From an optimization exercise on the open Yosys and OpenROAD flow, aimed at small area; shortcuts taken in it are not production practice. At most, simulation tests tie the RTL to the original design; equivalence was not proved. Not every run is shown, and edits may drop behaviour that the tests do not exercise. Function not checked in runs 2, 4 to 6, 9 and 10: the RTL went through the layout flow alone. Power is estimated from default activity; no workload was simulated.

<file path="design/flow/config.mk">
export PLATFORM = sky130hd
export DESIGN_NAME = router_top
export DESIGN_NICKNAME = router_top
export VERILOG_FILES = /design/flow/design.v
export SDC_FILE = /design/flow/constraint.sdc
export NUM_CORES = 4
export LEC_CHECK = 0
export CAP_MARGIN = 20
export CORE_MARGIN = 2
export CORE_UTILIZATION = 40
export SLEW_MARGIN = 20
</file>
<file path="design/flow/constraint.sdc">
create_clock -name core_clock -period 5.0 [get_ports {clock}]
set_input_delay 1.0000 -clock core_clock [delete_from_list [all_inputs] [get_ports {clock}]]
set_output_delay 1.0000 -clock core_clock [all_outputs]
set_load 0.01 [all_outputs]
</file>
<file path="design/flow/design.v">
module router_fsm(input clock,resetn,pkt_valid,fifo_full,fifo_empty_0,fifo_empty_1,fifo_empty_2,soft_reset_0,soft_reset_1,soft_reset_2,parity_done,low_pkt_valid,input[1:0]data_in, output write_enb_reg,detect_add,ld_state,laf_state,full_state,lfd_state,rst_int_reg,busy);
parameter decode_address    =3'b000,   
	  load_first_data   =3'b001,   
	  load_data         =3'b010,   
	  fifo_full_state   =3'b011,   
	  load_after_full   =3'b100,   
	  load_parity       =3'b101,   
	  check_parity_error=3'b110,   
	  wait_till_empty   =3'b111;   
reg [2:0]ps,ns;
reg[1:0]temp;
always@(posedge clock)
begin
	if(!resetn)
		temp<=0;
	else if(ps==decode_address)
		temp<=data_in;
end
always@(posedge clock)
begin
	if(!resetn)
		ps<=decode_address;
	else if((soft_reset_0 &&(temp==2'b00)) || (soft_reset_1 &&(temp==2'b01)) || (soft_reset_2 &&(temp==2'b10)))
		ps<=decode_address;
	else
		ps<=ns;
end
always@(*)
begin
	ns=ps;
	case(ps)
		decode_address:begin
			if((pkt_valid  && (data_in==2'b00) && fifo_empty_0) || (pkt_valid  && (data_in==2'b01) && fifo_empty_1) || (pkt_valid  && (data_in==2'b10) && fifo_empty_2))
				ns=load_first_data;
			else if((pkt_valid  && (data_in==2'b00) && !fifo_empty_0) || (pkt_valid  && (data_in==2'b01) && !fifo_empty_1) || (pkt_valid  && (data_in==2'b10) && !fifo_empty_2))
				ns=wait_till_empty;
			else
				ns=decode_address;
		end
		load_first_data:begin
			ns=load_data;
		end
		load_data:begin
			if(fifo_full)
				ns=fifo_full_state;
			else
			begin
				if(!fifo_full && !pkt_valid)
					ns=load_parity;
				else
					ns=load_data;
			end
		end
		fifo_full_state:begin
			if(!fifo_full)
				ns=load_after_full;
			else
				ns=fifo_full_state;
		end
		load_after_full:begin
			if(!parity_done && low_pkt_valid)
				ns=load_parity;
			else if(!parity_done && !low_pkt_valid)
				ns=load_data;
			else if(parity_done)
				ns=decode_address;
			else
				ns=load_after_full;
		end
		load_parity:begin
			ns=check_parity_error;
		end
		check_parity_error:begin
			if(fifo_full)
				ns=fifo_full_state;
			else
				ns=decode_address;
		end
		wait_till_empty:begin
			if((fifo_empty_0 && (temp==2'b00)) || (fifo_empty_1 && (temp==2'b01)) || (fifo_empty_2 && (temp==2'b10)))
				ns=load_first_data;
			else
				ns=wait_till_empty;
		end
	endcase
end
assign detect_add = (ps==decode_address) ? 1'b1 : 1'b0;
assign lfd_state  = (ps==load_first_data) ? 1'b1 : 1'b0;
assign ld_state   = (ps==load_data) ? 1'b1 : 1'b0;
assign busy = ((ps==load_first_data) || (ps==load_parity) || (ps==fifo_full_state) || (ps==load_after_full) ||(ps==wait_till_empty) || (ps==check_parity_error)) ? 1'b1 : 1'b0;
assign write_enb_reg = ((ps==load_data) || (ps==load_parity) || (ps==load_after_full)) ? 1'b1 : 1'b0;
assign full_state = (ps==fifo_full_state) ? 1'b1 : 1'b0;
assign laf_state = (ps==load_after_full) ? 1'b1 : 1'b0;
assign rst_int_reg = (ps==check_parity_error) ? 1'b1 : 1'b0;
endmodule
module router_sync(input clock,resetn,detect_add,full_0,full_1,full_2,empty_0,empty_1,empty_2,write_enb_reg,read_enb_0,read_enb_1,read_enb_2,input[1:0]data_in,output reg[2:0]write_enb,output vld_out_0,vld_out_1,vld_out_2,output reg fifo_full,soft_reset_0,soft_reset_1,soft_reset_2);
reg[1:0]temp;
reg[5:0]count_0,count_1,count_2;
always@(posedge clock)
begin
	if(!resetn)
		temp<=0;
	else if(detect_add)
		temp<=data_in;
	else
		temp<=temp;
end
always@(*)
begin
	case(temp)
		2'b00:fifo_full=full_0;
		2'b01:fifo_full=full_1;
		2'b10:fifo_full=full_2;
		default:fifo_full=0;
	endcase
end
assign vld_out_0 = ~empty_0;
assign vld_out_1 = ~empty_1;
assign vld_out_2 = ~empty_2;
always@(*)
begin
	if(write_enb_reg)
	begin
		case(temp)
			2'b00:write_enb=3'b001;
			2'b01:write_enb=3'b010;
			2'b10:write_enb=3'b100;
			default:write_enb=3'b000;
		endcase
	end
	else
		write_enb=0;
end
always@(posedge clock)
begin
	if(!resetn)
	begin
		count_0<=0;
		soft_reset_0<=0;
	end
	else if(vld_out_0)
	begin
		if(read_enb_0)
		begin
			soft_reset_0<=0;
			count_0<=0;
		end
		else if(count_0==6'd29)
		begin
			soft_reset_0<=1;
			count_0<=0;
		end
		else
		begin
			soft_reset_0<=0;
			count_0<=count_0+1'b1;
		end
	end
	else
	begin
		soft_reset_0<=0;
		count_0<=0;
	end
end
always@(posedge clock)
begin
	if(!resetn)
	begin
		count_1<=0;
		soft_reset_1<=0;
	end
	else if(vld_out_1)
	begin
		if(read_enb_1)
		begin
			soft_reset_1<=0;
			count_1<=0;
		end
		else if(count_1==6'd29)
		begin
			soft_reset_1<=1;
			count_1<=0;
		end
		else
		begin
			soft_reset_1<=0;
			count_1<=count_1+1'b1;
		end
	end
	else
	begin
		soft_reset_1<=0;
		count_1<=0;
	end
end
always@(posedge clock)
begin
	if(!resetn)
	begin
		count_2<=0;
		soft_reset_2<=0;
	end
	else if(vld_out_2)
	begin
		if(read_enb_2)
		begin
			soft_reset_2<=0;
			count_2<=0;
		end
		else if(count_2==6'd29)
		begin
			soft_reset_2<=1;
			count_2<=0;
		end
		else
		begin
			soft_reset_2<=0;
			count_2<=count_2+1'b1;
		end
	end
	else
	begin
		soft_reset_2<=0;
		count_2<=0;
	end
end
endmodule
module router_reg(input clock,resetn,pkt_valid,fifo_full,rst_int_reg,detect_add,ld_state,laf_state,full_state,lfd_state,input[7:0]data_in,output reg err,parity_done,low_pkt_valid,output reg[7:0]dout);
reg[7:0]header,fifo_full_state,internal_parity,packet_parity;
always@(posedge clock)
begin
	if(!resetn)
		dout<=0;
	else if(detect_add && pkt_valid && data_in[1:0]!=3)
		dout<=dout;
	else if(lfd_state)
		dout<=header;
	else if(ld_state && !fifo_full)
		dout<=data_in;
	else if(ld_state && fifo_full)
		dout<=dout;
	else if(laf_state)
		dout<=fifo_full_state;
	else
		dout<=dout;
end
always@(posedge clock)
begin
	if(!resetn)
		header<=8'd0;
	else if(detect_add && pkt_valid && data_in[1:0]!=3)
		header<=data_in;
	else
		header<=header;
end
always@(posedge clock)
begin
	if(!resetn)
		internal_parity<=8'd0;
	else if(detect_add)
		internal_parity<=8'd0;
	else if(lfd_state)
		internal_parity<=internal_parity^header;
	else if(pkt_valid && ld_state && ~full_state)
		internal_parity<=internal_parity^data_in;
	else
		internal_parity<=internal_parity;
end
always@(posedge clock)
begin
	if(!resetn)
		packet_parity<=8'd0;
	else if(detect_add)
		packet_parity<=8'd0;
	else if(~pkt_valid && ld_state)
		packet_parity<=data_in;
	else
		packet_parity<=packet_parity;
end
always@(posedge clock)
begin
	if(!resetn)
		fifo_full_state<=8'd0;
	else if(ld_state && fifo_full)
		fifo_full_state<=data_in;
	else
		fifo_full_state<=fifo_full_state;
end
always@(posedge clock)
begin
	if(!resetn)
		low_pkt_valid<=1'b0;
	else if(rst_int_reg)
		low_pkt_valid<=1'b0;
	else if(ld_state && !pkt_valid)
		low_pkt_valid<=1'b1;
end
always@(posedge clock)
begin
	if(!resetn)
		parity_done<=1'b0;
	else if((ld_state && !fifo_full && !pkt_valid) || (laf_state && low_pkt_valid))  
		parity_done<=1'b1;
	else if(detect_add)
		parity_done<=1'b0;
end
always@(posedge clock)
begin
	if(!resetn)
		err<=1'b0;
	else if(parity_done)
	begin
		if(packet_parity !=internal_parity)
			err<=1'b1;
		else
			err<=1'b0;
	end
end
endmodule
module router_fifo(input clock,resetn,soft_reset,write_enb,read_enb,lfd_state,input[7:0]data_in,output full,empty,output reg [7:0]data_out);
reg [3:0]wr_ptr,rd_ptr;
reg lfd;
reg [6:0]count;
integer i;
reg [8:0]mem[15:0];    
always@(posedge clock)
begin
	if(!resetn)
		lfd<=0;
	else if(soft_reset)
		lfd<=0;
	else
		lfd<=lfd_state;
end
always@(posedge clock)
begin
	if(!resetn || soft_reset)
		for(i=0;i<16;i=i+1)
		begin
			{mem[i],wr_ptr}<=0;
		end
		else if(write_enb && !full)
		begin
			mem[wr_ptr]<={lfd,data_in};
			wr_ptr<=wr_ptr+1;
		end
end
always@(posedge clock)
begin
	if(!resetn)  
	begin
		{data_out,rd_ptr}<=0;
	end
	else if(soft_reset)
	begin
		data_out<=8'd0;
		rd_ptr<=0;
	end
	else if(read_enb && !empty)
	begin
		data_out<=mem[rd_ptr];
		rd_ptr<=rd_ptr+1;
	end
end
always@(posedge clock)
begin
	if(!resetn)
		count<=0;
	else if(soft_reset)
		count<=0;
	else if(read_enb && !empty)
	begin
		if(mem[rd_ptr[3:0]][8]==1'b1)
			count<=mem[0][7:2]+1'b1;
		else if(count!=0)
			count<=count-1'b1;
	end
end
assign full=((wr_ptr+4'd1)==rd_ptr) ? 1'b1 : 1'b0;
assign empty=(wr_ptr==rd_ptr) ? 1'b1 : 1'b0;
endmodule
module router_top(input clock,resetn,read_enb_0,read_enb_1,read_enb_2,pkt_valid,input [7:0]data_in, output [7:0]data_out_0,data_out_1,data_out_2, output vld_out_0,vld_out_1,vld_out_2,err,busy);
wire [2:0]write_enb;
wire [7:0]dout;
wire fifo_full,empty_0,empty_1,empty_2,full_0,full_1,full_2,soft_reset_0,soft_reset_1,soft_reset_2;
wire parity_done,low_pkt_valid,write_enb_reg,detect_add,ld_state,laf_state,full_state,lfd_state,rst_int_reg;
router_fsm FSM1 (clock,resetn,pkt_valid,fifo_full,empty_0,empty_1,empty_2,soft_reset_0,soft_reset_1,soft_reset_2,parity_done,low_pkt_valid,data_in[1:0],write_enb_reg,detect_add,ld_state,laf_state,full_state,lfd_state,rst_int_reg,busy);
router_sync SYNC1 (clock,resetn,detect_add,full_0,full_1,full_2,empty_0,empty_1,empty_2,write_enb_reg,read_enb_0,read_enb_1,read_enb_2,data_in[1:0],write_enb,vld_out_0,vld_out_1,vld_out_2,fifo_full,soft_reset_0,soft_reset_1,soft_reset_2);
router_reg REG1 (clock,resetn,pkt_valid,fifo_full,rst_int_reg,detect_add,ld_state,laf_state,full_state,lfd_state,data_in,err,parity_done,low_pkt_valid,dout);
router_fifo FIFO0 (.clock(clock),.resetn(resetn),.soft_reset(soft_reset_0),.write_enb(write_enb[0]),.read_enb(read_enb_0),.lfd_state(lfd_state),.data_in(dout),.full(full_0),.empty(empty_0),.data_out(data_out_0));
router_fifo FIFO1 (.clock(clock),.resetn(resetn),.soft_reset(soft_reset_1),.write_enb(write_enb[1]),.read_enb(read_enb_1),.lfd_state(lfd_state),.data_in(dout),.full(full_1),.empty(empty_1),.data_out(data_out_1));
router_fifo FIFO2 (.clock(clock),.resetn(resetn),.soft_reset(soft_reset_2),.write_enb(write_enb[2]),.read_enb(read_enb_2),.lfd_state(lfd_state),.data_in(dout),.full(full_2),.empty(empty_2),.data_out(data_out_2));
endmodule
</file>
<file path="design/flow/run.sh">
#!/bin/bash
# synth_recipe.tcl (not shown) runs the flow's synth.tcl, then flattens the netlist and writes it again
# the make line also repeats each setting of config.mk as NAME=value (left out here)
make -C /OpenROAD-flow-scripts/flow DESIGN_CONFIG=/design/flow/config.mk WORK_HOME=/design/flow/orfs CLKGATE_MAP_FILE= SYNTH_SCRIPT=/design/flow/synth_recipe.tcl finish
</file>
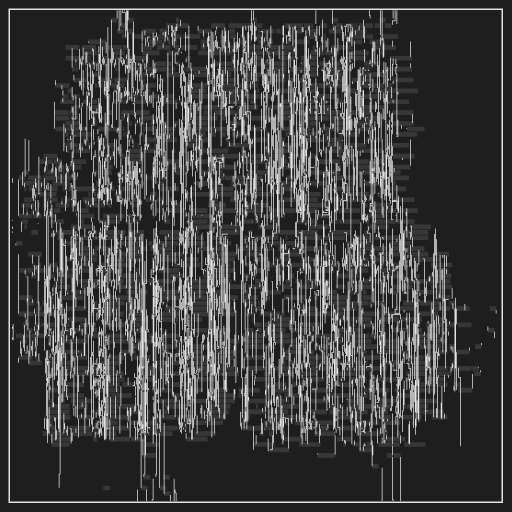
*The metal 2 layer, run 1*
(2 px per um)
wire length on this layer: 26.4 mm
longest straight run: 89.2 um
nets with wire on the layer: 1379
main direction: vertical
share of all routed wire: 48%

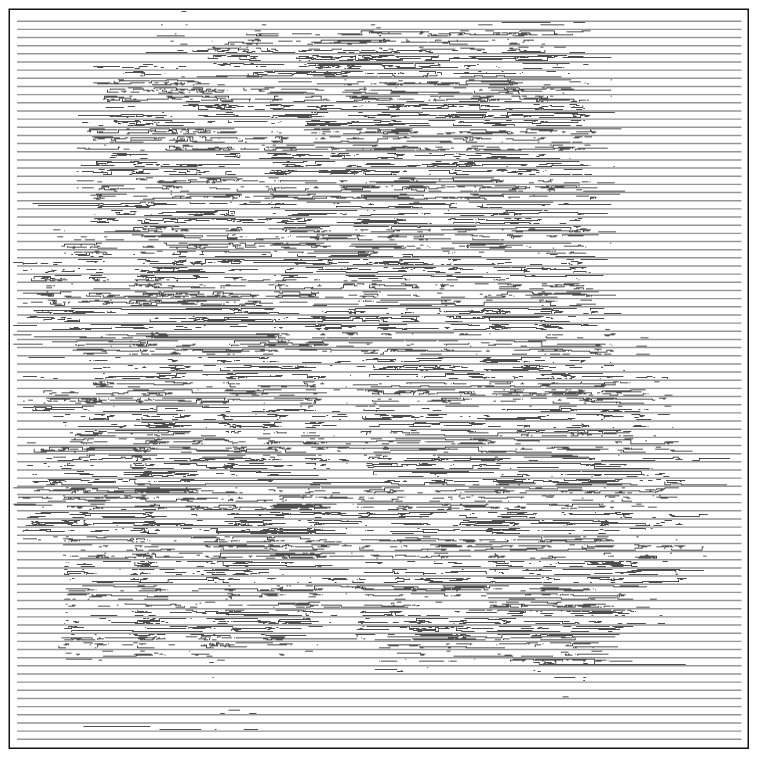
*Signal wires on met1, run 1*
(3 px per um) Supply wires on this layer in gray.
longest straight run: 49.2 um
share of all routed wire: 44%
nets with wire on the layer: 1692
main direction: horizontal
wire length on this layer: 24.3 mm

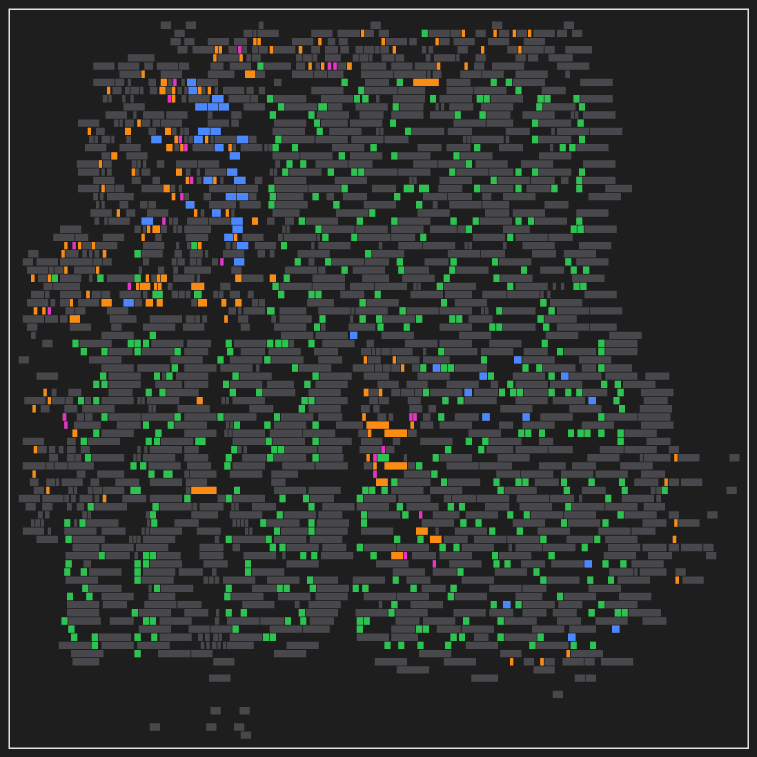
*Gate-type map, run 1*
(3 px per um)
| family | color | cells |
|---|---|---|
| inv cells | magenta | 24 |
| non-inverting ao/oa cells | blue | 40 |
| nor cells | orange | 127 |
| and/or cells | green | 407 |
non-filler cells in the finished layout: 2513
commonest non-fill, non-tap cell in the layout: edfxtp_1
multi-input gate share of total cell area: 0.332

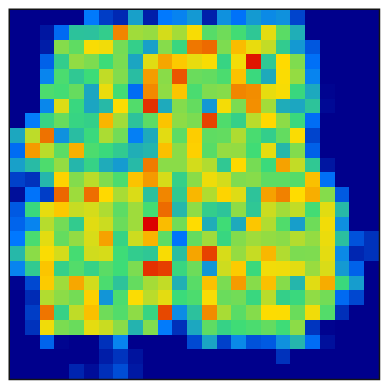
*Cell area per tile, run 1*
(1.5 px per um) The die is cut into 25 by 25 equal tiles; dark blue is low, red is high, 0 to 100% covered.
tiles over 75% full: 11%
emptiest ninth of the die: top right
nearly empty tiles: 22%
initial core utilization: 0.405
total core area: 57800 um^2
final core utilization: 0.450

==> results.sh, run 1 <==
export IMPL_tns_ps=0
export IMPL_grt_use_total=0.185
export IMPL_min_to="REG1.packet_parity[5]$_SDFFE_PP0P_"
export IMPL_met3_length_um=3290
export IMPL_die_h_um=246
export IMPL_drt_wirelength_per_cell_um=21.9
export IMPL_largestRegisters="FIFO0.mem (128), FIFO1.mem (128), FIFO2.mem (128)"
export IMPL_place_ws_ps=1010
export IMPL_clock_latency_ps=610
export IMPL_worstHoldPathType="reg -> reg"
export IMPL_yosysWarnings=4
export IMPL_highest_layer="met4"
export IMPL_cts_path_max_buffers=3
export IMPL_synth_compound_area_frac=0.0328
export IMPL_end_kind="output pin"
export IMPL_antenna_found_initial=0
export IMPL_p_clk_frac=0.366
export IMPL_clock_sinks=501
export IMPL_rows=88
export IMPL_well_tap_count=765
export IMPL_cp_num_cells=3
export IMPL_cts_max_level=2
export IMPL_most_common_layout_cells="384 x edfxtp_1, 354 x and3_1, 120 x nand2_1, 120 x mux4_2, 114 x dfxtp_1"
export IMPL_area_growth_syn_to_layout_pct=11.2
export IMPL_cts_tree="done"
export IMPL_detail_route_antenna_nets=0
export IMPL_max_freq_mhz=275
export IMPL_r2r_end="FIFO1.mem[7][0]$_SDFFCE_PN0P_"
export IMPL_ctsHoldBuffers=0
export IMPL_yosys_cell_types_count=60
export IMPL_period_needed_ps=3630
export IMPL_overflow=0
export IMPL_fin_ws_ps=1370
export IMPL_seq_cells=501
export IMPL_yosys_area_share_simple=0.173
export IMPL_drt_iter0_markers=1505
export IMPL_largest_class="registers"
export IMPL_drtPass1Iterations=5
export IMPL_p_int_uw=7820
export IMPL_io_buffer_count=42
export IMPL_vdd_ir_drop_max_mv=0.395
export IMPL_worstMarginPinSlew_ps=1090
export IMPL_powerClk_uw=4010
export IMPL_min_from="REG1.packet_parity[5]$_SDFFE_PP0P_"
export IMPL_post_place_cells=2415
export IMPL_multi_input_gates=1046
export IMPL_finalHoldWorstSlack_ps=464
export IMPL_p_total_uw=10900
export IMPL_synth_top_family_by_area="simple AND/OR/NAND/NOR gates"
export IMPL_synth_most_common_cell="edfxtp_1"
export IMPL_power_leader="sequential cells"
export IMPL_post_route_period_util=0.726
export IMPL_status="complete, no violations"
export IMPL_synth_mux_area_frac=0.125
export IMPL_cts_resized=0
export IMPL_dieWidth_um=246
export IMPL_worstSetupStartpoint="FIFO2.rd_ptr[3]$_SDFFE_PP0P_"
export IMPL_crit_path_top_delay_cell="dfxtp_1"
export IMPL_worst_setup_path_start_kind="flop"
export IMPL_pg_comb_uw=2090
export IMPL_n_all_inverters=24
export IMPL_worstPathCellList="xnor2_1, nand4_1, clkdlybuf4s50_1"
export IMPL_relSlewSlack=0.271
export IMPL_place_congestion=0.781
export IMPL_cpPeakStageDelay_ps=810
export IMPL_yosysSeqAreaShare=0.593
export IMPL_yosysTopAreaCell="edfxtp_1"
export IMPL_netlist_area_um2=23400
export IMPL_multi_input_area_um2=8620
export IMPL_pin_count=43
--- run 2 (changed files replaced; the others as in run 1) ---
==> design/flow/design.v <==
module router_fsm(input clock,resetn,pkt_valid,fifo_full,fifo_empty_0,fifo_empty_1,fifo_empty_2,soft_reset_0,soft_reset_1,soft_reset_2,parity_done,low_pkt_valid,input[1:0]data_in, output write_enb_reg,detect_add,ld_state,laf_state,lfd_state,rst_int_reg,busy,output reg [1:0]temp);
parameter decode_address    =3'b000,
	  load_first_data   =3'b001,
	  load_data         =3'b010,
	  fifo_full_state   =3'b011,
	  load_after_full   =3'b100,
	  load_parity       =3'b101,
	  check_parity_error=3'b110,
	  wait_till_empty   =3'b111;
reg [2:0]ps,ns;
always@(posedge clock)
	if(!resetn)
		temp<=0;
	else if(ps==decode_address)
		temp<=data_in;
wire sel_empty = (data_in==2'b00) ? fifo_empty_0 : (data_in==2'b01) ? fifo_empty_1 : fifo_empty_2;
wire cur_empty = (temp==2'b00) ? fifo_empty_0 : (temp==2'b01) ? fifo_empty_1 : (temp==2'b10) ? fifo_empty_2 : 1'b0;
wire cur_sr    = (temp==2'b00) ? soft_reset_0 : (temp==2'b01) ? soft_reset_1 : (temp==2'b10) ? soft_reset_2 : 1'b0;
always@(posedge clock)
	if(!resetn || cur_sr)
		ps<=decode_address;
	else
		ps<=ns;
always@(*)
begin
	ns=ps;
	case(ps)
		decode_address:
			if(pkt_valid && data_in!=2'b11)
				ns = sel_empty ? load_first_data : wait_till_empty;
		load_first_data:
			ns=load_data;
		load_data:
			if(fifo_full)
				ns=fifo_full_state;
			else if(!pkt_valid)
				ns=load_parity;
		fifo_full_state:
			if(!fifo_full)
				ns=load_after_full;
		load_after_full:
			if(parity_done)
				ns=decode_address;
			else if(low_pkt_valid)
				ns=load_parity;
			else
				ns=load_data;
		load_parity:
			ns=check_parity_error;
		check_parity_error:
			ns = fifo_full ? fifo_full_state : decode_address;
		wait_till_empty:
			if(cur_empty)
				ns=load_first_data;
	endcase
end
assign detect_add = (ps==decode_address);
assign lfd_state  = (ps==load_first_data);
assign ld_state   = (ps==load_data);
assign busy = (ps!=decode_address) && (ps!=load_data);
assign write_enb_reg = (ps==load_data) || (ps==load_parity) || (ps==load_after_full);
assign laf_state = (ps==load_after_full);
assign rst_int_reg = (ps==check_parity_error);
endmodule
module router_sync(input clock,resetn,full_0,full_1,full_2,empty_0,empty_1,empty_2,write_enb_reg,read_enb_0,read_enb_1,read_enb_2,input[1:0]temp,output [2:0]write_enb,output vld_out_0,vld_out_1,vld_out_2,output fifo_full,output soft_reset_0,soft_reset_1,soft_reset_2);
assign fifo_full = (temp==2'b00) ? full_0 : (temp==2'b01) ? full_1 : (temp==2'b10) ? full_2 : 1'b0;
assign write_enb = write_enb_reg ? {temp==2'b10, temp==2'b01, temp==2'b00} : 3'b000;
assign vld_out_0 = ~empty_0;
assign vld_out_1 = ~empty_1;
assign vld_out_2 = ~empty_2;
router_wdog W0 (.clock(clock),.resetn(resetn),.vld(vld_out_0),.read_enb(read_enb_0),.soft_reset(soft_reset_0));
router_wdog W1 (.clock(clock),.resetn(resetn),.vld(vld_out_1),.read_enb(read_enb_1),.soft_reset(soft_reset_1));
router_wdog W2 (.clock(clock),.resetn(resetn),.vld(vld_out_2),.read_enb(read_enb_2),.soft_reset(soft_reset_2));
endmodule
module router_wdog(input clock,resetn,vld,read_enb,output reg soft_reset);
reg [4:0]count;
always@(posedge clock)
	if(!resetn || !vld || read_enb) begin
		count<=0;
		soft_reset<=0;
	end else if(count==5'd29) begin
		count<=0;
		soft_reset<=1;
	end else begin
		count<=count+1'b1;
		soft_reset<=0;
	end
endmodule
module router_reg(input clock,resetn,pkt_valid,fifo_full,rst_int_reg,detect_add,ld_state,laf_state,lfd_state,input[7:0]data_in,output reg err,parity_done,low_pkt_valid,output reg[7:0]dout);
reg[7:0]full_byte,parity_diff;
wire hdr_ld = detect_add && pkt_valid && data_in[1:0]!=2'b11;
always@(posedge clock)
	if(hdr_ld || (ld_state && !fifo_full))
		dout<=data_in;
	else if(laf_state)
		dout<=full_byte;
always@(posedge clock)
	if(ld_state && fifo_full)
		full_byte<=data_in;
always@(posedge clock)
	if(!resetn)
		parity_diff<=8'd0;
	else if(detect_add)
		parity_diff<= hdr_ld ? data_in : 8'd0;
	else if(ld_state)
		parity_diff<=parity_diff^data_in;
always@(posedge clock)
	if(!resetn || rst_int_reg)
		low_pkt_valid<=1'b0;
	else if(ld_state && !pkt_valid)
		low_pkt_valid<=1'b1;
always@(posedge clock)
	if(!resetn)
		parity_done<=1'b0;
	else if((ld_state && !fifo_full && !pkt_valid) || (laf_state && low_pkt_valid))
		parity_done<=1'b1;
	else if(detect_add)
		parity_done<=1'b0;
always@(posedge clock)
	if(!resetn)
		err<=1'b0;
	else if(parity_done)
		err<= |parity_diff;
endmodule
module router_fifo(input clock,resetn,soft_reset,write_enb,read_enb,input[7:0]data_in,output full,empty,output [7:0]data_out);
reg [3:0]wr_ptr,rd_ptr;
reg cleared;
reg [7:0]mem[15:0];
assign full  = (wr_ptr+4'd1)==rd_ptr;
assign empty = wr_ptr==rd_ptr;
always@(posedge clock)
	if(!full)
		mem[wr_ptr]<=data_in;
always@(posedge clock)
	if(!resetn || soft_reset)
		wr_ptr<=0;
	else if(write_enb && !full)
		wr_ptr<=wr_ptr+1'b1;
always@(posedge clock)
	if(!resetn || soft_reset) begin
		rd_ptr<=0;
		cleared<=1'b1;
	end else if(read_enb && !empty) begin
		rd_ptr<=rd_ptr+1'b1;
		cleared<=1'b0;
	end
reg [7:0]rdata;
integer j;
always@(*) begin
	rdata = 8'd0;
	for(j=0;j<16;j=j+1)
		if(rd_ptr==((j+1)&15) && !(j==15 && cleared))
			rdata = rdata | mem[j];
end
assign data_out = rdata;
endmodule
module router_top(input clock,resetn,read_enb_0,read_enb_1,read_enb_2,pkt_valid,input [7:0]data_in, output [7:0]data_out_0,data_out_1,data_out_2, output vld_out_0,vld_out_1,vld_out_2,err,busy);
wire [2:0]write_enb;
wire [7:0]dout;
wire [1:0]temp;
wire fifo_full,empty_0,empty_1,empty_2,full_0,full_1,full_2,soft_reset_0,soft_reset_1,soft_reset_2;
wire parity_done,low_pkt_valid,write_enb_reg,detect_add,ld_state,laf_state,lfd_state,rst_int_reg;
router_fsm FSM1 (.clock(clock),.resetn(resetn),.pkt_valid(pkt_valid),.fifo_full(fifo_full),
	.fifo_empty_0(empty_0),.fifo_empty_1(empty_1),.fifo_empty_2(empty_2),
	.soft_reset_0(soft_reset_0),.soft_reset_1(soft_reset_1),.soft_reset_2(soft_reset_2),
	.parity_done(parity_done),.low_pkt_valid(low_pkt_valid),.data_in(data_in[1:0]),
	.write_enb_reg(write_enb_reg),.detect_add(detect_add),.ld_state(ld_state),.laf_state(laf_state),
	.lfd_state(lfd_state),.rst_int_reg(rst_int_reg),.busy(busy),.temp(temp));
router_sync SYNC1 (.clock(clock),.resetn(resetn),.temp(temp),.full_0(full_0),.full_1(full_1),.full_2(full_2),
	.empty_0(empty_0),.empty_1(empty_1),.empty_2(empty_2),.write_enb_reg(write_enb_reg),
	.read_enb_0(read_enb_0),.read_enb_1(read_enb_1),.read_enb_2(read_enb_2),.write_enb(write_enb),
	.vld_out_0(vld_out_0),.vld_out_1(vld_out_1),.vld_out_2(vld_out_2),.fifo_full(fifo_full),
	.soft_reset_0(soft_reset_0),.soft_reset_1(soft_reset_1),.soft_reset_2(soft_reset_2));
router_reg REG1 (.clock(clock),.resetn(resetn),.pkt_valid(pkt_valid),.fifo_full(fifo_full),.rst_int_reg(rst_int_reg),
	.detect_add(detect_add),.ld_state(ld_state),.laf_state(laf_state),.lfd_state(lfd_state),.data_in(data_in),
	.err(err),.parity_done(parity_done),.low_pkt_valid(low_pkt_valid),.dout(dout));
router_fifo FIFO0 (.clock(clock),.resetn(resetn),.soft_reset(soft_reset_0),.write_enb(write_enb[0]),.read_enb(read_enb_0),.data_in(dout),.full(full_0),.empty(empty_0),.data_out(data_out_0));
router_fifo FIFO1 (.clock(clock),.resetn(resetn),.soft_reset(soft_reset_1),.write_enb(write_enb[1]),.read_enb(read_enb_1),.data_in(dout),.full(full_1),.empty(empty_1),.data_out(data_out_1));
router_fifo FIFO2 (.clock(clock),.resetn(resetn),.soft_reset(soft_reset_2),.write_enb(write_enb[2]),.read_enb(read_enb_2),.data_in(dout),.full(full_2),.empty(empty_2),.data_out(data_out_2));
endmodule
==> design/flow/config.mk <==
export PLATFORM = sky130hd
export DESIGN_NAME = router_top
export DESIGN_NICKNAME = router_top
export VERILOG_FILES = /design/flow/design.v
export SDC_FILE = /design/flow/constraint.sdc
export NUM_CORES = 4
export LEC_CHECK = 0
export ABC_AREA = 1
export CAP_MARGIN = 20
export CORE_MARGIN = 2
export CORE_UTILIZATION = 40
export SLEW_MARGIN = 20
==> run 2 against run 1 <==
Against the previous run: critical path type unchanged; clock power fell by 17%; still clean on timing, DRC and antenna; first-iteration DRC count down 26%; routed wire length decreased by 18%; count of clock-buffer cells in the layout decreased by 17; setup slack got worse by 490 ps; fmax decreased by 12%.
==> results.sh, run 2 <==
export IMPL_status="complete, no violations"
export IMPL_r2r_end="REG1.dout[3]$_DFFE_PP_"
export IMPL_fillers=4166
export IMPL_antennaDiodeCount=0
export IMPL_crit_path_end="data_out_2[2]"
export IMPL_powerClk_uw=3310
export IMPL_grtUsageMet1=0.261
export IMPL_highest_layer="met4"
export IMPL_yosys_area_share_adder=0.0203
export IMPL_overflow=0
export IMPL_synth_mux_area_frac=0
export IMPL_synth_compound_area_frac=0.0835
export IMPL_synth_area_leaders="edfxtp_1 65%, dfxtp_1 6.6%, nand2_1 6.5%, nor2_1 3.2%, inv_1 2.6%"
export IMPL_n_all_inverters=142
export IMPL_drtPass1Iterations=5
export IMPL_cts_path_max_buffers=3
export IMPL_p_total_uw=11500
export IMPL_worst_setup_path_start_kind="flop"
export IMPL_cts_root_buf="clkbuf_16"
export IMPL_ctsHoldBuffers=0
export IMPL_critPathRequiredTime_ps=4000
export IMPL_post_place_cells=2135
export IMPL_relSlewSlack=0.310
export IMPL_vdd_ir_drop_max_mv=0.279
export IMPL_yosys_area_share_simple=0.142
export IMPL_path_max_fanout=7
export IMPL_p_clk_frac=0.288
export IMPL_drt_iter0_markers=1121
export IMPL_final_area_um2=21100
export IMPL_dieWidth_um=219
export IMPL_seq_power_uw=5350
export IMPL_synthTopCellsByCount="400 x edfxtp_1, 322 x nand2_1, 159 x nor2_1"
export IMPL_met3_length_um=2810
export IMPL_most_common_layout_cells="400 x edfxtp_1, 322 x nand2_1, 159 x nor2_1, 130 x inv_1, 83 x nand3_1"
export IMPL_vias=11800
export IMPL_layout_commonest_cell="edfxtp_1"
export IMPL_min_to="SYNC1.W1.count[0]$_SDFF_PP0_"
export IMPL_crit_path_frequent_cell="inv_1"
export IMPL_critPathBufInv=3
export IMPL_clkSlewWorstSetupHoldPaths_ps=60
export IMPL_yosysWarnings=4
export IMPL_p_int_uw=7760
export IMPL_worstSetupStartpoint="FIFO2.rd_ptr[0]$_SDFFE_PP0P_"
export IMPL_drc=0
export IMPL_synth_top_family_by_area="simple AND/OR/NAND/NOR gates"
export IMPL_nNonClkBuffers=50
export IMPL_combPwrFrac=0.246
export IMPL_place_congestion=0.915
export IMPL_worstHoldPathType="reg -> reg"
export IMPL_power_frac_seq=0.466
export IMPL_synth_top_cell_area_share=0.650
export IMPL_grt_max_degree=49
export IMPL_min_from="SYNC1.W1.count[0]$_SDFF_PP0_"
export IMPL_r2r_start="FIFO2.wr_ptr[0]$_SDFFE_PP0P_"
export IMPL_buf_share=0.0228
export IMPL_detail_route_antenna_nets=0
export IMPL_rsz0062_at_grt="no"
export IMPL_io_buffer_count=42
export IMPL_grt_pass1_vias=11700
export IMPL_busiest_layer="met2"
export IMPL_pg_comb_uw=2830
export IMPL_cp_num_cells=7
export IMPL_yosysSeqAreaShare=0.717
export IMPL_finalMaxSlewViolations=0
export IMPL_detailroute_wirelength_met2_um=21200
export IMPL_regArea_um2=13200
export IMPL_cts_resized=0
export IMPL_clock_sinks=461
export IMPL_finalHoldWorstSlack_ps=466
export IMPL_power_leader="sequential cells"
export IMPL_yosysTopAreaCell="edfxtp_1"
export IMPL_syn_nets=1538
export IMPL_switching_share=0.324
export IMPL_synth_most_common_cell="edfxtp_1"
export IMPL_netSwitchingPower_uw=3730
export IMPL_multi_input_area_um2=4640
export IMPL_stdcell_count=2223
export IMPL_yosys_cell_types_count=43
export IMPL_reg2reg_slack_ps=2140
export IMPL_die_area_um2=47900
export IMPL_place_ws_ps=1460
export IMPL_worstMarginPinSlew_ps=1030
export IMPL_cellPowerDensity_nw_per_um2=546
export IMPL_multi_input_area_share=0.220
export IMPL_wl_met1_um=19800
export IMPL_drive_above_1_share=0.0641
export IMPL_rows=78
export IMPL_netlist_area_um2=18500
export IMPL_die_h_um=219
export IMPL_grt_use_total=0.192
export IMPL_multi_input_gates=882
export IMPL_largest_class="registers"
export IMPL_crit_path_top_delay_cell="a221oi_1"
export IMPL_max_freq_mhz=243
export IMPL_area_growth_syn_to_layout_pct=14.1
export IMPL_pin_count=43
export IMPL_ys_flop_type="edfxtp_1"
export IMPL_largestRegisters="FIFO0.mem (128), FIFO1.mem (128), FIFO2.mem (128)"
export IMPL_post_route_period_util=0.825
export IMPL_grt_use_met2=0.313
export IMPL_tns_ps=0
export IMPL_ys_ff_latch=461
export IMPL_final_clk_cell_share=0.0676
export IMPL_synth_edf_count=400
export IMPL_cts_made_buffers=48
export IMPL_setup_violations=0
export IMPL_well_tap_count=600
export IMPL_end_kind="output pin"
export IMPL_cpPeakStageDelay_ps=640
export IMPL_drt_wirelength_per_cell_um=20.3
export IMPL_antenna_found_initial=0
export IMPL_ys_async_sr_fraction=0
export IMPL_r2r_cells=12
export IMPL_grt_pass1_wl_um=69300
export IMPL_period_needed_ps=4120
export IMPL_cts_max_level=2
export IMPL_fin_ws_ps=876
export IMPL_syn_avg_cell_area_um2=12.4
export IMPL_worstPathCellList="inv_1, ha_1, nand2_1, inv_1, a221oi_1, nand4_1, clkdlybuf4s50_1"
export IMPL_cts_tree="done"
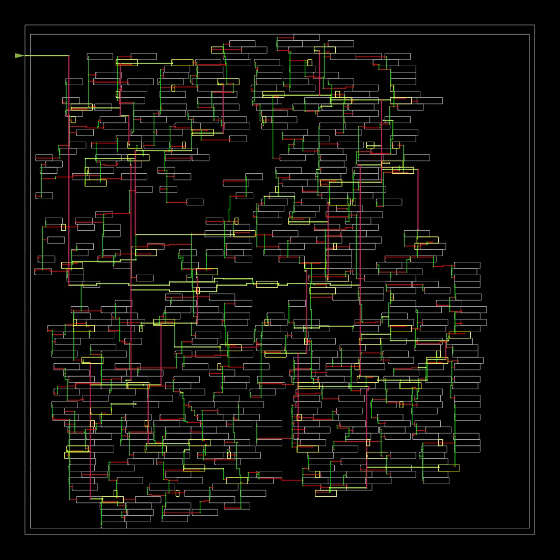
*Clock nets, run 2*
Clock Skew: 20.0 ps
Clock Latency Late Sink: 590 ps
Seq Cell Count: 461

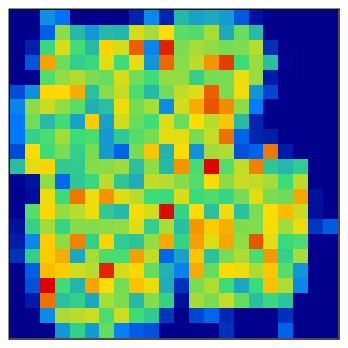
*Cell area per tile, run 2*
(1.5 px per um) The die is cut into 22 by 22 equal tiles; dark blue is low, red is high, 0 to 100% covered.
fullest tile: 100%
mean over tiles: 42%
emptiest ninth of the die: top right
tiles over 75% full: 12%
nearly empty tiles: 21%
final core utilization: 0.463
initial core utilization: 0.406
total core area: 45500 um^2

### Gate-type map, run 2

(3 px per um)
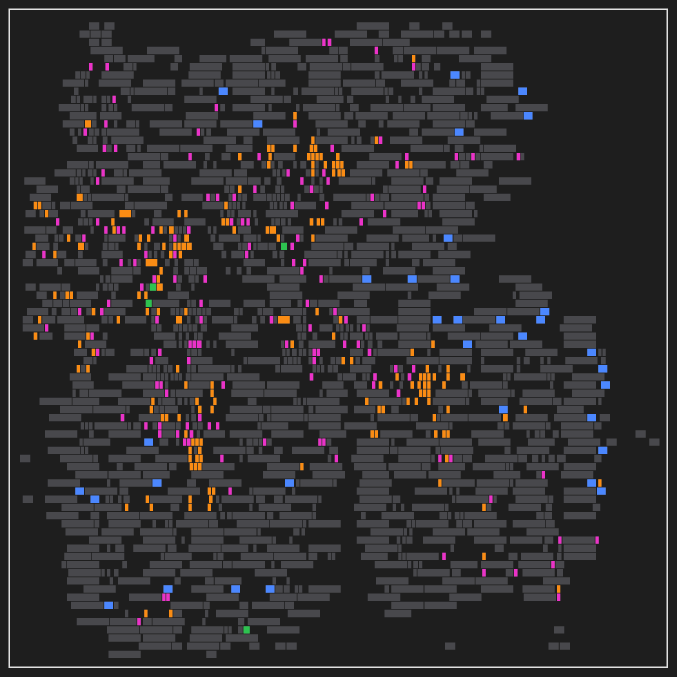

==> run 3: changes to the inputs <==
--- a/design/flow/design.v
+++ b/design/flow/design.v
@@ -144,15 +144,8 @@
 		rd_ptr<=rd_ptr+1'b1;
 		cleared<=1'b0;
 	end
-reg [7:0]rdata;
-integer j;
-always@(*) begin
-	rdata = 8'd0;
-	for(j=0;j<16;j=j+1)
-		if(rd_ptr==((j+1)&15) && !(j==15 && cleared))
-			rdata = rdata | mem[j];
-end
-assign data_out = rdata;
+wire [3:0]last_rd = rd_ptr-4'd1;
+assign data_out = cleared ? 8'd0 : mem[last_rd];
 endmodule
 module router_top(input clock,resetn,read_enb_0,read_enb_1,read_enb_2,pkt_valid,input [7:0]data_in, output [7:0]data_out_0,data_out_1,data_out_2, output vld_out_0,vld_out_1,vld_out_2,err,busy);
 wire [2:0]write_enb;
--- a/design/flow/config.mk
+++ b/design/flow/config.mk
@@ -5,7 +5,6 @@
 export SDC_FILE = /design/flow/constraint.sdc
 export NUM_CORES = 4
 export LEC_CHECK = 0
-export ABC_AREA = 1
 export CAP_MARGIN = 20
 export CORE_MARGIN = 2
 export CORE_UTILIZATION = 40
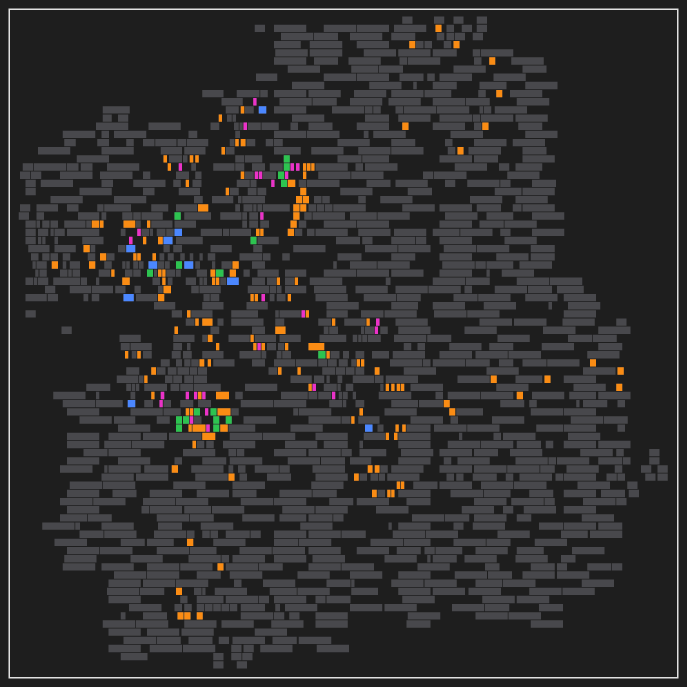
*Gate-type map, run 3*
(3 px per um)
| family | color | cells |
|---|---|---|
| non-inverting ao/oa cells | blue | 10 |
| nor cells | orange | 139 |
| inv cells | magenta | 27 |
| and/or cells | green | 18 |

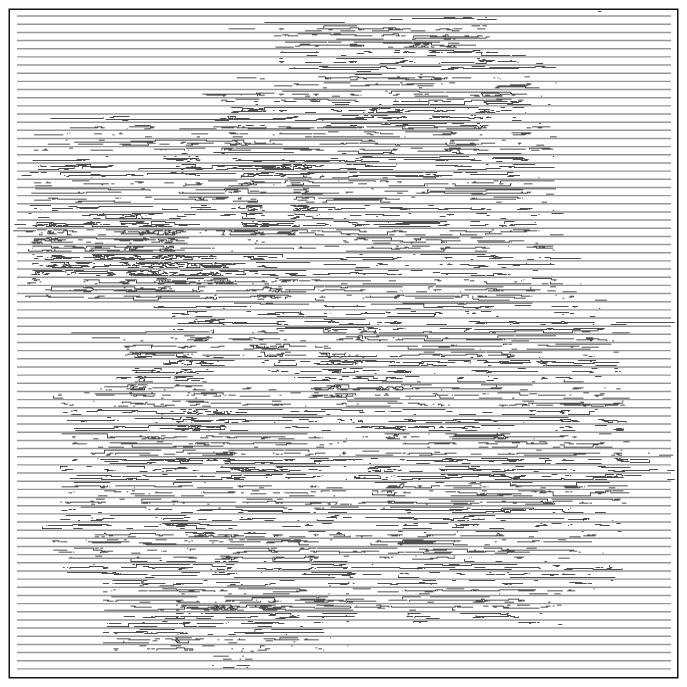
*Signal wires on met1, run 3*
(3 px per um) Supply wires on this layer in gray.
wire length on this layer: 17100 um
main direction: horizontal
longest straight run: 71.3 um
nets with wire on the layer: 1164
share of all routed wire: 44%

==> run 3 against run 2 <==
Against the previous run: combinational power shrank about 10%; fmax fell by 10%; clock power grew 7.6%; highest routed layer unchanged; cell count is 17% lower; utilization decreased by 0.087 points; count of clock-buffer cells in the layout decreased by 1; register-to-register slack worse by 150 ps; via count fell by 16%; cell area increased by 4.1%; setup slack worse by 470 ps; critical endpoint is now data_out_0[1]; routed wire length shrank 14%.
==> results.sh, run 3 <==
export IMPL_status="complete, no violations"
export IMPL_power_leader="sequential cells"
export IMPL_synth_top_cell_area_share=0.630
export IMPL_netSwitchingPower_uw=3280
export IMPL_power_frac_seq=0.461
export IMPL_cts_resized=0
export IMPL_largest_class="registers"
export IMPL_period_needed_ps=4590
export IMPL_cts_setup_buffers=0
export IMPL_max_freq_mhz=218
export IMPL_reg2reg_slack_ps=1990
export IMPL_ys_ff_latch=461
export IMPL_r2r_end="REG1.dout[0]$_DFFE_PP_"
export IMPL_yosys_area_share_adder=0.0157
export IMPL_pin_count=43
export IMPL_multi_input_area_share=0.251
export IMPL_yosys_area_share_simple=0.0647
export IMPL_die_h_um=222
export IMPL_dieWidth_um=222
export IMPL_layout_commonest_cell="edfxtp_1"
export IMPL_highest_layer="met4"
export IMPL_drt_iter0_markers=691
export IMPL_synth_compound_area_frac=0.0431
export IMPL_critPathRequiredTime_ps=4000
export IMPL_worst_setup_path_start_kind="flop"
export IMPL_crit_path_top_delay_cell="ha_1"
export IMPL_cts_tree="done"
export IMPL_multi_input_gates=567
export IMPL_multi_input_area_um2=5500
export IMPL_grtUsageMet1=0.216
export IMPL_grt_pass1_vias=10100
export IMPL_clock_latency_ps=580
export IMPL_synthTopCellsByCount="400 x edfxtp_1, 96 x mux4_2, 75 x nor2_1"
export IMPL_cpPeakStageDelay_ps=680
export IMPL_grt_pass1_wl_um=60100
export IMPL_rsz0062_at_grt="no"
export IMPL_cp_arrival_ps=3590
export IMPL_fin_util=0.462
export IMPL_finalHoldWorstSlack_ps=469
export IMPL_yosysTopAreaCell="edfxtp_1"
export IMPL_synth_edf_count=400
export IMPL_largestRegisters="FIFO0.mem (128), FIFO1.mem (128), FIFO2.mem (128)"
export IMPL_ys_async_sr_fraction=0
export IMPL_syn_nets=1155
export IMPL_cellPowerDensity_nw_per_um2=516
export IMPL_netlist_area_um2=19100
export IMPL_grt_use_total=0.160
export IMPL_fillers=4077
export IMPL_ctsHoldBuffers=0
export IMPL_setup_violations=0
export IMPL_worstSetupStartpoint="FIFO0.rd_ptr[1]$_SDFFE_PP0P_"
export IMPL_powerClk_uw=3560
export IMPL_drtPass1Iterations=5
export IMPL_floorplan_initialDensity=0.402
export IMPL_grt_use_met2=0.261
export IMPL_path_max_fanout=13
export IMPL_placed_cell_area_um2=20300
export IMPL_yosysSeqAreaShare=0.694
export IMPL_synth_area_leaders="edfxtp_1 63%, mux4_2 11%, dfxtp_1 6.4%, a211oi_1 2.0%, mux2i_1 1.8%"
export IMPL_busiest_layer="met2"
export IMPL_r2r_cells=8
export IMPL_nNonClkBuffers=84
export IMPL_met3_length_um=2030
export IMPL_worstMarginPinSlew_ps=1010
export IMPL_r2r_start="FIFO0.rd_ptr[0]$_SDFFE_PP0P_"
export IMPL_syn_avg_cell_area_um2=17.1
export IMPL_synth_top_family_by_area="multiplexers"
export IMPL_drt_wirelength_per_cell_um=21.1
export IMPL_place_ws_ps=1000
export IMPL_grt_max_degree=49
export IMPL_switching_share=0.290
export IMPL_clock_sinks=461
export IMPL_seq_cells=461
export IMPL_fin_ws_ps=410
export IMPL_regArea_um2=13200
export IMPL_p_int_uw=8040
export IMPL_area_growth_syn_to_layout_pct=15.0
export IMPL_final_clk_cell_share=0.0725
export IMPL_cts_path_max_buffers=3
export IMPL_die_area_um2=49400
export IMPL_worstHoldPathType="reg -> reg"
export IMPL_p_total_uw=11300
export IMPL_p_clk_frac=0.314
export IMPL_io_buffer_count=42
export IMPL_post_place_cells=1754
export IMPL_core_um2=47400
export IMPL_yosys_cell_types_count=54
export IMPL_most_common_layout_cells="400 x edfxtp_1, 96 x mux4_2, 75 x nor2_1, 58 x dfxtp_1, 50 x a211oi_1"
export IMPL_critPathBufInv=3
export IMPL_worstPathCellList="inv_1, ha_1, buf_4, mux4_2, mux2i_1, a211oi_1, clkdlybuf4s50_1"
export IMPL_rows=80
export IMPL_overflow=0
export IMPL_final_area_um2=21900
export IMPL_yosysWarnings=4
export IMPL_post_route_period_util=0.918
export IMPL_ys_flop_type="edfxtp_1"
export IMPL_stdcell_count=1842
export IMPL_vdd_ir_drop_max_mv=0.265
export IMPL_clkSlewWorstSetupHoldPaths_ps=60
export IMPL_buf_share=0.0335
export IMPL_detail_route_antenna_nets=0
export IMPL_relSlewSlack=0.327
export IMPL_pg_comb_uw=2540
export IMPL_drive_above_1_share=0.194
export IMPL_skew_ps=12.9
export IMPL_tns_ps=0
export IMPL_drc=0
export IMPL_antennaDiodeCount=0
export IMPL_min_from="SYNC1.W1.count[0]$_SDFF_PP0_"
export IMPL_antenna_found_initial=0
export IMPL_finalMaxSlewViolations=0
export IMPL_n_all_inverters=27
export IMPL_crit_path_end="data_out_0[1]"
==> run 4: changes to the inputs <==
--- a/design/flow/design.v
+++ b/design/flow/design.v
@@ -74,17 +74,14 @@
 endmodule
 module router_wdog(input clock,resetn,vld,read_enb,output reg soft_reset);
 reg [4:0]count;
+wire last = count[4] & ~count[2] & ~count[1] & ~count[0];
 always@(posedge clock)
-	if(!resetn || !vld || read_enb) begin
+	if(!resetn || !vld || read_enb || last)
 		count<=0;
-		soft_reset<=0;
-	end else if(count==5'd29) begin
-		count<=0;
-		soft_reset<=1;
-	end else begin
-		count<=count+1'b1;
-		soft_reset<=0;
-	end
+	else
+		count<={count[3:0], ~(count[4]^count[2])};
+always@(posedge clock)
+	soft_reset <= resetn && vld && !read_enb && last;
 endmodule
 module router_reg(input clock,resetn,pkt_valid,fifo_full,rst_int_reg,detect_add,ld_state,laf_state,lfd_state,input[7:0]data_in,output reg err,parity_done,low_pkt_valid,output reg[7:0]dout);
 reg[7:0]full_byte,parity_diff;
@@ -144,8 +141,15 @@
 		rd_ptr<=rd_ptr+1'b1;
 		cleared<=1'b0;
 	end
-wire [3:0]last_rd = rd_ptr-4'd1;
-assign data_out = cleared ? 8'd0 : mem[last_rd];
+reg [7:0]rdata;
+integer j;
+always@(*) begin
+	rdata = 8'd0;
+	for(j=0;j<16;j=j+1)
+		if(rd_ptr==((j+1)&15) && !(j==15 && cleared))
+			rdata = rdata | mem[j];
+end
+assign data_out = rdata;
 endmodule
 module router_top(input clock,resetn,read_enb_0,read_enb_1,read_enb_2,pkt_valid,input [7:0]data_in, output [7:0]data_out_0,data_out_1,data_out_2, output vld_out_0,vld_out_1,vld_out_2,err,busy);
 wire [2:0]write_enb;
--- a/design/flow/config.mk
+++ b/design/flow/config.mk
@@ -5,7 +5,10 @@
 export SDC_FILE = /design/flow/constraint.sdc
 export NUM_CORES = 4
 export LEC_CHECK = 0
+export ABC_AREA = 1
 export CAP_MARGIN = 20
 export CORE_MARGIN = 2
-export CORE_UTILIZATION = 40
+export CORE_UTILIZATION = 60
+export CTS_CLUSTER_DIAMETER = 80
+export CTS_CLUSTER_SIZE = 30
 export SLEW_MARGIN = 20
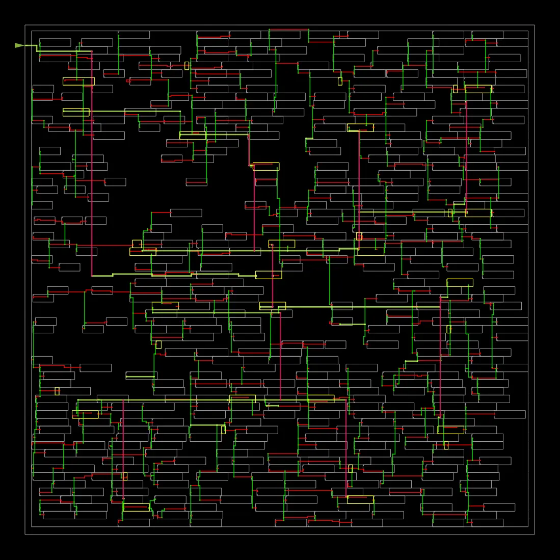
*Clock nets, run 4*
Clock Latency Late Sink: 530 ps
cts bufs inserted: 19
clk sinks: 461

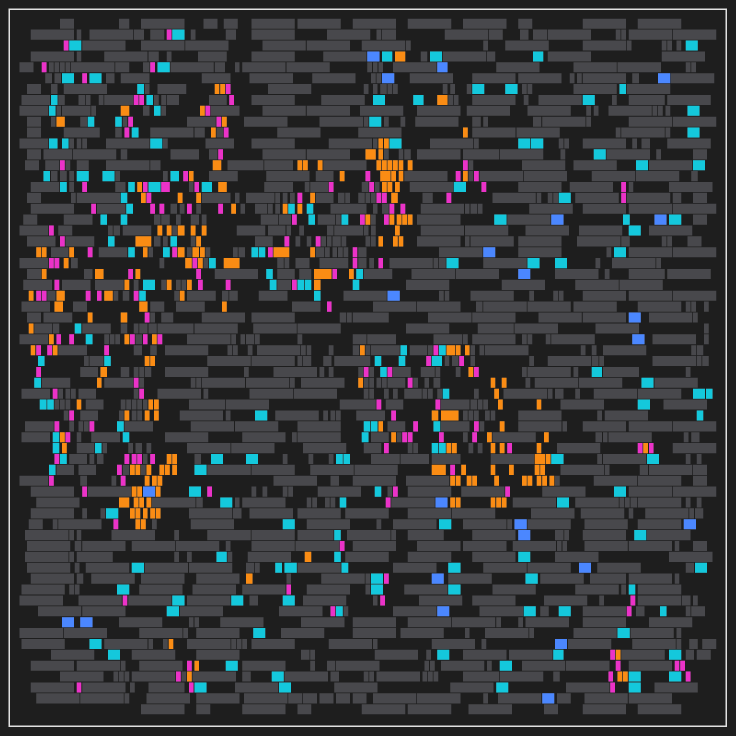
*Gate-type map, run 4*
(4 px per um)
| family | color | cells |
|---|---|---|
| nor cells | orange | 188 |
| inv cells | magenta | 142 |
| non-inverting ao/oa cells | blue | 23 |
| aoi and oai cells | cyan | 168 |
multi-input gate share of total cell area: 0.229
non-filler cells in the finished layout: 1962

==> run 4 against run 3 <==
Against the previous run: setup slack better by 230 ps; first-iteration DRC count increased by 77%; utilization increased by 19 points; routed wire length rose by 5.0%; critical path type unchanged; largest cell class unchanged; highest routed layer unchanged.
==> results.sh, run 4 <==
export IMPL_status="complete, no violations"
export IMPL_cts_setup_buffers=0
export IMPL_most_common_layout_cells="400 x edfxtp_1, 361 x nand2_1, 155 x nor2_1, 121 x inv_1, 62 x a221oi_1"
export IMPL_cpPeakStageDelay_ps=880
export IMPL_r2r_end="FIFO1.mem[5][4]$_DFFE_PP_"
export IMPL_die_area_um2=32000
export IMPL_end_kind="output pin"
export IMPL_syn_avg_cell_area_um2=12.3
export IMPL_rows=64
export IMPL_switching_share=0.332
export IMPL_detail_route_antenna_nets=0
export IMPL_finalHoldWorstSlack_ps=417
export IMPL_multi_input_area_um2=4540
export IMPL_ctsHoldBuffers=0
export IMPL_cts_path_max_buffers=3
export IMPL_worstPathCellList="inv_1, ha_1, inv_1, nor2_1, nand2_1, nand3_1, a2111oi_0, nand3_1, clkdlybuf4s50_1"
export IMPL_yosysTopAreaCell="edfxtp_1"
export IMPL_power_frac_seq=0.527
export IMPL_met3_length_um=2540
export IMPL_synth_most_common_cell="edfxtp_1"
export IMPL_skew_ps=18.0
export IMPL_worstHoldPathType="reg -> reg"
export IMPL_crit_path_top_delay_cell="a2111oi_0"
export IMPL_grt_use_met2=0.407
export IMPL_crit_path_end="data_out_1[0]"
export IMPL_synth_top_cell_area_share=0.655
export IMPL_p_total_uw=10100
export IMPL_reg2reg_slack_ps=2300
export IMPL_synth_top_family_by_area="simple AND/OR/NAND/NOR gates"
export IMPL_worst_setup_path_start_kind="flop"
export IMPL_powerClk_uw=1900
export IMPL_seq_cells=461
export IMPL_place_congestion=0.895
export IMPL_critPathRequiredTime_ps=4000
export IMPL_place_ws_ps=1330
export IMPL_period_needed_ps=4360
export IMPL_synth_compound_area_frac=0.0747
export IMPL_path_max_fanout=8
export IMPL_overflow=0
export IMPL_pin_count=43
export IMPL_final_clk_cell_share=0.0283
export IMPL_detailroute_wirelength_met2_um=18900
export IMPL_multi_input_gates=879
export IMPL_largestRegisters="FIFO0.mem (128), FIFO1.mem (128), FIFO2.mem (128)"
export IMPL_r2r_cells=8
export IMPL_synthTopCellsByCount="400 x edfxtp_1, 361 x nand2_1, 155 x nor2_1"
export IMPL_grt_pass1_wl_um=61800
export IMPL_die_h_um=179
export IMPL_pg_comb_uw=2890
export IMPL_finalMaxSlewViolations=0
export IMPL_setup_violations=0
export IMPL_power_leader="sequential cells"
export IMPL_cts_root_buf="clkbuf_16"
export IMPL_vdd_ir_drop_max_mv=0.390
export IMPL_drtPass1Iterations=6
export IMPL_placed_cell_area_um2=19300
export IMPL_cts_tree="done"
export IMPL_floorplan_initialDensity=0.605
export IMPL_rsz0062_at_grt="no"
export IMPL_min_to="SYNC1.W0.count[4]$_SDFF_PP0_"
export IMPL_worstMarginPinSlew_ps=1030
### Signal wires on met1, run 4

(4 px per um) Supply wires on this layer in gray.
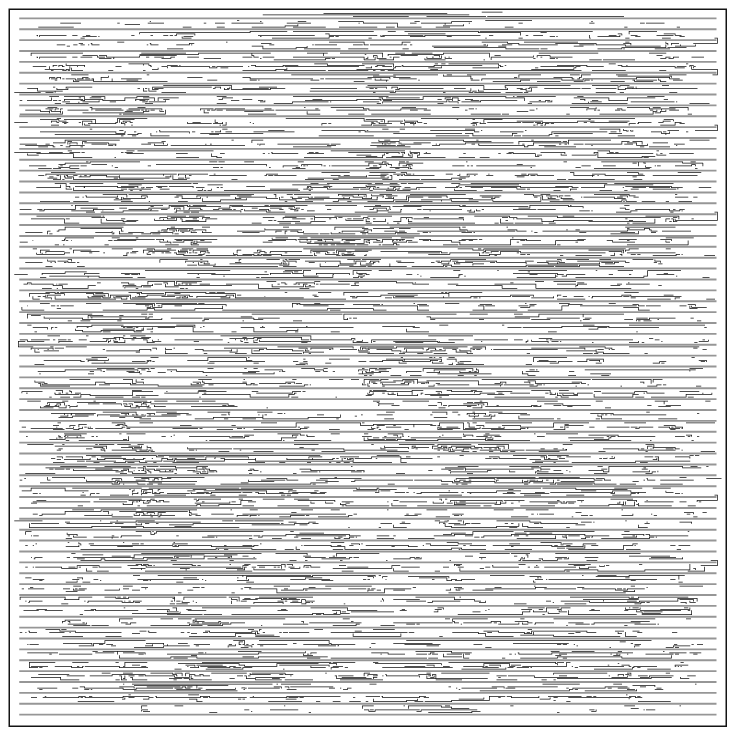

==> run 5: changes to the inputs <==
--- a/design/flow/config.mk
+++ b/design/flow/config.mk
@@ -9,6 +9,7 @@
 export CAP_MARGIN = 20
 export CORE_MARGIN = 2
 export CORE_UTILIZATION = 60
-export CTS_CLUSTER_DIAMETER = 80
-export CTS_CLUSTER_SIZE = 30
+export CTS_BUF_LIST = sky130_fd_sc_hd__clkbuf_8
+export CTS_CLUSTER_DIAMETER = 60
+export CTS_CLUSTER_SIZE = 20
 export SLEW_MARGIN = 20
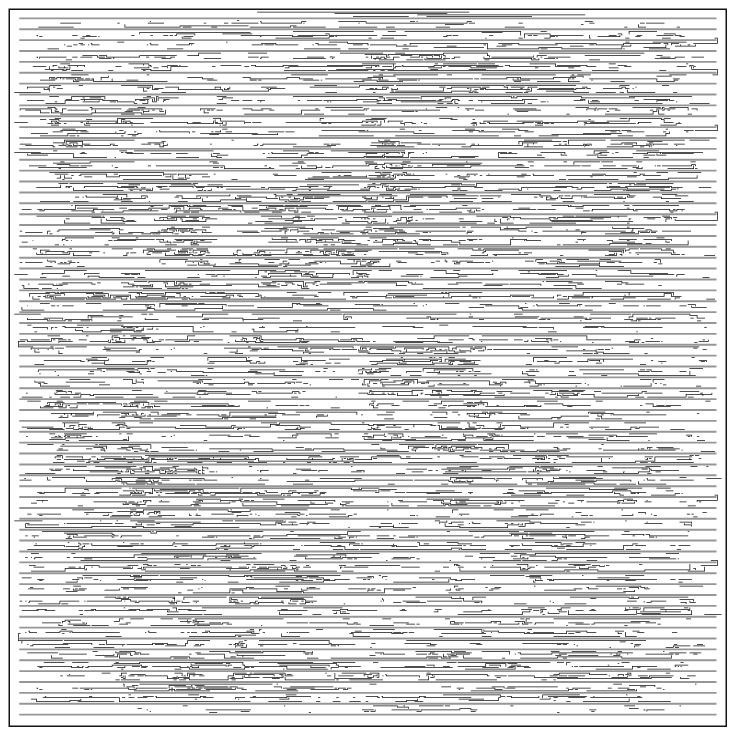
*Signal wires on met1, run 5*
(4 px per um) Supply wires on this layer in gray.
main direction: horizontal
share of all routed wire: 45%
longest straight run: 59.8 um
wire length on this layer: 18300 um
nets with wire on the layer: 1528

==> run 5 against run 4 <==
Against the previous run: via count is 1.3% higher; highest routed layer unchanged; count of clock-buffer cells in the layout increased by 6; clock skew rose by 4.9 ps; area after synthesis unchanged; global-route usage is 0.19 points higher; critical path type unchanged; setup slack worse by 120 ps; still clean.
==> results.sh, run 5 <==
export IMPL_status="complete, no violations"
export IMPL_cts_tree="done"
export IMPL_worstMarginPinSlew_ps=1120
export IMPL_p_clk_frac=0.203
export IMPL_period_needed_ps=4480
export IMPL_highest_layer="met4"
export IMPL_r2r_end="FIFO1.mem[5][2]$_DFFE_PP_"
export IMPL_post_route_period_util=0.896
export IMPL_largest_class="registers"
export IMPL_drt_wirelength_per_cell_um=20.5
export IMPL_netlist_area_um2=18400
export IMPL_buf_share=0.0244
export IMPL_ctsHoldBuffers=0
export IMPL_cp_num_cells=9
export IMPL_overflow=0
export IMPL_wl_met1_um=18300
export IMPL_grtUsageMet1=0.385
export IMPL_ys_flop_type="edfxtp_1"
export IMPL_clock_sinks=461
export IMPL_place_ws_ps=1330
export IMPL_cts_made_buffers=35
export IMPL_vdd_ir_drop_max_mv=0.482
export IMPL_well_tap_count=396
export IMPL_seq_power_uw=5330
export IMPL_synth_edf_count=400
export IMPL_drt_iter0_markers=1321
export IMPL_max_freq_mhz=223
export IMPL_syn_nets=1529
export IMPL_skew_ps=22.9
export IMPL_synth_most_common_cell="edfxtp_1"
export IMPL_largestRegisters="FIFO0.mem (128), FIFO1.mem (128), FIFO2.mem (128)"
export IMPL_power_leader="sequential cells"
export IMPL_crit_path_top_delay_cell="a2111oi_0"
export IMPL_place_congestion=0.895
export IMPL_die_h_um=179
export IMPL_worstHoldPathType="reg -> reg"
export IMPL_area_growth_syn_to_layout_pct=9.12
export IMPL_netSwitchingPower_uw=3510
export IMPL_pg_comb_uw=2880
export IMPL_relSlewSlack=0.233
export IMPL_grt_pass1_wl_um=62100
export IMPL_combPwrFrac=0.280
export IMPL_cts_max_level=2
export IMPL_worst_setup_path_start_kind="flop"
export IMPL_busiest_layer="met2"
export IMPL_met3_length_um=2790
export IMPL_ys_ff_latch=461
export IMPL_syn_avg_cell_area_um2=12.3
export IMPL_min_from="SYNC1.W0.count[3]$_SDFF_PP0_"
export IMPL_io_buffer_count=42
export IMPL_r2r_cells=8
export IMPL_placed_cell_area_um2=19300
export IMPL_cts_setup_buffers=0
export IMPL_vias=11500
export IMPL_end_kind="output pin"
export IMPL_post_place_cells=1929
export IMPL_clkSlewWorstSetupHoldPaths_ps=110
export IMPL_cts_resized=0
export IMPL_drtPass1Iterations=5
export IMPL_multi_input_area_um2=4540
export IMPL_multi_input_area_share=0.227
export IMPL_power_frac_seq=0.517
export IMPL_nNonClkBuffers=51
export IMPL_fillers=2341
export IMPL_n_all_inverters=142
export IMPL_grt_pass1_vias=11000
export IMPL_yosysTopAreaCell="edfxtp_1"
export IMPL_critPathRequiredTime_ps=4000
export IMPL_final_clk_cell_share=0.0365
export IMPL_layout_commonest_cell="edfxtp_1"
export IMPL_r2r_start="FIFO1.wr_ptr[0]$_SDFFE_PP0P_"
export IMPL_antenna_found_initial=0
export IMPL_core_um2=30300
export IMPL_final_area_um2=20000
export IMPL_rsz0062_at_grt="no"
export IMPL_cts_root_buf="clkbuf_8"
export IMPL_cpPeakStageDelay_ps=960
export IMPL_stdcell_count=1991
export IMPL_die_area_um2=32000
export IMPL_grt_use_met2=0.408
export IMPL_dieWidth_um=179
export IMPL_multi_input_gates=879
export IMPL_drc=0
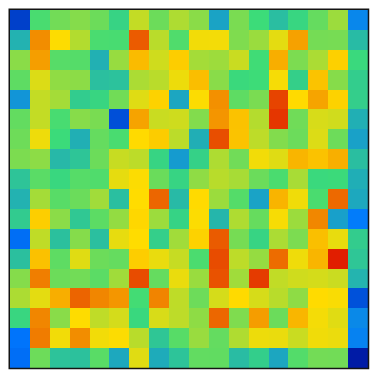
*Cell area per tile, run 5*
(2 px per um) The die is cut into 18 by 18 equal tiles; dark blue is low, red is high, 0 to 100% covered.
tiles over 75% full: 19%
fullest tile: 97%
mean over tiles: 61%
final core utilization: 0.660
initial core utilization: 0.605

==> run 6: changes to the inputs <==
--- a/design/flow/design.v
+++ b/design/flow/design.v
@@ -120,36 +120,44 @@
 		err<= |parity_diff;
 endmodule
 module router_fifo(input clock,resetn,soft_reset,write_enb,read_enb,input[7:0]data_in,output full,empty,output [7:0]data_out);
-reg [3:0]wr_ptr,rd_ptr;
+reg [3:0]count;
 reg cleared;
 reg [7:0]mem[15:0];
-assign full  = (wr_ptr+4'd1)==rd_ptr;
-assign empty = wr_ptr==rd_ptr;
+integer i;
+assign full  = count==4'd15;
+assign empty = count==4'd0;
+wire wr = write_enb && !full;
+wire rd = read_enb && !empty;
 always@(posedge clock)
-	if(!full)
-		mem[wr_ptr]<=data_in;
+	if(wr) begin
+		mem[0]<=data_in;
+		for(i=1;i<16;i=i+1)
+			mem[i]<=mem[i-1];
+	end
 always@(posedge clock)
 	if(!resetn || soft_reset)
-		wr_ptr<=0;
-	else if(write_enb && !full)
-		wr_ptr<=wr_ptr+1'b1;
+		count<=0;
+	else if(wr && !rd)
+		count<=count+1'b1;
+	else if(rd && !wr)
+		count<=count-1'b1;
 always@(posedge clock)
-	if(!resetn || soft_reset) begin
-		rd_ptr<=0;
+	if(!resetn || soft_reset)
 		cleared<=1'b1;
-	end else if(read_enb && !empty) begin
-		rd_ptr<=rd_ptr+1'b1;
+	else if(rd)
 		cleared<=1'b0;
+wire [3:0]sa = 4'b1 << count[1:0];
+wire [3:0]sb = (4'b1 << count[3:2]) & {4{~cleared}};
+reg [7:0]r,t; integer j,k;
+always@(*) begin
+	r=0;
+	for(k=0;k<4;k=k+1) begin
+		t=0;
+		for(j=0;j<4;j=j+1) t = t | ({8{sa[j]}} & mem[4*k+j]);
+		r = r | ({8{sb[k]}} & t);
 	end
-reg [7:0]rdata;
-integer j;
-always@(*) begin
-	rdata = 8'd0;
-	for(j=0;j<16;j=j+1)
-		if(rd_ptr==((j+1)&15) && !(j==15 && cleared))
-			rdata = rdata | mem[j];
 end
-assign data_out = rdata;
+assign data_out = r;
 endmodule
 module router_top(input clock,resetn,read_enb_0,read_enb_1,read_enb_2,pkt_valid,input [7:0]data_in, output [7:0]data_out_0,data_out_1,data_out_2, output vld_out_0,vld_out_1,vld_out_2,err,busy);
 wire [2:0]write_enb;
==> design/flow/config.mk (replaced) <==
export PLATFORM = sky130hd
export DESIGN_NAME = router_top
export DESIGN_NICKNAME = router_top
export VERILOG_FILES = /design/flow/design.v
export SDC_FILE = /design/flow/constraint.sdc
export NUM_CORES = 4
export LEC_CHECK = 0
export CAP_MARGIN = 20
export CORE_MARGIN = 2
export CORE_UTILIZATION = 60
export CTS_CLUSTER_DIAMETER = 80
export CTS_CLUSTER_SIZE = 30
export SLEW_MARGIN = 20
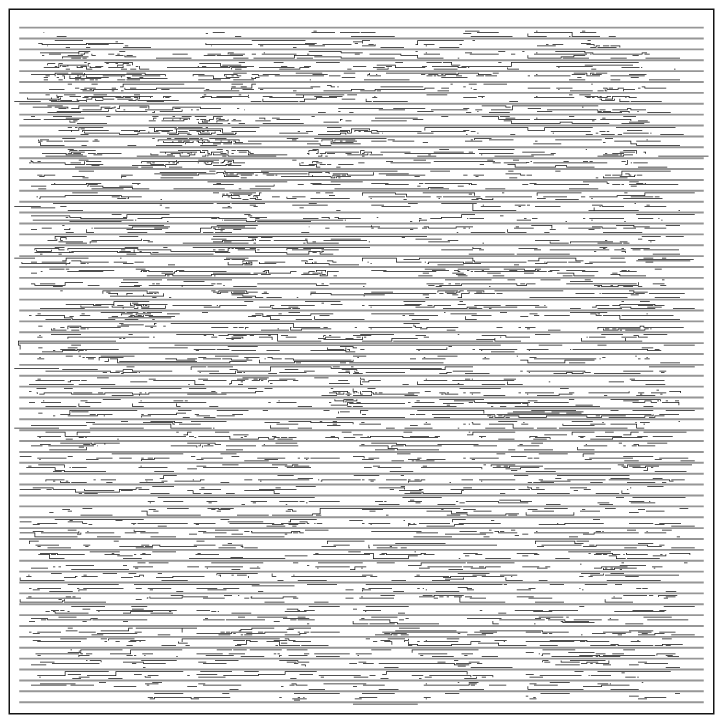
*Signal wires on met1, run 6*
(4 px per um) Supply wires on this layer in gray.
main direction: horizontal
share of all routed wire: 46%
nets with wire on the layer: 900
longest straight run: 81.4 um

==> run 6 against run 5 <==
Against the previous run: largest cell class unchanged; routed wire length shrank 28%; die area shrank 3.5%; global-route usage shrank 6.3 points; still clean; register-to-register slack lost 900 ps; largest power group unchanged.
==> results.sh, run 6 <==
export IMPL_critPathRequiredTime_ps=4000
export IMPL_synth_edf_count=400
export IMPL_ys_flop_type="edfxtp_1"
export IMPL_cts_max_level=1
export IMPL_worstPathCellList="buf_4, mux4_1, mux4_2, nor2b_1, clkdlybuf4s50_1"
export IMPL_cts_path_max_buffers=3
export IMPL_power_frac_seq=0.565
export IMPL_drtPass1Iterations=5
export IMPL_place_congestion=0.805
export IMPL_synth_mux_area_frac=0.162
export IMPL_floorplan_initialDensity=0.613
export IMPL_cts_root_buf="clkbuf_16"
export IMPL_synth_area_leaders="edfxtp_1 68%, mux4_2 15%, dfxtp_1 5.5%, nor2b_1 1.1%, ha_1 0.85%"
export IMPL_power_leader="sequential cells"
export IMPL_core_um2=28900
export IMPL_tns_ps=0
export IMPL_ctsHoldBuffers=0
export IMPL_p_clk_frac=0.173
export IMPL_post_place_cells=1269
export IMPL_antennaDiodeCount=0
export IMPL_cts_made_buffers=19
export IMPL_syn_avg_cell_area_um2=20.4
export IMPL_yosysTopAreaCell="edfxtp_1"
export IMPL_layout_commonest_cell="edfxtp_1"
export IMPL_powerClk_uw=1850
export IMPL_pg_comb_uw=2800
export IMPL_status="complete, no violations"
export IMPL_cp_arrival_ps=3330
export IMPL_cts_setup_buffers=0
export IMPL_netlist_area_um2=17700
export IMPL_worst_setup_path_start_kind="flop"
export IMPL_well_tap_count=384
export IMPL_detail_route_antenna_nets=0
export IMPL_crit_path_end="data_out_1[7]"
export IMPL_netSwitchingPower_uw=3090
export IMPL_ys_async_sr_fraction=0
export IMPL_place_ws_ps=1180
export IMPL_vias=8106
export IMPL_max_freq_mhz=231
export IMPL_yosys_area_share_adder=0.0119
export IMPL_period_needed_ps=4330
export IMPL_grt_use_met2=0.311
export IMPL_dieWidth_um=176
export IMPL_fillers=1926
export IMPL_finalMaxSlewViolations=0
export IMPL_p_total_uw=10700
export IMPL_synthTopCellsByCount="400 x edfxtp_1, 119 x mux4_2, 49 x dfxtp_1"
export IMPL_combPwrFrac=0.262
export IMPL_met3_length_um=1280
export IMPL_worstSetupStartpoint="FIFO1.count[0]$_SDFFE_PP0P_"
export IMPL_seq_power_uw=6050
export IMPL_wl_met1_um=13600
export IMPL_cpPeakStageDelay_ps=840
export IMPL_crit_path_top_delay_cell="dfxtp_2"
export IMPL_rsz0062_at_grt="no"
export IMPL_n_all_inverters=12
export IMPL_worstHoldPathType="reg -> reg"
export IMPL_yosysWarnings=5
export IMPL_stdcell_count=1300
export IMPL_grt_use_total=0.197
export IMPL_reg2reg_slack_ps=1420
export IMPL_multi_input_gates=365
export IMPL_clkSlewWorstSetupHoldPaths_ps=110
export IMPL_grt_pass1_vias=8233
export IMPL_cp_num_cells=5
export IMPL_grtUsageMet1=0.305
export IMPL_r2r_cells=12
export IMPL_drive_above_1_share=0.212
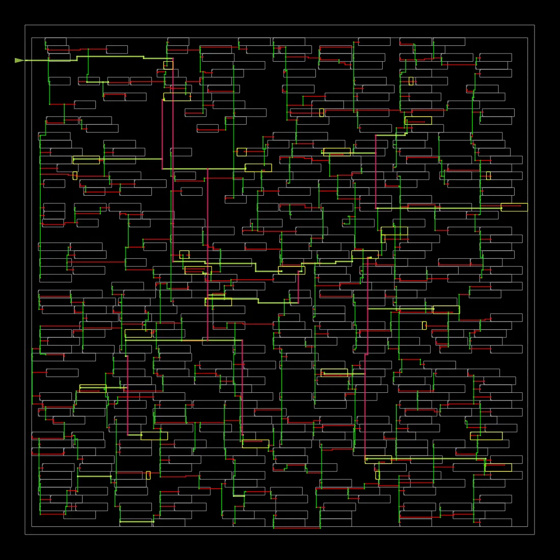
*Clock nets, run 6*
CLK BUF: 27
Clock Skew: 11.2 ps
Clock Latency Late Sink: 520 ps
Seq Cell Count: 449

==> run 7: changes to the inputs <==
--- a/design/flow/design.v
+++ b/design/flow/design.v
@@ -146,18 +146,12 @@
 		cleared<=1'b1;
 	else if(rd)
 		cleared<=1'b0;
-wire [3:0]sa = 4'b1 << count[1:0];
-wire [3:0]sb = (4'b1 << count[3:2]) & {4{~cleared}};
-reg [7:0]r,t; integer j,k;
-always@(*) begin
-	r=0;
-	for(k=0;k<4;k=k+1) begin
-		t=0;
-		for(j=0;j<4;j=j+1) t = t | ({8{sa[j]}} & mem[4*k+j]);
-		r = r | ({8{sb[k]}} & t);
-	end
-end
-assign data_out = r;
+wire [7:0]q0 = count[1] ? (count[0]?mem[3]:mem[2]) : (count[0]?mem[1]:mem[0]);
+wire [7:0]q1 = count[1] ? (count[0]?mem[7]:mem[6]) : (count[0]?mem[5]:mem[4]);
+wire [7:0]q2 = count[1] ? (count[0]?mem[11]:mem[10]) : (count[0]?mem[9]:mem[8]);
+wire [7:0]q3 = count[1] ? (count[0]?mem[15]:mem[14]) : (count[0]?mem[13]:mem[12]);
+wire [7:0]r = count[3] ? (count[2]?q3:q2) : (count[2]?q1:q0);
+assign data_out = cleared ? 8'd0 : r;
 endmodule
 module router_top(input clock,resetn,read_enb_0,read_enb_1,read_enb_2,pkt_valid,input [7:0]data_in, output [7:0]data_out_0,data_out_1,data_out_2, output vld_out_0,vld_out_1,vld_out_2,err,busy);
 wire [2:0]write_enb;
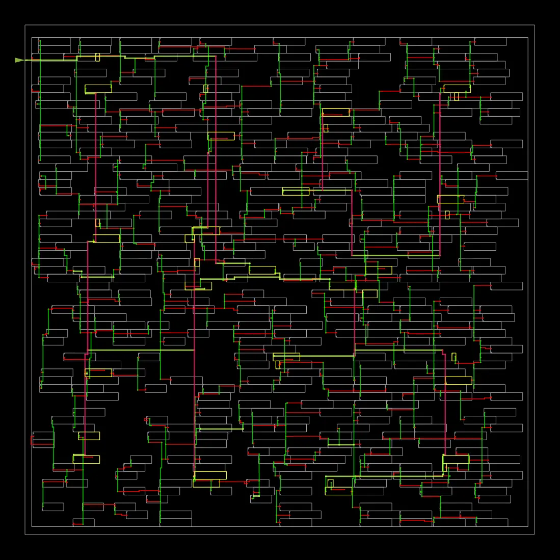
*Clock nets, run 7*
clk sinks: 449
Clock Skew: 24.4 ps
CLK BUF: 29
clock network power: 1890 uW

==> run 7 against run 6 <==
Against the previous run: largest power group unchanged; cell count is 1.2% higher; critical endpoint is now data_out_0[4]; cell area about the same; clock power rose by 2%; count of clock-buffer cells in the layout increased by 2; via count grew 0.86%; highest routed layer is now met5; still clean on timing, DRC and antenna; combinational power decreased by 2%; global-route usage is 0.085 points higher; sequential share of layout area hardly changed.
==> results.sh, run 7 <==
export IMPL_setup_violations=0
export IMPL_combPwrFrac=0.265
export IMPL_drive_above_1_share=0.201
export IMPL_pg_comb_uw=2740
export IMPL_crit_path_end="data_out_0[4]"
export IMPL_status="complete, no violations"
export IMPL_fin_ws_ps=596
export IMPL_dieWidth_um=176
export IMPL_p_clk_frac=0.182
export IMPL_largestRegisters="FIFO0.mem (128), FIFO1.mem (128), FIFO2.mem (128)"
export IMPL_yosys_area_share_simple=0.0422
export IMPL_finalHoldWorstSlack_ps=448
export IMPL_vdd_ir_drop_max_mv=0.276
export IMPL_cts_root_buf="clkbuf_16"
export IMPL_antenna_found_initial=1
export IMPL_synth_top_family_by_area="multiplexers"
export IMPL_detail_route_antenna_nets=0
export IMPL_cts_setup_buffers=0
export IMPL_area_growth_syn_to_layout_pct=8.30
export IMPL_synth_top_cell_area_share=0.679
export IMPL_highest_layer="met5"
export IMPL_final_area_um2=19100
export IMPL_place_ws_ps=1090
export IMPL_end_kind="output pin"
export IMPL_multi_input_area_share=0.234
export IMPL_grt_use_total=0.198
export IMPL_critPathRequiredTime_ps=4000
export IMPL_syn_avg_cell_area_um2=20.0
export IMPL_met3_length_um=1240
export IMPL_multi_input_gates=379
export IMPL_max_freq_mhz=227
export IMPL_most_common_layout_cells="400 x edfxtp_1, 113 x mux4_2, 45 x dfxtp_1, 42 x clkdlybuf4s50_1"
export IMPL_yosysSeqAreaShare=0.735
export IMPL_final_clk_cell_share=0.0309
export IMPL_core_um2=28900
export IMPL_cp_num_cells=6
export IMPL_ys_ff_latch=449
export IMPL_yosys_area_share_adder=0.0119
export IMPL_layout_commonest_cell="edfxtp_1"
export IMPL_crit_path_top_delay_cell="dfxtp_2"
export IMPL_worstHoldPathType="reg -> reg"
export IMPL_cts_tree="done"
export IMPL_ctsHoldBuffers=0
export IMPL_cts_resized=0
export IMPL_well_tap_count=384
export IMPL_worstMarginPinSlew_ps=1040
export IMPL_power_leader="sequential cells"
export IMPL_switching_share=0.295
export IMPL_die_h_um=176
export IMPL_multi_input_area_um2=4490
export IMPL_drt_iter0_markers=829
export IMPL_drc=0
export IMPL_p_total_uw=10400
export IMPL_yosysWarnings=5
export IMPL_grt_max_degree=73
export IMPL_cts_made_buffers=19
export IMPL_reg2reg_slack_ps=1490
export IMPL_period_needed_ps=4400
export IMPL_antennaDiodeCount=0
export IMPL_grtUsageMet1=0.309
export IMPL_pin_count=43
export IMPL_synthTopCellsByCount="400 x edfxtp_1, 113 x mux4_2, 49 x dfxtp_1"
export IMPL_floorplan_initialDensity=0.613
export IMPL_buf_share=0.0285
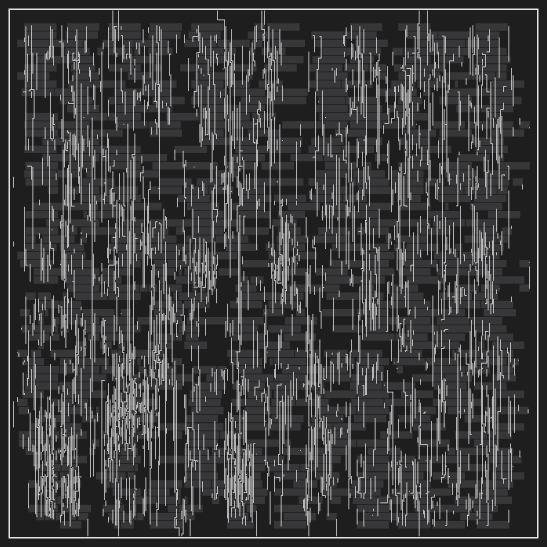
*The metal 2 layer, run 7*
(3 px per um)
share of all routed wire: 48%
main direction: vertical
nets with wire on the layer: 884

==> run 8: changes to the inputs <==
==> design/flow/flow/run.sh (new file) <==
#!/bin/bash
set -euo pipefail
export BUFFER_PORTS_ARGS="-buffer_cell sky130_fd_sc_hd__buf_1"
export CTS_ARGS="-sink_clustering_enable -repair_clock_nets -sink_clustering_size 30 -sink_clustering_max_diameter 80 -dont_use_dummy_load"
bash standard.sh > run_standard.log 2>&1
==> design/flow/standard.sh (new file) <==
#!/bin/bash
# synth_recipe.tcl (not shown) runs the flow's synth.tcl, then flattens the netlist and writes it again
# the make line also repeats each setting of config.mk as NAME=value (left out here)
make -C /OpenROAD-flow-scripts/flow DESIGN_CONFIG=/design/flow/config.mk WORK_HOME=/design/flow/orfs CLKGATE_MAP_FILE= SYNTH_SCRIPT=/design/flow/synth_recipe.tcl "${@:-finish}"
removed: design/flow/run.sh
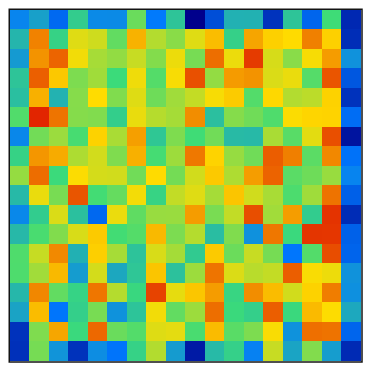
*Cell area per tile, run 8*
(2 px per um) The die is cut into 18 by 18 equal tiles; dark blue is low, red is high, 0 to 100% covered.
mean over tiles: 59%
fullest tile: 96%
nearly empty tiles: 0.30%
tiles over 75% full: 26%
total core area: 28900 um^2
initial core utilization: 0.613
final core utilization: 0.650

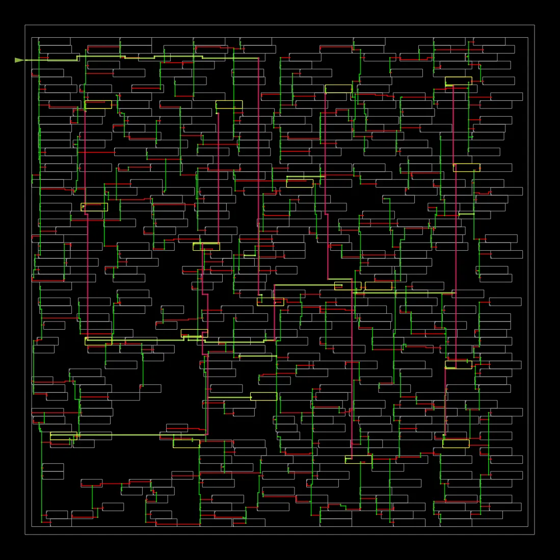
*Clock nets, run 8*
Clock Skew: 51.1 ps
Clock Latency Late Sink: 530 ps
CLK BUF: 19

==> run 8 against run 7 <==
Against the previous run: area after synthesis unchanged; cell area decreased by 2.0%; sequential power hardly changed; still clean; highest routed layer is now met4; hold slack got worse by 20 ps; global-route usage fell by 0.40 points; routed wire length down 1.1%; count of clock-buffer cells in the layout decreased by 10; register-to-register slack better by 80 ps; critical endpoint is now data_out_1[2]; utilization down 1.3 points.
==> results.sh, run 8 <==
export IMPL_drtPass1Iterations=5
export IMPL_yosys_area_share_simple=0.0422
export IMPL_vdd_ir_drop_max_mv=0.356
export IMPL_largest_class="registers"
export IMPL_end_kind="output pin"
export IMPL_grtUsageMet1=0.299
export IMPL_clkSlewWorstSetupHoldPaths_ps=110
export IMPL_p_int_uw=7060
export IMPL_most_common_layout_cells="400 x edfxtp_1, 113 x mux4_2, 46 x dfxtp_1, 42 x buf_1"
export IMPL_drt_iter0_markers=835
export IMPL_routed_wl_um=29200
export IMPL_critPathTopFamily="multiplexers"
export IMPL_wl_met1_um=13700
export IMPL_cpPeakStageDelay_ps=900
export IMPL_ctsHoldBuffers=0
export IMPL_ys_flop_type="edfxtp_1"
export IMPL_antennaDiodeCount=0
export IMPL_synth_most_common_cell="edfxtp_1"
export IMPL_final_area_um2=18800
export IMPL_netlist_instances=886
export IMPL_largestRegisters="FIFO0.mem (128), FIFO1.mem (128), FIFO2.mem (128)"
export IMPL_buf_share=0.0151
export IMPL_place_ws_ps=1360
export IMPL_crit_type="reg -> out"
export IMPL_critPathBufInv=2
export IMPL_rows=62
export IMPL_placed_cell_area_um2=18300
export IMPL_n_all_inverters=13
export IMPL_cts_max_level=1
export IMPL_grt_pass1_wl_um=46500
export IMPL_yosysWarnings=5
export IMPL_antenna_found_initial=1
export IMPL_cts_path_max_buffers=3
export IMPL_synth_compound_area_frac=0.0342
export IMPL_crit_path_end="data_out_1[2]"
export IMPL_relSlewSlack=0.306
export IMPL_grt_max_degree=97
export IMPL_tns_ps=0
export IMPL_hold_viol=0
export IMPL_cp_arrival_ps=3130
export IMPL_rsz0062_at_grt="no"
export IMPL_crit_path_frequent_cell="mux4_2"
export IMPL_min_from="FIFO1.mem[3][7]$_DFFE_PP_"
export IMPL_r2r_start="FSM1.ps[1]$_SDFFE_PP0P_"
export IMPL_seq_cells=449
export IMPL_cts_made_buffers=19
export IMPL_multi_input_gates=379
export IMPL_multi_input_area_share=0.239
export IMPL_io_buffer_count=42
export IMPL_final_nets=947
export IMPL_crit_path_top_delay_cell="dfxtp_2"
export IMPL_powerClk_uw=1710
export IMPL_holdPathStages=0
export IMPL_grt_util_met3=0.0258
export IMPL_worstHoldPathType="reg -> reg"
export IMPL_max_freq_mhz=242
export IMPL_p_total_uw=10000
export IMPL_syn_nets=915
export IMPL_ys_ff_latch=449
export IMPL_yosys_cell_types_count=54
export IMPL_critPathRequiredTime_ps=4000
export IMPL_reg2reg_slack_ps=1570
export IMPL_layout_commonest_cell="edfxtp_1"
export IMPL_p_leak_uw=0.00572
export IMPL_clock_sinks=449
export IMPL_cts_setup_buffers=0
export IMPL_ys_async_sr_fraction=0
export IMPL_viasPerCell=6.20
export IMPL_detailroute_wirelength_met2_um=13900
export IMPL_grt_pass1_vias=8241
export IMPL_detail_route_antenna_nets=0
export IMPL_synth_mux_area_frac=0.156
export IMPL_cellPowerDensity_nw_per_um2=535
export IMPL_finalMaxSlewViolations=0
export IMPL_cp_num_cells=5
export IMPL_die_area_um2=30900
export IMPL_met3_length_um=955
export IMPL_well_tap_count=384
export IMPL_seq_power_uw=5720
export IMPL_fillers=1972
export IMPL_status="complete, no violations"
export IMPL_area_growth_syn_to_layout_pct=6.15
export IMPL_post_route_period_util=0.827
export IMPL_nNonClkBuffers=56
export IMPL_die_h_um=176
export IMPL_vias=8063
export IMPL_synth_xor_area_frac=0.00446
export IMPL_grt_use_met2=0.304
export IMPL_worstMarginPinSlew_ps=1040
export IMPL_dieWidth_um=176
export IMPL_synth_edf_count=400
export IMPL_period_needed_ps=4130
export IMPL_grt_use_total=0.194
export IMPL_yosysTopAreaCell="edfxtp_1"
export IMPL_cts_resized=0
export IMPL_p_clk_frac=0.170
export IMPL_syn_avg_cell_area_um2=20.0
export IMPL_fin_ws_ps=867
export IMPL_cts_root_buf="clkbuf_16"
export IMPL_drive_above_1_share=0.195
export IMPL_r2r_cells=5
export IMPL_synth_top_cell_area_share=0.679
export IMPL_setup_violations=0
export IMPL_cap_violations=0
export IMPL_overflow=0
export IMPL_path_max_fanout=26
export IMPL_drc=0
export IMPL_worstSetupStartpoint="FIFO1.count[0]$_SDFFE_PP0P_"
export IMPL_r2r_end="FIFO1.mem[12][3]$_DFFE_PP_"
export IMPL_combPwrFrac=0.260
export IMPL_multi_input_area_um2=4490
export IMPL_netSwitchingPower_uw=2990
export IMPL_power_frac_seq=0.569
export IMPL_busiest_layer="met2"
export IMPL_seq_area_frac=0.692
export IMPL_power_leader="sequential cells"
export IMPL_final_clk_cell_share=0.0253
export IMPL_pin_count=43
export IMPL_synth_area_leaders="edfxtp_1 68%, mux4_2 14%, dfxtp_1 5.5%, nor2b_1 1.1%, ha_1 0.85%"
export IMPL_synthTopCellsByCount="400 x edfxtp_1, 113 x mux4_2, 49 x dfxtp_1"
export IMPL_yosysSeqAreaShare=0.735
export IMPL_worst_setup_path_start_kind="flop"
export IMPL_dpl_hpwl_um=18100
export IMPL_netlist_area_um2=17700
export IMPL_yosys_area_share_adder=0.0119
export IMPL_cts_tree="done"
export IMPL_worstPathCellList="buf_4, mux4_2, mux4_2, nor2b_1, buf_1"
export IMPL_synth_top_family_by_area="multiplexers"
export IMPL_post_place_cells=1281
export IMPL_stdcell_count=1300
export IMPL_drt_wirelength_per_cell_um=22.4
export IMPL_place_congestion=0.790
export IMPL_pg_comb_uw=2620
export IMPL_regArea_um2=13000
export IMPL_finalHoldWorstSlack_ps=427
export IMPL_switching_share=0.297
export IMPL_highest_layer="met4"
export IMPL_min_to="FIFO1.mem[4][7]$_DFFE_PP_"
### Gate-type map, run 8

(4 px per um)
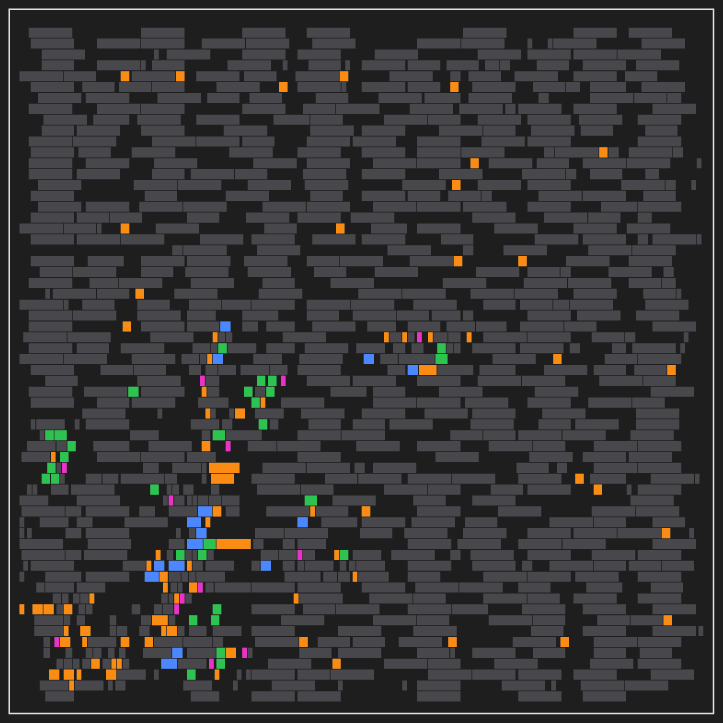

==> run 9: changes to the inputs <==
--- a/design/flow/design.v
+++ b/design/flow/design.v
@@ -9,9 +9,7 @@
 	  wait_till_empty   =3'b111;
 reg [2:0]ps,ns;
 always@(posedge clock)
-	if(!resetn)
-		temp<=0;
-	else if(ps==decode_address)
+	if(ps==decode_address)
 		temp<=data_in;
 wire sel_empty = (data_in==2'b00) ? fifo_empty_0 : (data_in==2'b01) ? fifo_empty_1 : fifo_empty_2;
 wire cur_empty = (temp==2'b00) ? fifo_empty_0 : (temp==2'b01) ? fifo_empty_1 : (temp==2'b10) ? fifo_empty_2 : 1'b0;
@@ -72,16 +70,14 @@
 router_wdog W1 (.clock(clock),.resetn(resetn),.vld(vld_out_1),.read_enb(read_enb_1),.soft_reset(soft_reset_1));
 router_wdog W2 (.clock(clock),.resetn(resetn),.vld(vld_out_2),.read_enb(read_enb_2),.soft_reset(soft_reset_2));
 endmodule
-module router_wdog(input clock,resetn,vld,read_enb,output reg soft_reset);
+module router_wdog(input clock,resetn,vld,read_enb,output soft_reset);
 reg [4:0]count;
-wire last = count[4] & ~count[2] & ~count[1] & ~count[0];
+assign soft_reset = count==5'b10000;
 always@(posedge clock)
-	if(!resetn || !vld || read_enb || last)
+	if(!resetn || !vld || read_enb)
 		count<=0;
 	else
-		count<={count[3:0], ~(count[4]^count[2])};
-always@(posedge clock)
-	soft_reset <= resetn && vld && !read_enb && last;
+		count<={count[3:0], ~(count[4]^count[2]) | soft_reset};
 endmodule
 module router_reg(input clock,resetn,pkt_valid,fifo_full,rst_int_reg,detect_add,ld_state,laf_state,lfd_state,input[7:0]data_in,output reg err,parity_done,low_pkt_valid,output reg[7:0]dout);
 reg[7:0]full_byte,parity_diff;
@@ -95,9 +91,7 @@
 	if(ld_state && fifo_full)
 		full_byte<=data_in;
 always@(posedge clock)
-	if(!resetn)
-		parity_diff<=8'd0;
-	else if(detect_add)
+	if(detect_add)
 		parity_diff<= hdr_ld ? data_in : 8'd0;
 	else if(ld_state)
 		parity_diff<=parity_diff^data_in;
@@ -146,12 +140,12 @@
 		cleared<=1'b1;
 	else if(rd)
 		cleared<=1'b0;
-wire [7:0]q0 = count[1] ? (count[0]?mem[3]:mem[2]) : (count[0]?mem[1]:mem[0]);
-wire [7:0]q1 = count[1] ? (count[0]?mem[7]:mem[6]) : (count[0]?mem[5]:mem[4]);
-wire [7:0]q2 = count[1] ? (count[0]?mem[11]:mem[10]) : (count[0]?mem[9]:mem[8]);
-wire [7:0]q3 = count[1] ? (count[0]?mem[15]:mem[14]) : (count[0]?mem[13]:mem[12]);
-wire [7:0]r = count[3] ? (count[2]?q3:q2) : (count[2]?q1:q0);
-assign data_out = cleared ? 8'd0 : r;
+reg [7:0]r; integer j;
+always@(*) begin
+	r=0;
+	for(j=0;j<16;j=j+1) if(count==j && !cleared) r = r | mem[j];
+end
+assign data_out = r;
 endmodule
 module router_top(input clock,resetn,read_enb_0,read_enb_1,read_enb_2,pkt_valid,input [7:0]data_in, output [7:0]data_out_0,data_out_1,data_out_2, output vld_out_0,vld_out_1,vld_out_2,err,busy);
 wire [2:0]write_enb;
==> design/flow/flow/run.sh (replaced) <==
#!/bin/bash
set -euo pipefail
export BUFFER_PORTS_ARGS="-buffer_cell sky130_fd_sc_hd__buf_1"
export CTS_ARGS="-sink_clustering_enable -repair_clock_nets -sink_clustering_size 30 -sink_clustering_max_diameter 80 -dont_use_dummy_load -root_buf sky130_fd_sc_hd__clkbuf_8 -tree_buf sky130_fd_sc_hd__clkbuf_8"
bash standard.sh > run_standard.log 2>&1
==> design/flow/config.mk (replaced) <==
export PLATFORM = sky130hd
export DESIGN_NAME = router_top
export DESIGN_NICKNAME = router_top
export VERILOG_FILES = /design/flow/design.v
export SDC_FILE = /design/flow/constraint.sdc
export NUM_CORES = 4
export LEC_CHECK = 0
export ABC_AREA = 1
export CAP_MARGIN = 20
export CORE_MARGIN = 2
export CORE_UTILIZATION = 70
export SLEW_MARGIN = 20
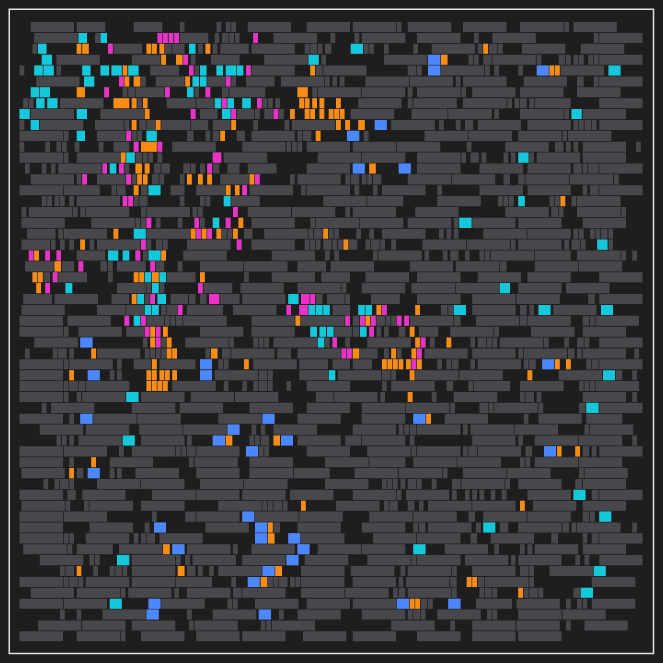
*Gate-type map, run 9*
(4 px per um)
| family | color | cells |
|---|---|---|
| non-inverting ao/oa cells | blue | 36 |
| nor cells | orange | 140 |
| aoi and oai cells | cyan | 86 |
| inv cells | magenta | 74 |
multi-input gate share of total cell area: 0.211
non-filler cells in the finished layout: 1695

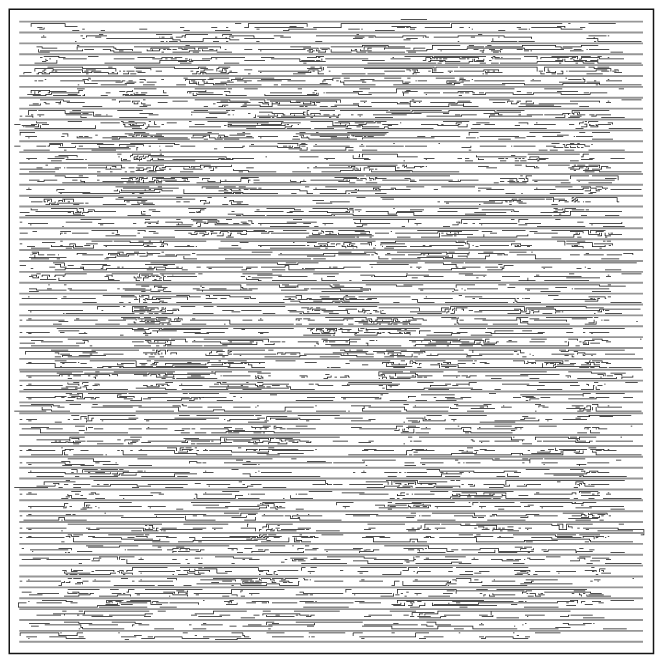
*Signal wires on met1, run 9*
(4 px per um) Supply wires on this layer in gray.
nets with wire on the layer: 1318
share of all routed wire: 43%
wire length on this layer: 15300 um

==> run 9 against run 8 <==
Against the previous run: still clean; fmax up 7.4%; global-route usage up 8.5 points; synthesized cell count up 48%; clock power down 5%; cell count up 30%; die area down 16%; area after synthesis down 2.8%; hold slack better by 12 ps; utilization up 10 points; routed wire length up 21%; count of clock-buffer cells in the layout down 1; total power down 9.0%; largest cell class unchanged.
==> results.sh, run 9 <==
export IMPL_post_place_cells=1677
export IMPL_grt_pass1_wl_um=55100
export IMPL_synth_most_common_cell="edfxtp_1"
export IMPL_combPwrFrac=0.205
export IMPL_final_nets=1405
export IMPL_synth_mux_area_frac=0
export IMPL_p_clk_frac=0.177
export IMPL_cts_made_buffers=18
export IMPL_cp_arrival_ps=2850
export IMPL_clkSlewWorstSetupHoldPaths_ps=110
export IMPL_viasPerCell=6.22
export IMPL_drtPass1Iterations=7
export IMPL_fillers=1563
export IMPL_crit_path_frequent_cell="nand2_1"
export IMPL_yosysSeqAreaShare=0.759
export IMPL_antennaDiodeCount=0
export IMPL_status="complete, no violations"
export IMPL_grt_util_met3=0.0405
export IMPL_floorplan_initialDensity=0.711
export IMPL_rows=57
export IMPL_io_buffer_count=42
export IMPL_netlist_area_um2=17200
export IMPL_dpl_hpwl_um=22700
export IMPL_min_to="SYNC1.W2.count[1]$_SDFF_PP0_"
export IMPL_final_area_um2=18200
export IMPL_most_common_layout_cells="410 x edfxtp_1, 375 x nand2_1, 118 x nor2_1, 73 x nand3_1, 66 x inv_1"
export IMPL_yosys_area_share_adder=0.0131
export IMPL_wl_met1_um=15300
export IMPL_finalHoldWorstSlack_ps=440
export IMPL_tns_ps=0
export IMPL_netlist_instances=1311
export IMPL_detailroute_wirelength_met2_um=16000
export IMPL_die_h_um=161
export IMPL_met3_length_um=2870
export IMPL_rsz0062_at_grt="no"
export IMPL_ctsHoldBuffers=0
export IMPL_largestRegisters="FIFO0.mem (128), FIFO1.mem (128), FIFO2.mem (128)"
export IMPL_buf_share=0.0105
export IMPL_cts_resized=0
export IMPL_min_from="SYNC1.W2.count[0]$_SDFF_PP0_"
export IMPL_hold_viol=0
export IMPL_cts_max_level=1
export IMPL_cts_root_buf="clkbuf_8"
export IMPL_yosysTopAreaCell="edfxtp_1"
export IMPL_netSwitchingPower_uw=2890
export IMPL_r2r_start="FSM1.ps[1]$_SDFFE_PP0P_"
export IMPL_reg2reg_slack_ps=1550
export IMPL_crit_path_top_delay_cell="nor2_1"
export IMPL_post_route_period_util=0.770
export IMPL_pin_count=43
export IMPL_worstPathCellList="inv_1, ha_1, nand2_1, nor2_1, nand2_1, nand4_1, a211oi_1, nand2_1, buf_1"
export IMPL_cp_num_cells=9
export IMPL_synth_xor_area_frac=0.00153
export IMPL_syn_avg_cell_area_um2=13.1
export IMPL_p_int_uw=6250
export IMPL_relSlewSlack=0.330
export IMPL_cts_path_max_buffers=3
export IMPL_grt_max_degree=94
export IMPL_period_needed_ps=3850
export IMPL_largest_class="registers"
export IMPL_critPathBufInv=2
export IMPL_cts_setup_buffers=0
==> run 10: changes to the inputs <==
--- a/design/flow/config.mk
+++ b/design/flow/config.mk
@@ -8,5 +8,5 @@
 export ABC_AREA = 1
 export CAP_MARGIN = 20
 export CORE_MARGIN = 2
-export CORE_UTILIZATION = 70
+export CORE_UTILIZATION = 60
 export SLEW_MARGIN = 20
==> run 10 against run 9 <==
Against the previous run: die area increased by 16%; fmax decreased by 2.3%; flip-flop and latch count unchanged; synthesized cell count unchanged; clock skew increased by 6.8 ps; count of clock-buffer cells in the layout increased by 1; critical path type unchanged; largest cell class unchanged; highest routed layer unchanged.
==> results.sh, run 10 <==
export IMPL_antenna_found_initial=0
export IMPL_reg2reg_slack_ps=1630
export IMPL_io_buffer_count=42
export IMPL_ys_flop_type="edfxtp_1"
export IMPL_largestRegisters="FIFO0.mem (128), FIFO1.mem (128), FIFO2.mem (128)"
export IMPL_routed_wl_um=35400
export IMPL_final_nets=1407
export IMPL_viasPerCell=5.86
export IMPL_highest_layer="met4"
export IMPL_busiest_layer="met1"
export IMPL_vdd_ir_drop_max_mv=0.365
export IMPL_grt_pass1_vias=9458
export IMPL_floorplan_initialDensity=0.613
export IMPL_cts_resized=0
export IMPL_cts_made_buffers=19
export IMPL_place_congestion=0.876
export IMPL_fillers=2153
export IMPL_grt_pass1_wl_um=54500
export IMPL_grt_max_degree=68
export IMPL_r2r_end="FIFO0.count[3]$_SDFFE_PP0P_"
export IMPL_drtPass1Iterations=7
export IMPL_relSlewSlack=0.246
export IMPL_cts_path_max_buffers=3
export IMPL_holdPathStages=0
export IMPL_cap_violations=0
export IMPL_power_leader="sequential cells"
export IMPL_yosys_area_share_simple=0.157
export IMPL_synth_xor_area_frac=0.00153
export IMPL_drt_iter0_markers=1154
export IMPL_p_clk_frac=0.181
export IMPL_dpl_hpwl_um=23100
export IMPL_detailroute_wirelength_met2_um=15800
export IMPL_core_um2=28000
export IMPL_met3_length_um=2400
export IMPL_multi_input_area_um2=3840
export IMPL_cellPowerDensity_nw_per_um2=503
export IMPL_rows=61
export IMPL_drt_wirelength_per_cell_um=20.2
export IMPL_netSwitchingPower_uw=2900
export IMPL_crit_path_top_delay_cell="nor2_1"
export IMPL_period_needed_ps=3940
export IMPL_power_frac_seq=0.615
export IMPL_seq_power_uw=5650
export IMPL_cts_setup_buffers=0
export IMPL_yosys_cell_types_count=33
export IMPL_layout_commonest_cell="edfxtp_1"
export IMPL_combPwrFrac=0.203
export IMPL_critPathRequiredTime_ps=4000
export IMPL_crit_path_frequent_cell="nand2_1"
export IMPL_fin_ws_ps=1060
export IMPL_worstHoldPathType="reg -> reg"
export IMPL_drc=0
export IMPL_worst_setup_path_start_kind="flop"
export IMPL_skew_ps=34.4
export IMPL_die_area_um2=30000
export IMPL_yosysWarnings=5
export IMPL_netlist_instances=1311
export IMPL_wl_met1_um=16400
export IMPL_max_freq_mhz=254
export IMPL_p_int_uw=6290
export IMPL_final_area_um2=18300
export IMPL_min_from="FIFO0.mem[0][0]$_DFFE_PP_"
export IMPL_cts_max_level=1
export IMPL_switching_share=0.316
export IMPL_place_ws_ps=1580
export IMPL_worstMarginPinSlew_ps=1130
export IMPL_grtUsageMet1=0.377
export IMPL_buf_share=0.0107
export IMPL_largest_class="registers"
export IMPL_ys_async_sr_fraction=0
export IMPL_pin_count=43
export IMPL_n_all_inverters=74
export IMPL_worstSetupStartpoint="FIFO1.count[0]$_SDFFE_PP0P_"
export IMPL_p_total_uw=9190
export IMPL_end_kind="output pin"
export IMPL_p_leak_uw=0.00626
export IMPL_r2r_start="FSM1.ps[1]$_SDFFE_PP0P_"
export IMPL_seq_cells=446
export IMPL_post_route_period_util=0.788
export IMPL_yosysTopAreaCell="edfxtp_1"
export IMPL_synth_top_family_by_area="simple AND/OR/NAND/NOR gates"
export IMPL_worstPathCellList="inv_1, ha_1, nand2_1, nor2_1, nand2_1, nand3_1, a211oi_1, nand2_1, buf_1"
export IMPL_vias=10300
export IMPL_well_tap_count=378
export IMPL_synth_top_cell_area_share=0.717
export IMPL_yosysSeqAreaShare=0.759
export IMPL_cts_root_buf="clkbuf_8"
export IMPL_status="complete, no violations"
export IMPL_clkSlewWorstSetupHoldPaths_ps=100
export IMPL_final_clk_cell_share=0.0242
export IMPL_clock_sinks=446
export IMPL_min_to="FIFO0.mem[1][0]$_DFFE_PP_"
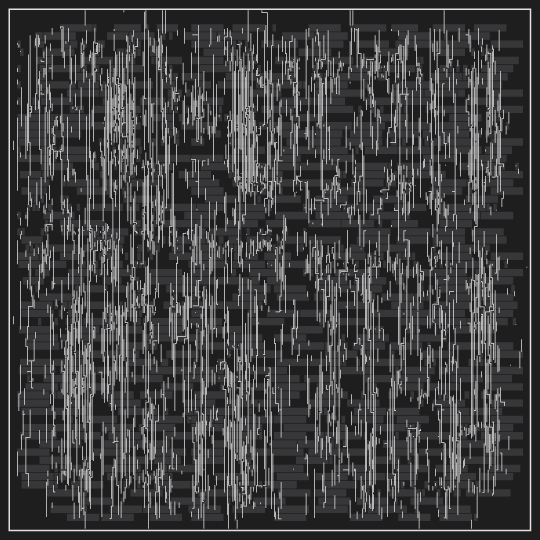
*The metal 2 layer, run 10*
(3 px per um)
longest straight run: 78.3 um
main direction: vertical
wire length on this layer: 15800 um

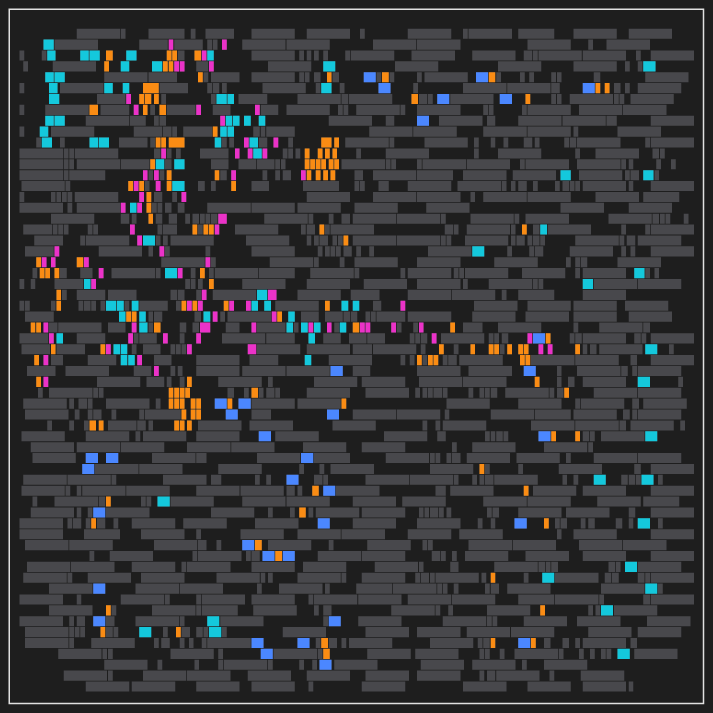
*Gate-type map, run 10*
(4 px per um)
| family | color | cells |
|---|---|---|
| nor cells | orange | 140 |
| inv cells | magenta | 74 |
| non-inverting ao/oa cells | blue | 36 |
| aoi and oai cells | cyan | 86 |
non-filler cells in the finished layout: 1752
multi-input gate share of total cell area: 0.210

### Cell area per tile, run 10

(2 px per um) The die is cut into 17 by 17 equal tiles; dark blue is low, red is high, 0 to 100% covered.
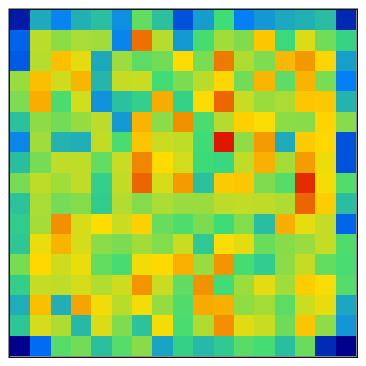

==> run 11: changes to the inputs <==
--- a/design/flow/design.v
+++ b/design/flow/design.v
@@ -77,7 +77,7 @@
 	if(!resetn || !vld || read_enb)
 		count<=0;
 	else
-		count<={count[3:0], ~(count[4]^count[2]) | soft_reset};
+		count<={count[3:0], ~(count[4]^count[2])};
 endmodule
 module router_reg(input clock,resetn,pkt_valid,fifo_full,rst_int_reg,detect_add,ld_state,laf_state,lfd_state,input[7:0]data_in,output reg err,parity_done,low_pkt_valid,output reg[7:0]dout);
 reg[7:0]full_byte,parity_diff;
--- a/design/flow/config.mk
+++ b/design/flow/config.mk
@@ -9,4 +9,5 @@
 export CAP_MARGIN = 20
 export CORE_MARGIN = 2
 export CORE_UTILIZATION = 60
+export PLACE_DENSITY = 0.85
 export SLEW_MARGIN = 20
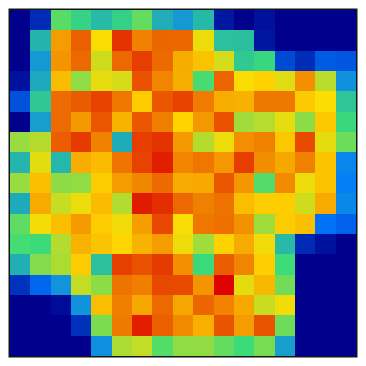
*Cell area per tile, run 11*
(2 px per um) The die is cut into 17 by 17 equal tiles; dark blue is low, red is high, 0 to 100% covered.
emptiest ninth of the die: bottom right
fullest tile: 100%
nearly empty tiles: 13%
mean over tiles: 59%
tiles over 75% full: 47%

==> run 11 against run 10 <==
Against the previous run: synthesized cell count stayed put; largest cell class unchanged; global-route usage is essentially flat; setup slack better by 77 ps; first-iteration DRC count rose by 38%; non-clock buffer count shrank 2; fmax rose by 2.0%; clock power is essentially flat; critical path depth is the same; flip-flop and latch count unchanged; die area fell by 0.18%.
==> results.sh, run 11 <==
export IMPL_largestRegisters="FIFO0.mem (128), FIFO1.mem (128), FIFO2.mem (128)"
export IMPL_multi_input_area_share=0.210
export IMPL_relSlewSlack=0.354
export IMPL_worst_setup_path_start_kind="flop"
export IMPL_floorplan_initialDensity=0.614
export IMPL_worstSetupStartpoint="FIFO2.count[0]$_SDFFE_PP0P_"
export IMPL_cts_path_max_buffers=3
export IMPL_holdPathStages=0
export IMPL_synth_top_family_by_area="simple AND/OR/NAND/NOR gates"
export IMPL_synth_xor_area_frac=0
export IMPL_drc=0
export IMPL_nNonClkBuffers=45
export IMPL_vias=10700
export IMPL_synth_mux_area_frac=0
export IMPL_ys_flop_type="edfxtp_1"
export IMPL_period_needed_ps=3860
export IMPL_max_freq_mhz=259
export IMPL_synth_area_leaders="edfxtp_1 72%, nand2_1 8.8%, dfxtp_1 4.2%, nor2_1 2.6%, nand4_1 2.0%"
export IMPL_viasPerCell=6.09
export IMPL_rsz0062_at_grt="no"
export IMPL_switching_share=0.315
export IMPL_place_ws_ps=1810
export IMPL_core_um2=27900
export IMPL_power_frac_seq=0.615
export IMPL_cts_tree="done"
export IMPL_multi_input_gates=792
export IMPL_wl_met1_um=14400
export IMPL_grt_pass1_wl_um=55600
export IMPL_cap_violations=0
export IMPL_synthTopCellsByCount="410 x edfxtp_1, 404 x nand2_1, 118 x nor2_1"
export IMPL_synth_compound_area_frac=0.0486
export IMPL_p_clk_frac=0.181
export IMPL_critPathRequiredTime_ps=4000
export IMPL_r2r_start="FSM1.ps[0]$_SDFFE_PP0P_"
export IMPL_critPathBufInv=2
export IMPL_crit_path_top_delay_cell="nor2_1"
export IMPL_clock_sinks=446
export IMPL_finalMaxSlewViolations=0
export IMPL_dieWidth_um=173
export IMPL_synth_top_cell_area_share=0.718
export IMPL_syn_avg_cell_area_um2=13.1
export IMPL_yosys_area_share_adder=0.0131
export IMPL_drt_iter0_markers=1592
export IMPL_yosysSeqAreaShare=0.760
export IMPL_place_congestion=0.852
export IMPL_yosys_area_share_simple=0.161
export IMPL_cp_arrival_ps=2860
export IMPL_layout_commonest_cell="edfxtp_1"
export IMPL_grtUsageMet1=0.348
export IMPL_grt_util_met3=0.0350
export IMPL_fin_ws_ps=1140
export IMPL_path_max_fanout=8
export IMPL_syn_nets=1343
export IMPL_fin_util=0.652
export IMPL_final_nets=1406
export IMPL_setup_violations=0
export IMPL_seq_area_frac=0.715
export IMPL_antennaDiodeCount=0
export IMPL_pg_comb_uw=1870
export IMPL_p_int_uw=6270
export IMPL_r2r_end="FIFO0.mem[15][4]$_DFFE_PP_"
export IMPL_most_common_layout_cells="410 x edfxtp_1, 404 x nand2_1, 118 x nor2_1, 59 x inv_1, 54 x nand4_1"
export IMPL_dpl_hpwl_um=23000
export IMPL_status="complete, no violations"
export IMPL_crit_type="reg -> out"
export IMPL_p_total_uw=9150
export IMPL_placed_cell_area_um2=17800
export IMPL_area_growth_syn_to_layout_pct=6.27
export IMPL_buf_share=0.00989
export IMPL_die_area_um2=29900
export IMPL_yosys_cell_types_count=31
export IMPL_detailroute_wirelength_met2_um=16100
export IMPL_critPathTopFamily="simple AND/OR/NAND/NOR gates"
export IMPL_grt_pass1_vias=10400
export IMPL_yosysTopAreaCell="edfxtp_1"
export IMPL_hold_viol=0
export IMPL_ys_async_sr_fraction=0
export IMPL_netSwitchingPower_uw=2890
export IMPL_min_to="FIFO0.mem[6][6]$_DFFE_PP_"
export IMPL_powerClk_uw=1650
export IMPL_ys_ff_latch=446
export IMPL_min_from="FIFO0.mem[5][6]$_DFFE_PP_"
export IMPL_clock_latency_ps=640
export IMPL_largest_class="registers"
export IMPL_worstPathCellList="inv_1, ha_1, nand2_1, nor2_1, nand2_1, nand4_1, nor2_1, nand2_1, buf_1"
export IMPL_n_all_inverters=70
export IMPL_cts_made_buffers=19
export IMPL_drtPass1Iterations=5
export IMPL_cellPowerDensity_nw_per_um2=502
export IMPL_cts_setup_buffers=0
export IMPL_seq_power_uw=5630
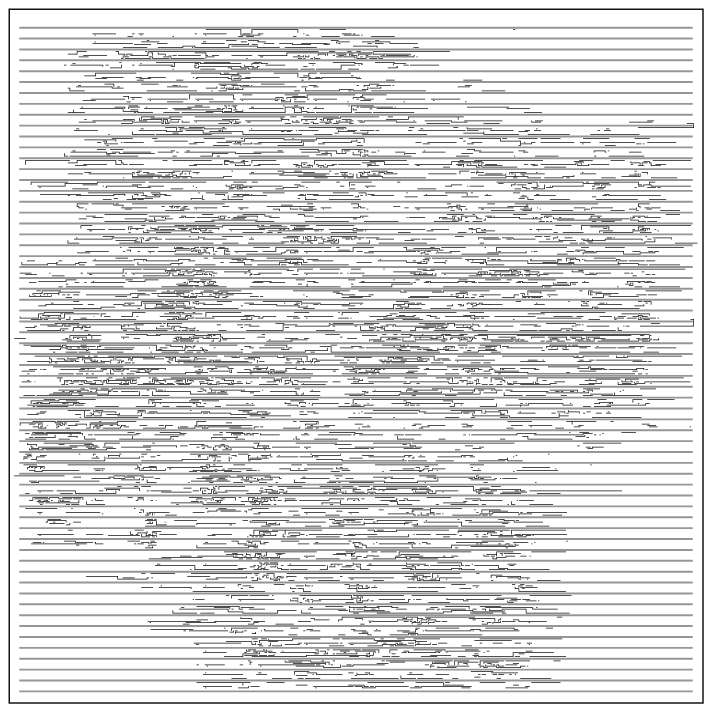
*Signal wires on met1, run 11*
(4 px per um) Supply wires on this layer in gray.
wire length on this layer: 14400 um
main direction: horizontal
longest straight run: 43.9 um
nets with wire on the layer: 1320

==> run 12: changes to the inputs <==
--- a/design/flow/config.mk
+++ b/design/flow/config.mk
@@ -9,5 +9,4 @@
 export CAP_MARGIN = 20
 export CORE_MARGIN = 2
 export CORE_UTILIZATION = 60
-export PLACE_DENSITY = 0.85
 export SLEW_MARGIN = 20
==> run 12 against run 11 <==
Against the previous run: still clean; total power increased by 0.16%; critical path depth did not move; synthesized cell count is the same; clock skew is 23 ps lower; critical path type unchanged; largest power group unchanged.
==> results.sh, run 12 <==
export IMPL_core_um2=27900
export IMPL_netSwitchingPower_uw=2900
export IMPL_cts_max_level=1
export IMPL_largestRegisters="FIFO0.mem (128), FIFO1.mem (128), FIFO2.mem (128)"
export IMPL_drt_wirelength_per_cell_um=20.9
export IMPL_netlist_area_um2=17100
export IMPL_ctsHoldBuffers=0
export IMPL_placed_cell_area_um2=17800
export IMPL_antennaDiodeCount=3
export IMPL_yosys_area_share_simple=0.161
export IMPL_synth_top_family_by_area="simple AND/OR/NAND/NOR gates"
export IMPL_seq_area_frac=0.714
export IMPL_ys_async_sr_fraction=0
export IMPL_io_buffer_count=42
export IMPL_final_nets=1408
export IMPL_highest_layer="met4"
export IMPL_detail_route_antenna_nets=0
export IMPL_wl_met1_um=16300
export IMPL_dieWidth_um=173
export IMPL_largest_class="registers"
export IMPL_grt_max_degree=69
export IMPL_grt_use_total=0.242
export IMPL_synth_top_cell_area_share=0.718
export IMPL_grt_use_met2=0.354
export IMPL_p_clk_frac=0.183
export IMPL_min_to="SYNC1.W1.count[1]$_SDFF_PP0_"
export IMPL_rows=61
export IMPL_worstSetupStartpoint="FIFO1.count[0]$_SDFFE_PP0P_"
export IMPL_synth_mux_area_frac=0
export IMPL_cts_path_max_buffers=3
export IMPL_regArea_um2=13000
export IMPL_synthTopCellsByCount="410 x edfxtp_1, 404 x nand2_1, 118 x nor2_1"
export IMPL_pin_count=43
export IMPL_multi_input_gates=792
export IMPL_worstHoldPathType="reg -> reg"
export IMPL_nClkBuffers=19
export IMPL_crit_path_top_delay_cell="nor2_1"
export IMPL_place_ws_ps=1830
export IMPL_power_frac_seq=0.616
export IMPL_fin_util=0.653
export IMPL_synth_edf_count=410
export IMPL_worst_setup_path_start_kind="flop"
export IMPL_dpl_hpwl_um=23400
export IMPL_seq_power_uw=5650
export IMPL_ys_ff_latch=446
export IMPL_finalHoldWorstSlack_ps=435
export IMPL_grt_pass1_vias=9762
export IMPL_grt_pass1_wl_um=56000
export IMPL_cts_made_buffers=19
export IMPL_detailroute_wirelength_met2_um=16200
export IMPL_power_leader="sequential cells"
export IMPL_grt_util_met3=0.0528
export IMPL_drive_above_1_share=0.0378
export IMPL_critPathRequiredTime_ps=4000
export IMPL_cts_setup_buffers=0
export IMPL_drt_iter0_markers=1299
export IMPL_r2r_end="FIFO2.mem[8][1]$_DFFE_PP_"
export IMPL_floorplan_initialDensity=0.614
export IMPL_r2r_cells=6
export IMPL_p_total_uw=9170
export IMPL_viasPerCell=5.94
export IMPL_multi_input_area_share=0.210
export IMPL_p_leak_uw=0.00626
export IMPL_cp_arrival_ps=2870
export IMPL_critPathBufInv=2
export IMPL_cellPowerDensity_nw_per_um2=502
export IMPL_crit_path_end="data_out_1[0]"
export IMPL_well_tap_count=378
export IMPL_p_int_uw=6260
export IMPL_yosysWarnings=5
export IMPL_final_area_um2=18200
export IMPL_status="complete, no violations"
export IMPL_nNonClkBuffers=47
export IMPL_critPathTopFamily="simple AND/OR/NAND/NOR gates"
export IMPL_multi_input_area_um2=3830
export IMPL_area_growth_syn_to_layout_pct=6.40
export IMPL_pg_comb_uw=1840
export IMPL_die_area_um2=29900
export IMPL_final_clk_cell_share=0.0242
export IMPL_overflow=0
export IMPL_syn_nets=1343
export IMPL_die_h_um=173
export IMPL_path_max_fanout=8
export IMPL_yosysSeqAreaShare=0.760
export IMPL_period_needed_ps=3870
export IMPL_yosys_cell_types_count=31
export IMPL_reg2reg_slack_ps=1840
export IMPL_relSlewSlack=0.256
export IMPL_fin_ws_ps=1130
export IMPL_end_kind="output pin"
export IMPL_synth_area_leaders="edfxtp_1 72%, nand2_1 8.8%, dfxtp_1 4.2%, nor2_1 2.6%, nand4_1 2.0%"
export IMPL_met3_length_um=3150
export IMPL_worstPathCellList="inv_1, ha_1, nand2_1, nor2_1, nand2_1, nand4_1, nor2_1, nand3_1, buf_1"
export IMPL_cts_root_buf="clkbuf_8"
export IMPL_n_all_inverters=70
export IMPL_cts_resized=0
export IMPL_hold_viol=0
export IMPL_yosysTopAreaCell="edfxtp_1"
export IMPL_setup_violations=0
export IMPL_clkSlewWorstSetupHoldPaths_ps=110
export IMPL_syn_avg_cell_area_um2=13.1
export IMPL_netlist_instances=1311
export IMPL_cts_tree="done"
export IMPL_stdcell_count=1755
export IMPL_synth_compound_area_frac=0.0486
export IMPL_crit_type="reg -> out"
export IMPL_buf_share=0.0107
export IMPL_synth_most_common_cell="edfxtp_1"
export IMPL_r2r_start="FSM1.ps[0]$_SDFFE_PP0P_"
export IMPL_vdd_ir_drop_max_mv=0.427
export IMPL_min_from="SYNC1.W1.count[0]$_SDFF_PP0_"
export IMPL_busiest_layer="met1"
export IMPL_synth_xor_area_frac=0
export IMPL_cp_num_cells=9
export IMPL_fillers=2106
export IMPL_cpPeakStageDelay_ps=840
export IMPL_rsz0062_at_grt="no"
export IMPL_finalMaxSlewViolations=0
export IMPL_post_place_cells=1733
export IMPL_cap_violations=0
export IMPL_worstMarginPinSlew_ps=1110
export IMPL_antenna_found_initial=0
export IMPL_most_common_layout_cells="410 x edfxtp_1, 404 x nand2_1, 118 x nor2_1, 59 x inv_1, 54 x nand4_1"
export IMPL_layout_commonest_cell="edfxtp_1"
export IMPL_yosys_area_share_adder=0.0131
export IMPL_drc=0
export IMPL_switching_share=0.317
export IMPL_tns_ps=0
export IMPL_ys_flop_type="edfxtp_1"
export IMPL_holdPathStages=2
export IMPL_combPwrFrac=0.201
export IMPL_place_congestion=0.824
export IMPL_max_freq_mhz=258
export IMPL_drtPass1Iterations=6
export IMPL_post_route_period_util=0.774
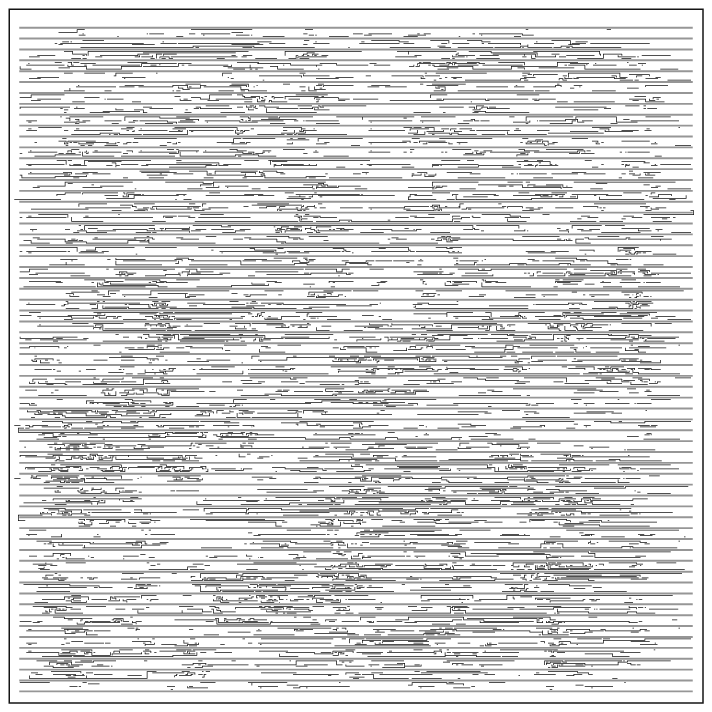
*Signal wires on met1, run 12*
(4 px per um) Supply wires on this layer in gray.
longest straight run: 61.2 um
nets with wire on the layer: 1328
main direction: horizontal
wire length on this layer: 16300 um
Global Route met1 Usage: 0.368
routed wire length: 36700 um
DR vias: 10.4k

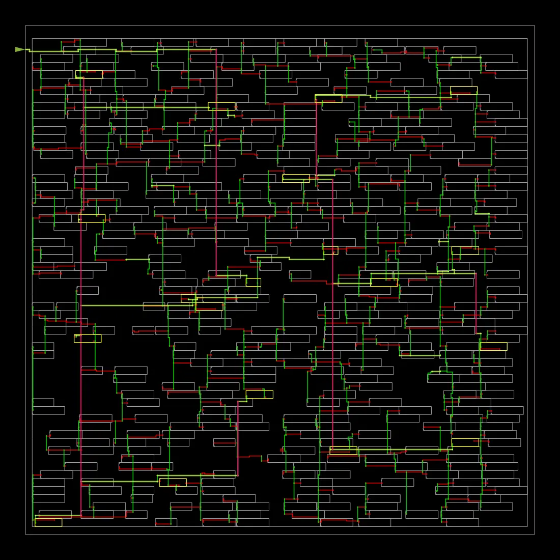
*Clock nets, run 12*
clock network power: 1680 uW
clk sinks: 446
Clock Latency Late Sink: 600 ps
Seq Cell Count: 446
Clock Skew: 54.6 ps


==> gallery <==
Signal wires on met1.
(4 px per um) Supply wires on this layer in gray.
image #1
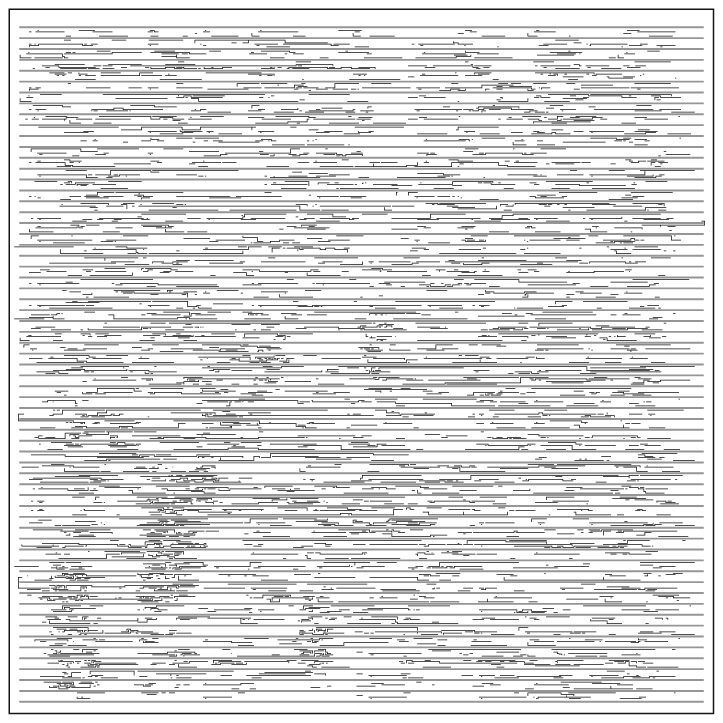
image #2
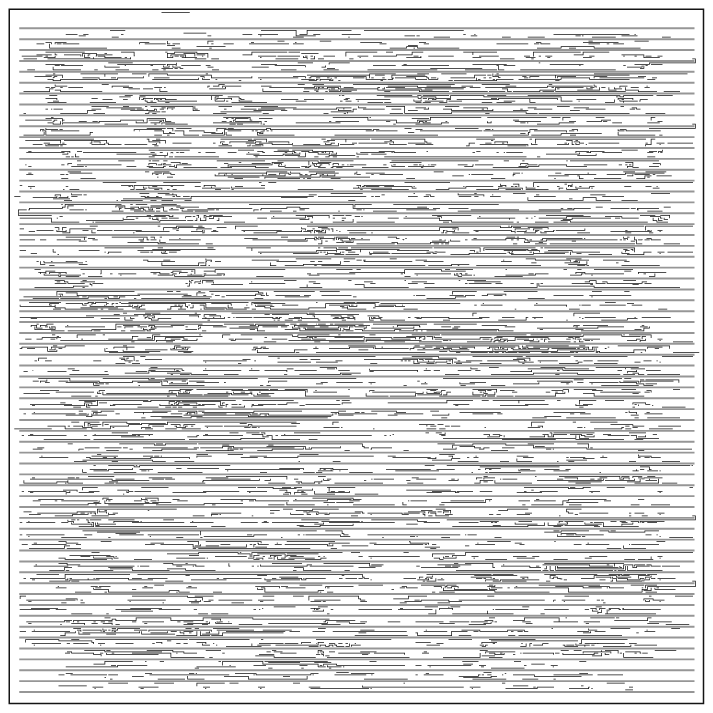
For run 7, see image #1.
For run 10, see image #2.


==> screenshots <==
The metal 2 layer.
(a)
(3 px per um)
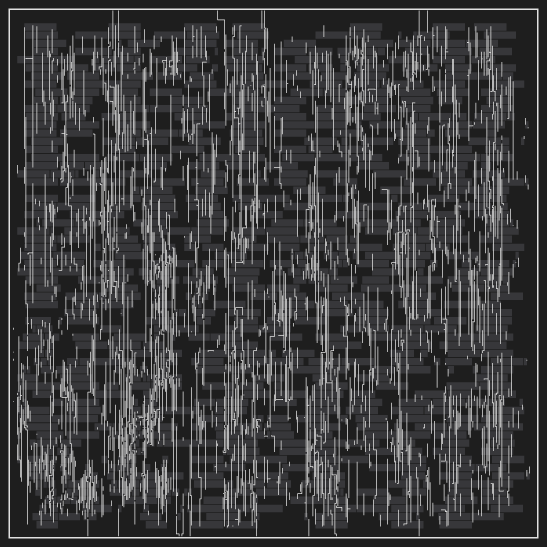
(b)
(4 px per um)
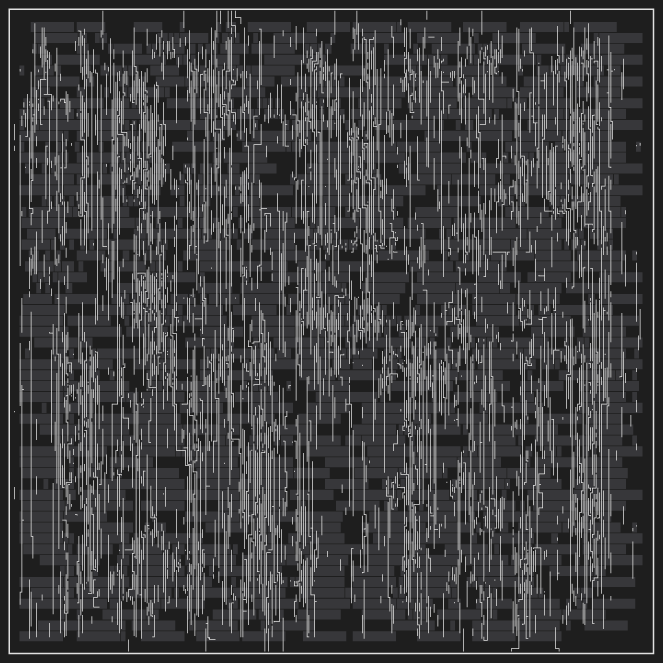
(c)
(3 px per um)
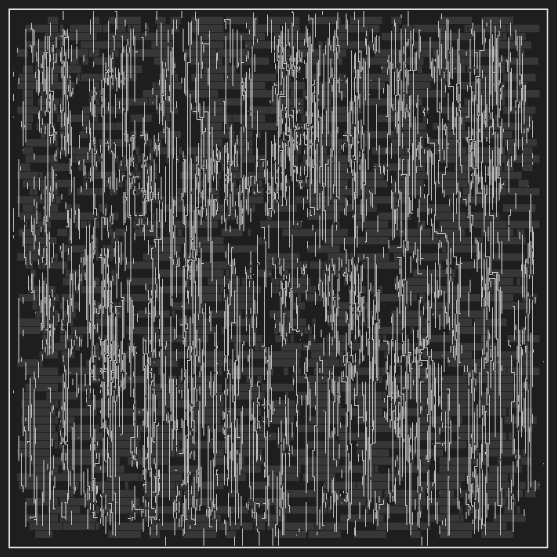
(d)
(3 px per um)
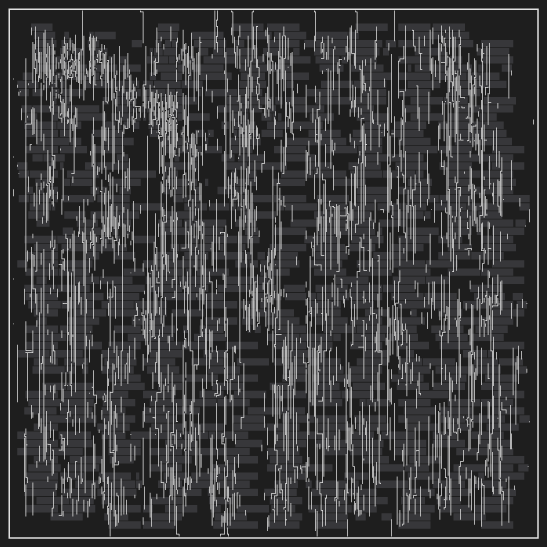
(e)
(2 px per um)
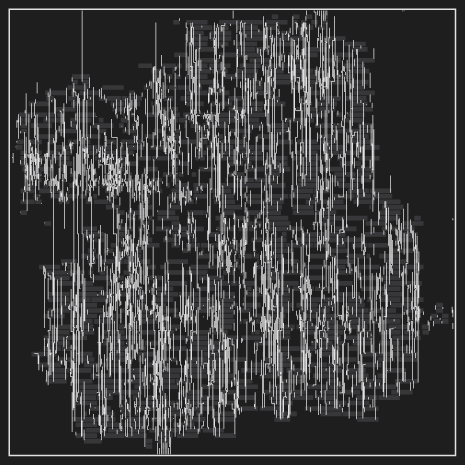
(f)
(3 px per um)
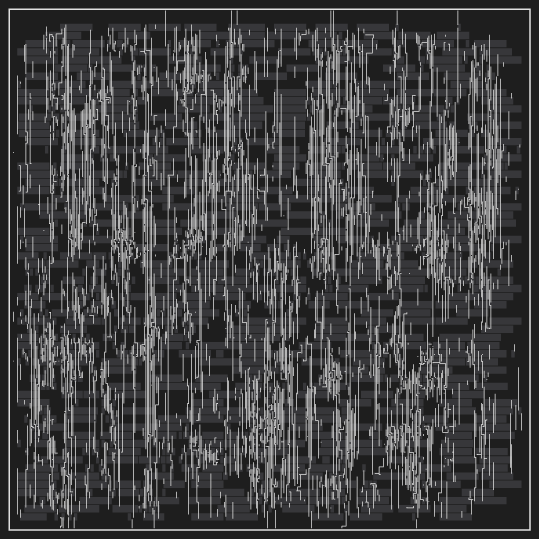
For run 12, see (f).
For run 8, see (a).
For run 9, see (b).
For run 5, see (c).
For run 6, see (d).
For run 3, see (e).
Of these, smallest die: (b)
Of these, largest die: (e)

-- static timing again, ports no longer ideal --
In the flow no input, the clock included, has a driving cell. The finished layouts below were timed again as built, in two steps.
Step 1, drivers: a clkbuf_16 drives clock and a buf_2 each remaining input, both assumed.
Step 2 also shifts input and output timing later by t, the mid clock arrival at the registers, as if the neighbouring blocks saw the same clock.
Slacks: ideal ports / drivers / drivers and shift; pairs: ideal ports / drivers.
run | shift t [ns] | setup WS [ns] | worst setup path after step 2 | pins driven straight from the clock port
run 1 | 0.651 | 1.370 / 1.312 / 0.955 | input to register | 1
run 2 | 0.637 | 0.876 / 0.821 / 1.459 | register to output | 1
run 3 | 0.629 | 0.410 / 0.354 / 0.982 | register to output | 1
run 4 | 0.573 | 0.641 / 0.593 / 1.166 | register to output | 1
run 5 | 0.601 | 0.518 / 0.473 / 1.075 | register to output | 1
run 6 | 0.568 | 0.669 / 0.617 / 1.185 | register to output | 1
run 7 | 0.576 | 0.596 / 0.548 / 1.124 | register to output | 1
run 8 | 0.557 | 0.867 / 0.818 / 1.375 | register to output | 1
run 9 | 0.639 | 1.152 / 1.103 / 1.545 | register to register | 1
run 10 | 0.643 | 1.061 / 1.014 / 1.627 | register to register | 1
run 11 | 0.640 | 1.138 / 1.096 / 1.736 | register to output | 1
run 12 | 0.625 | 1.128 / 1.081 / 1.707 | register to output | 1
After both steps every run listed still meets setup and hold. For run 1, which loses most, drivers alone change the setup slack by -0.058 ns; drivers and shift together by -0.415 ns.
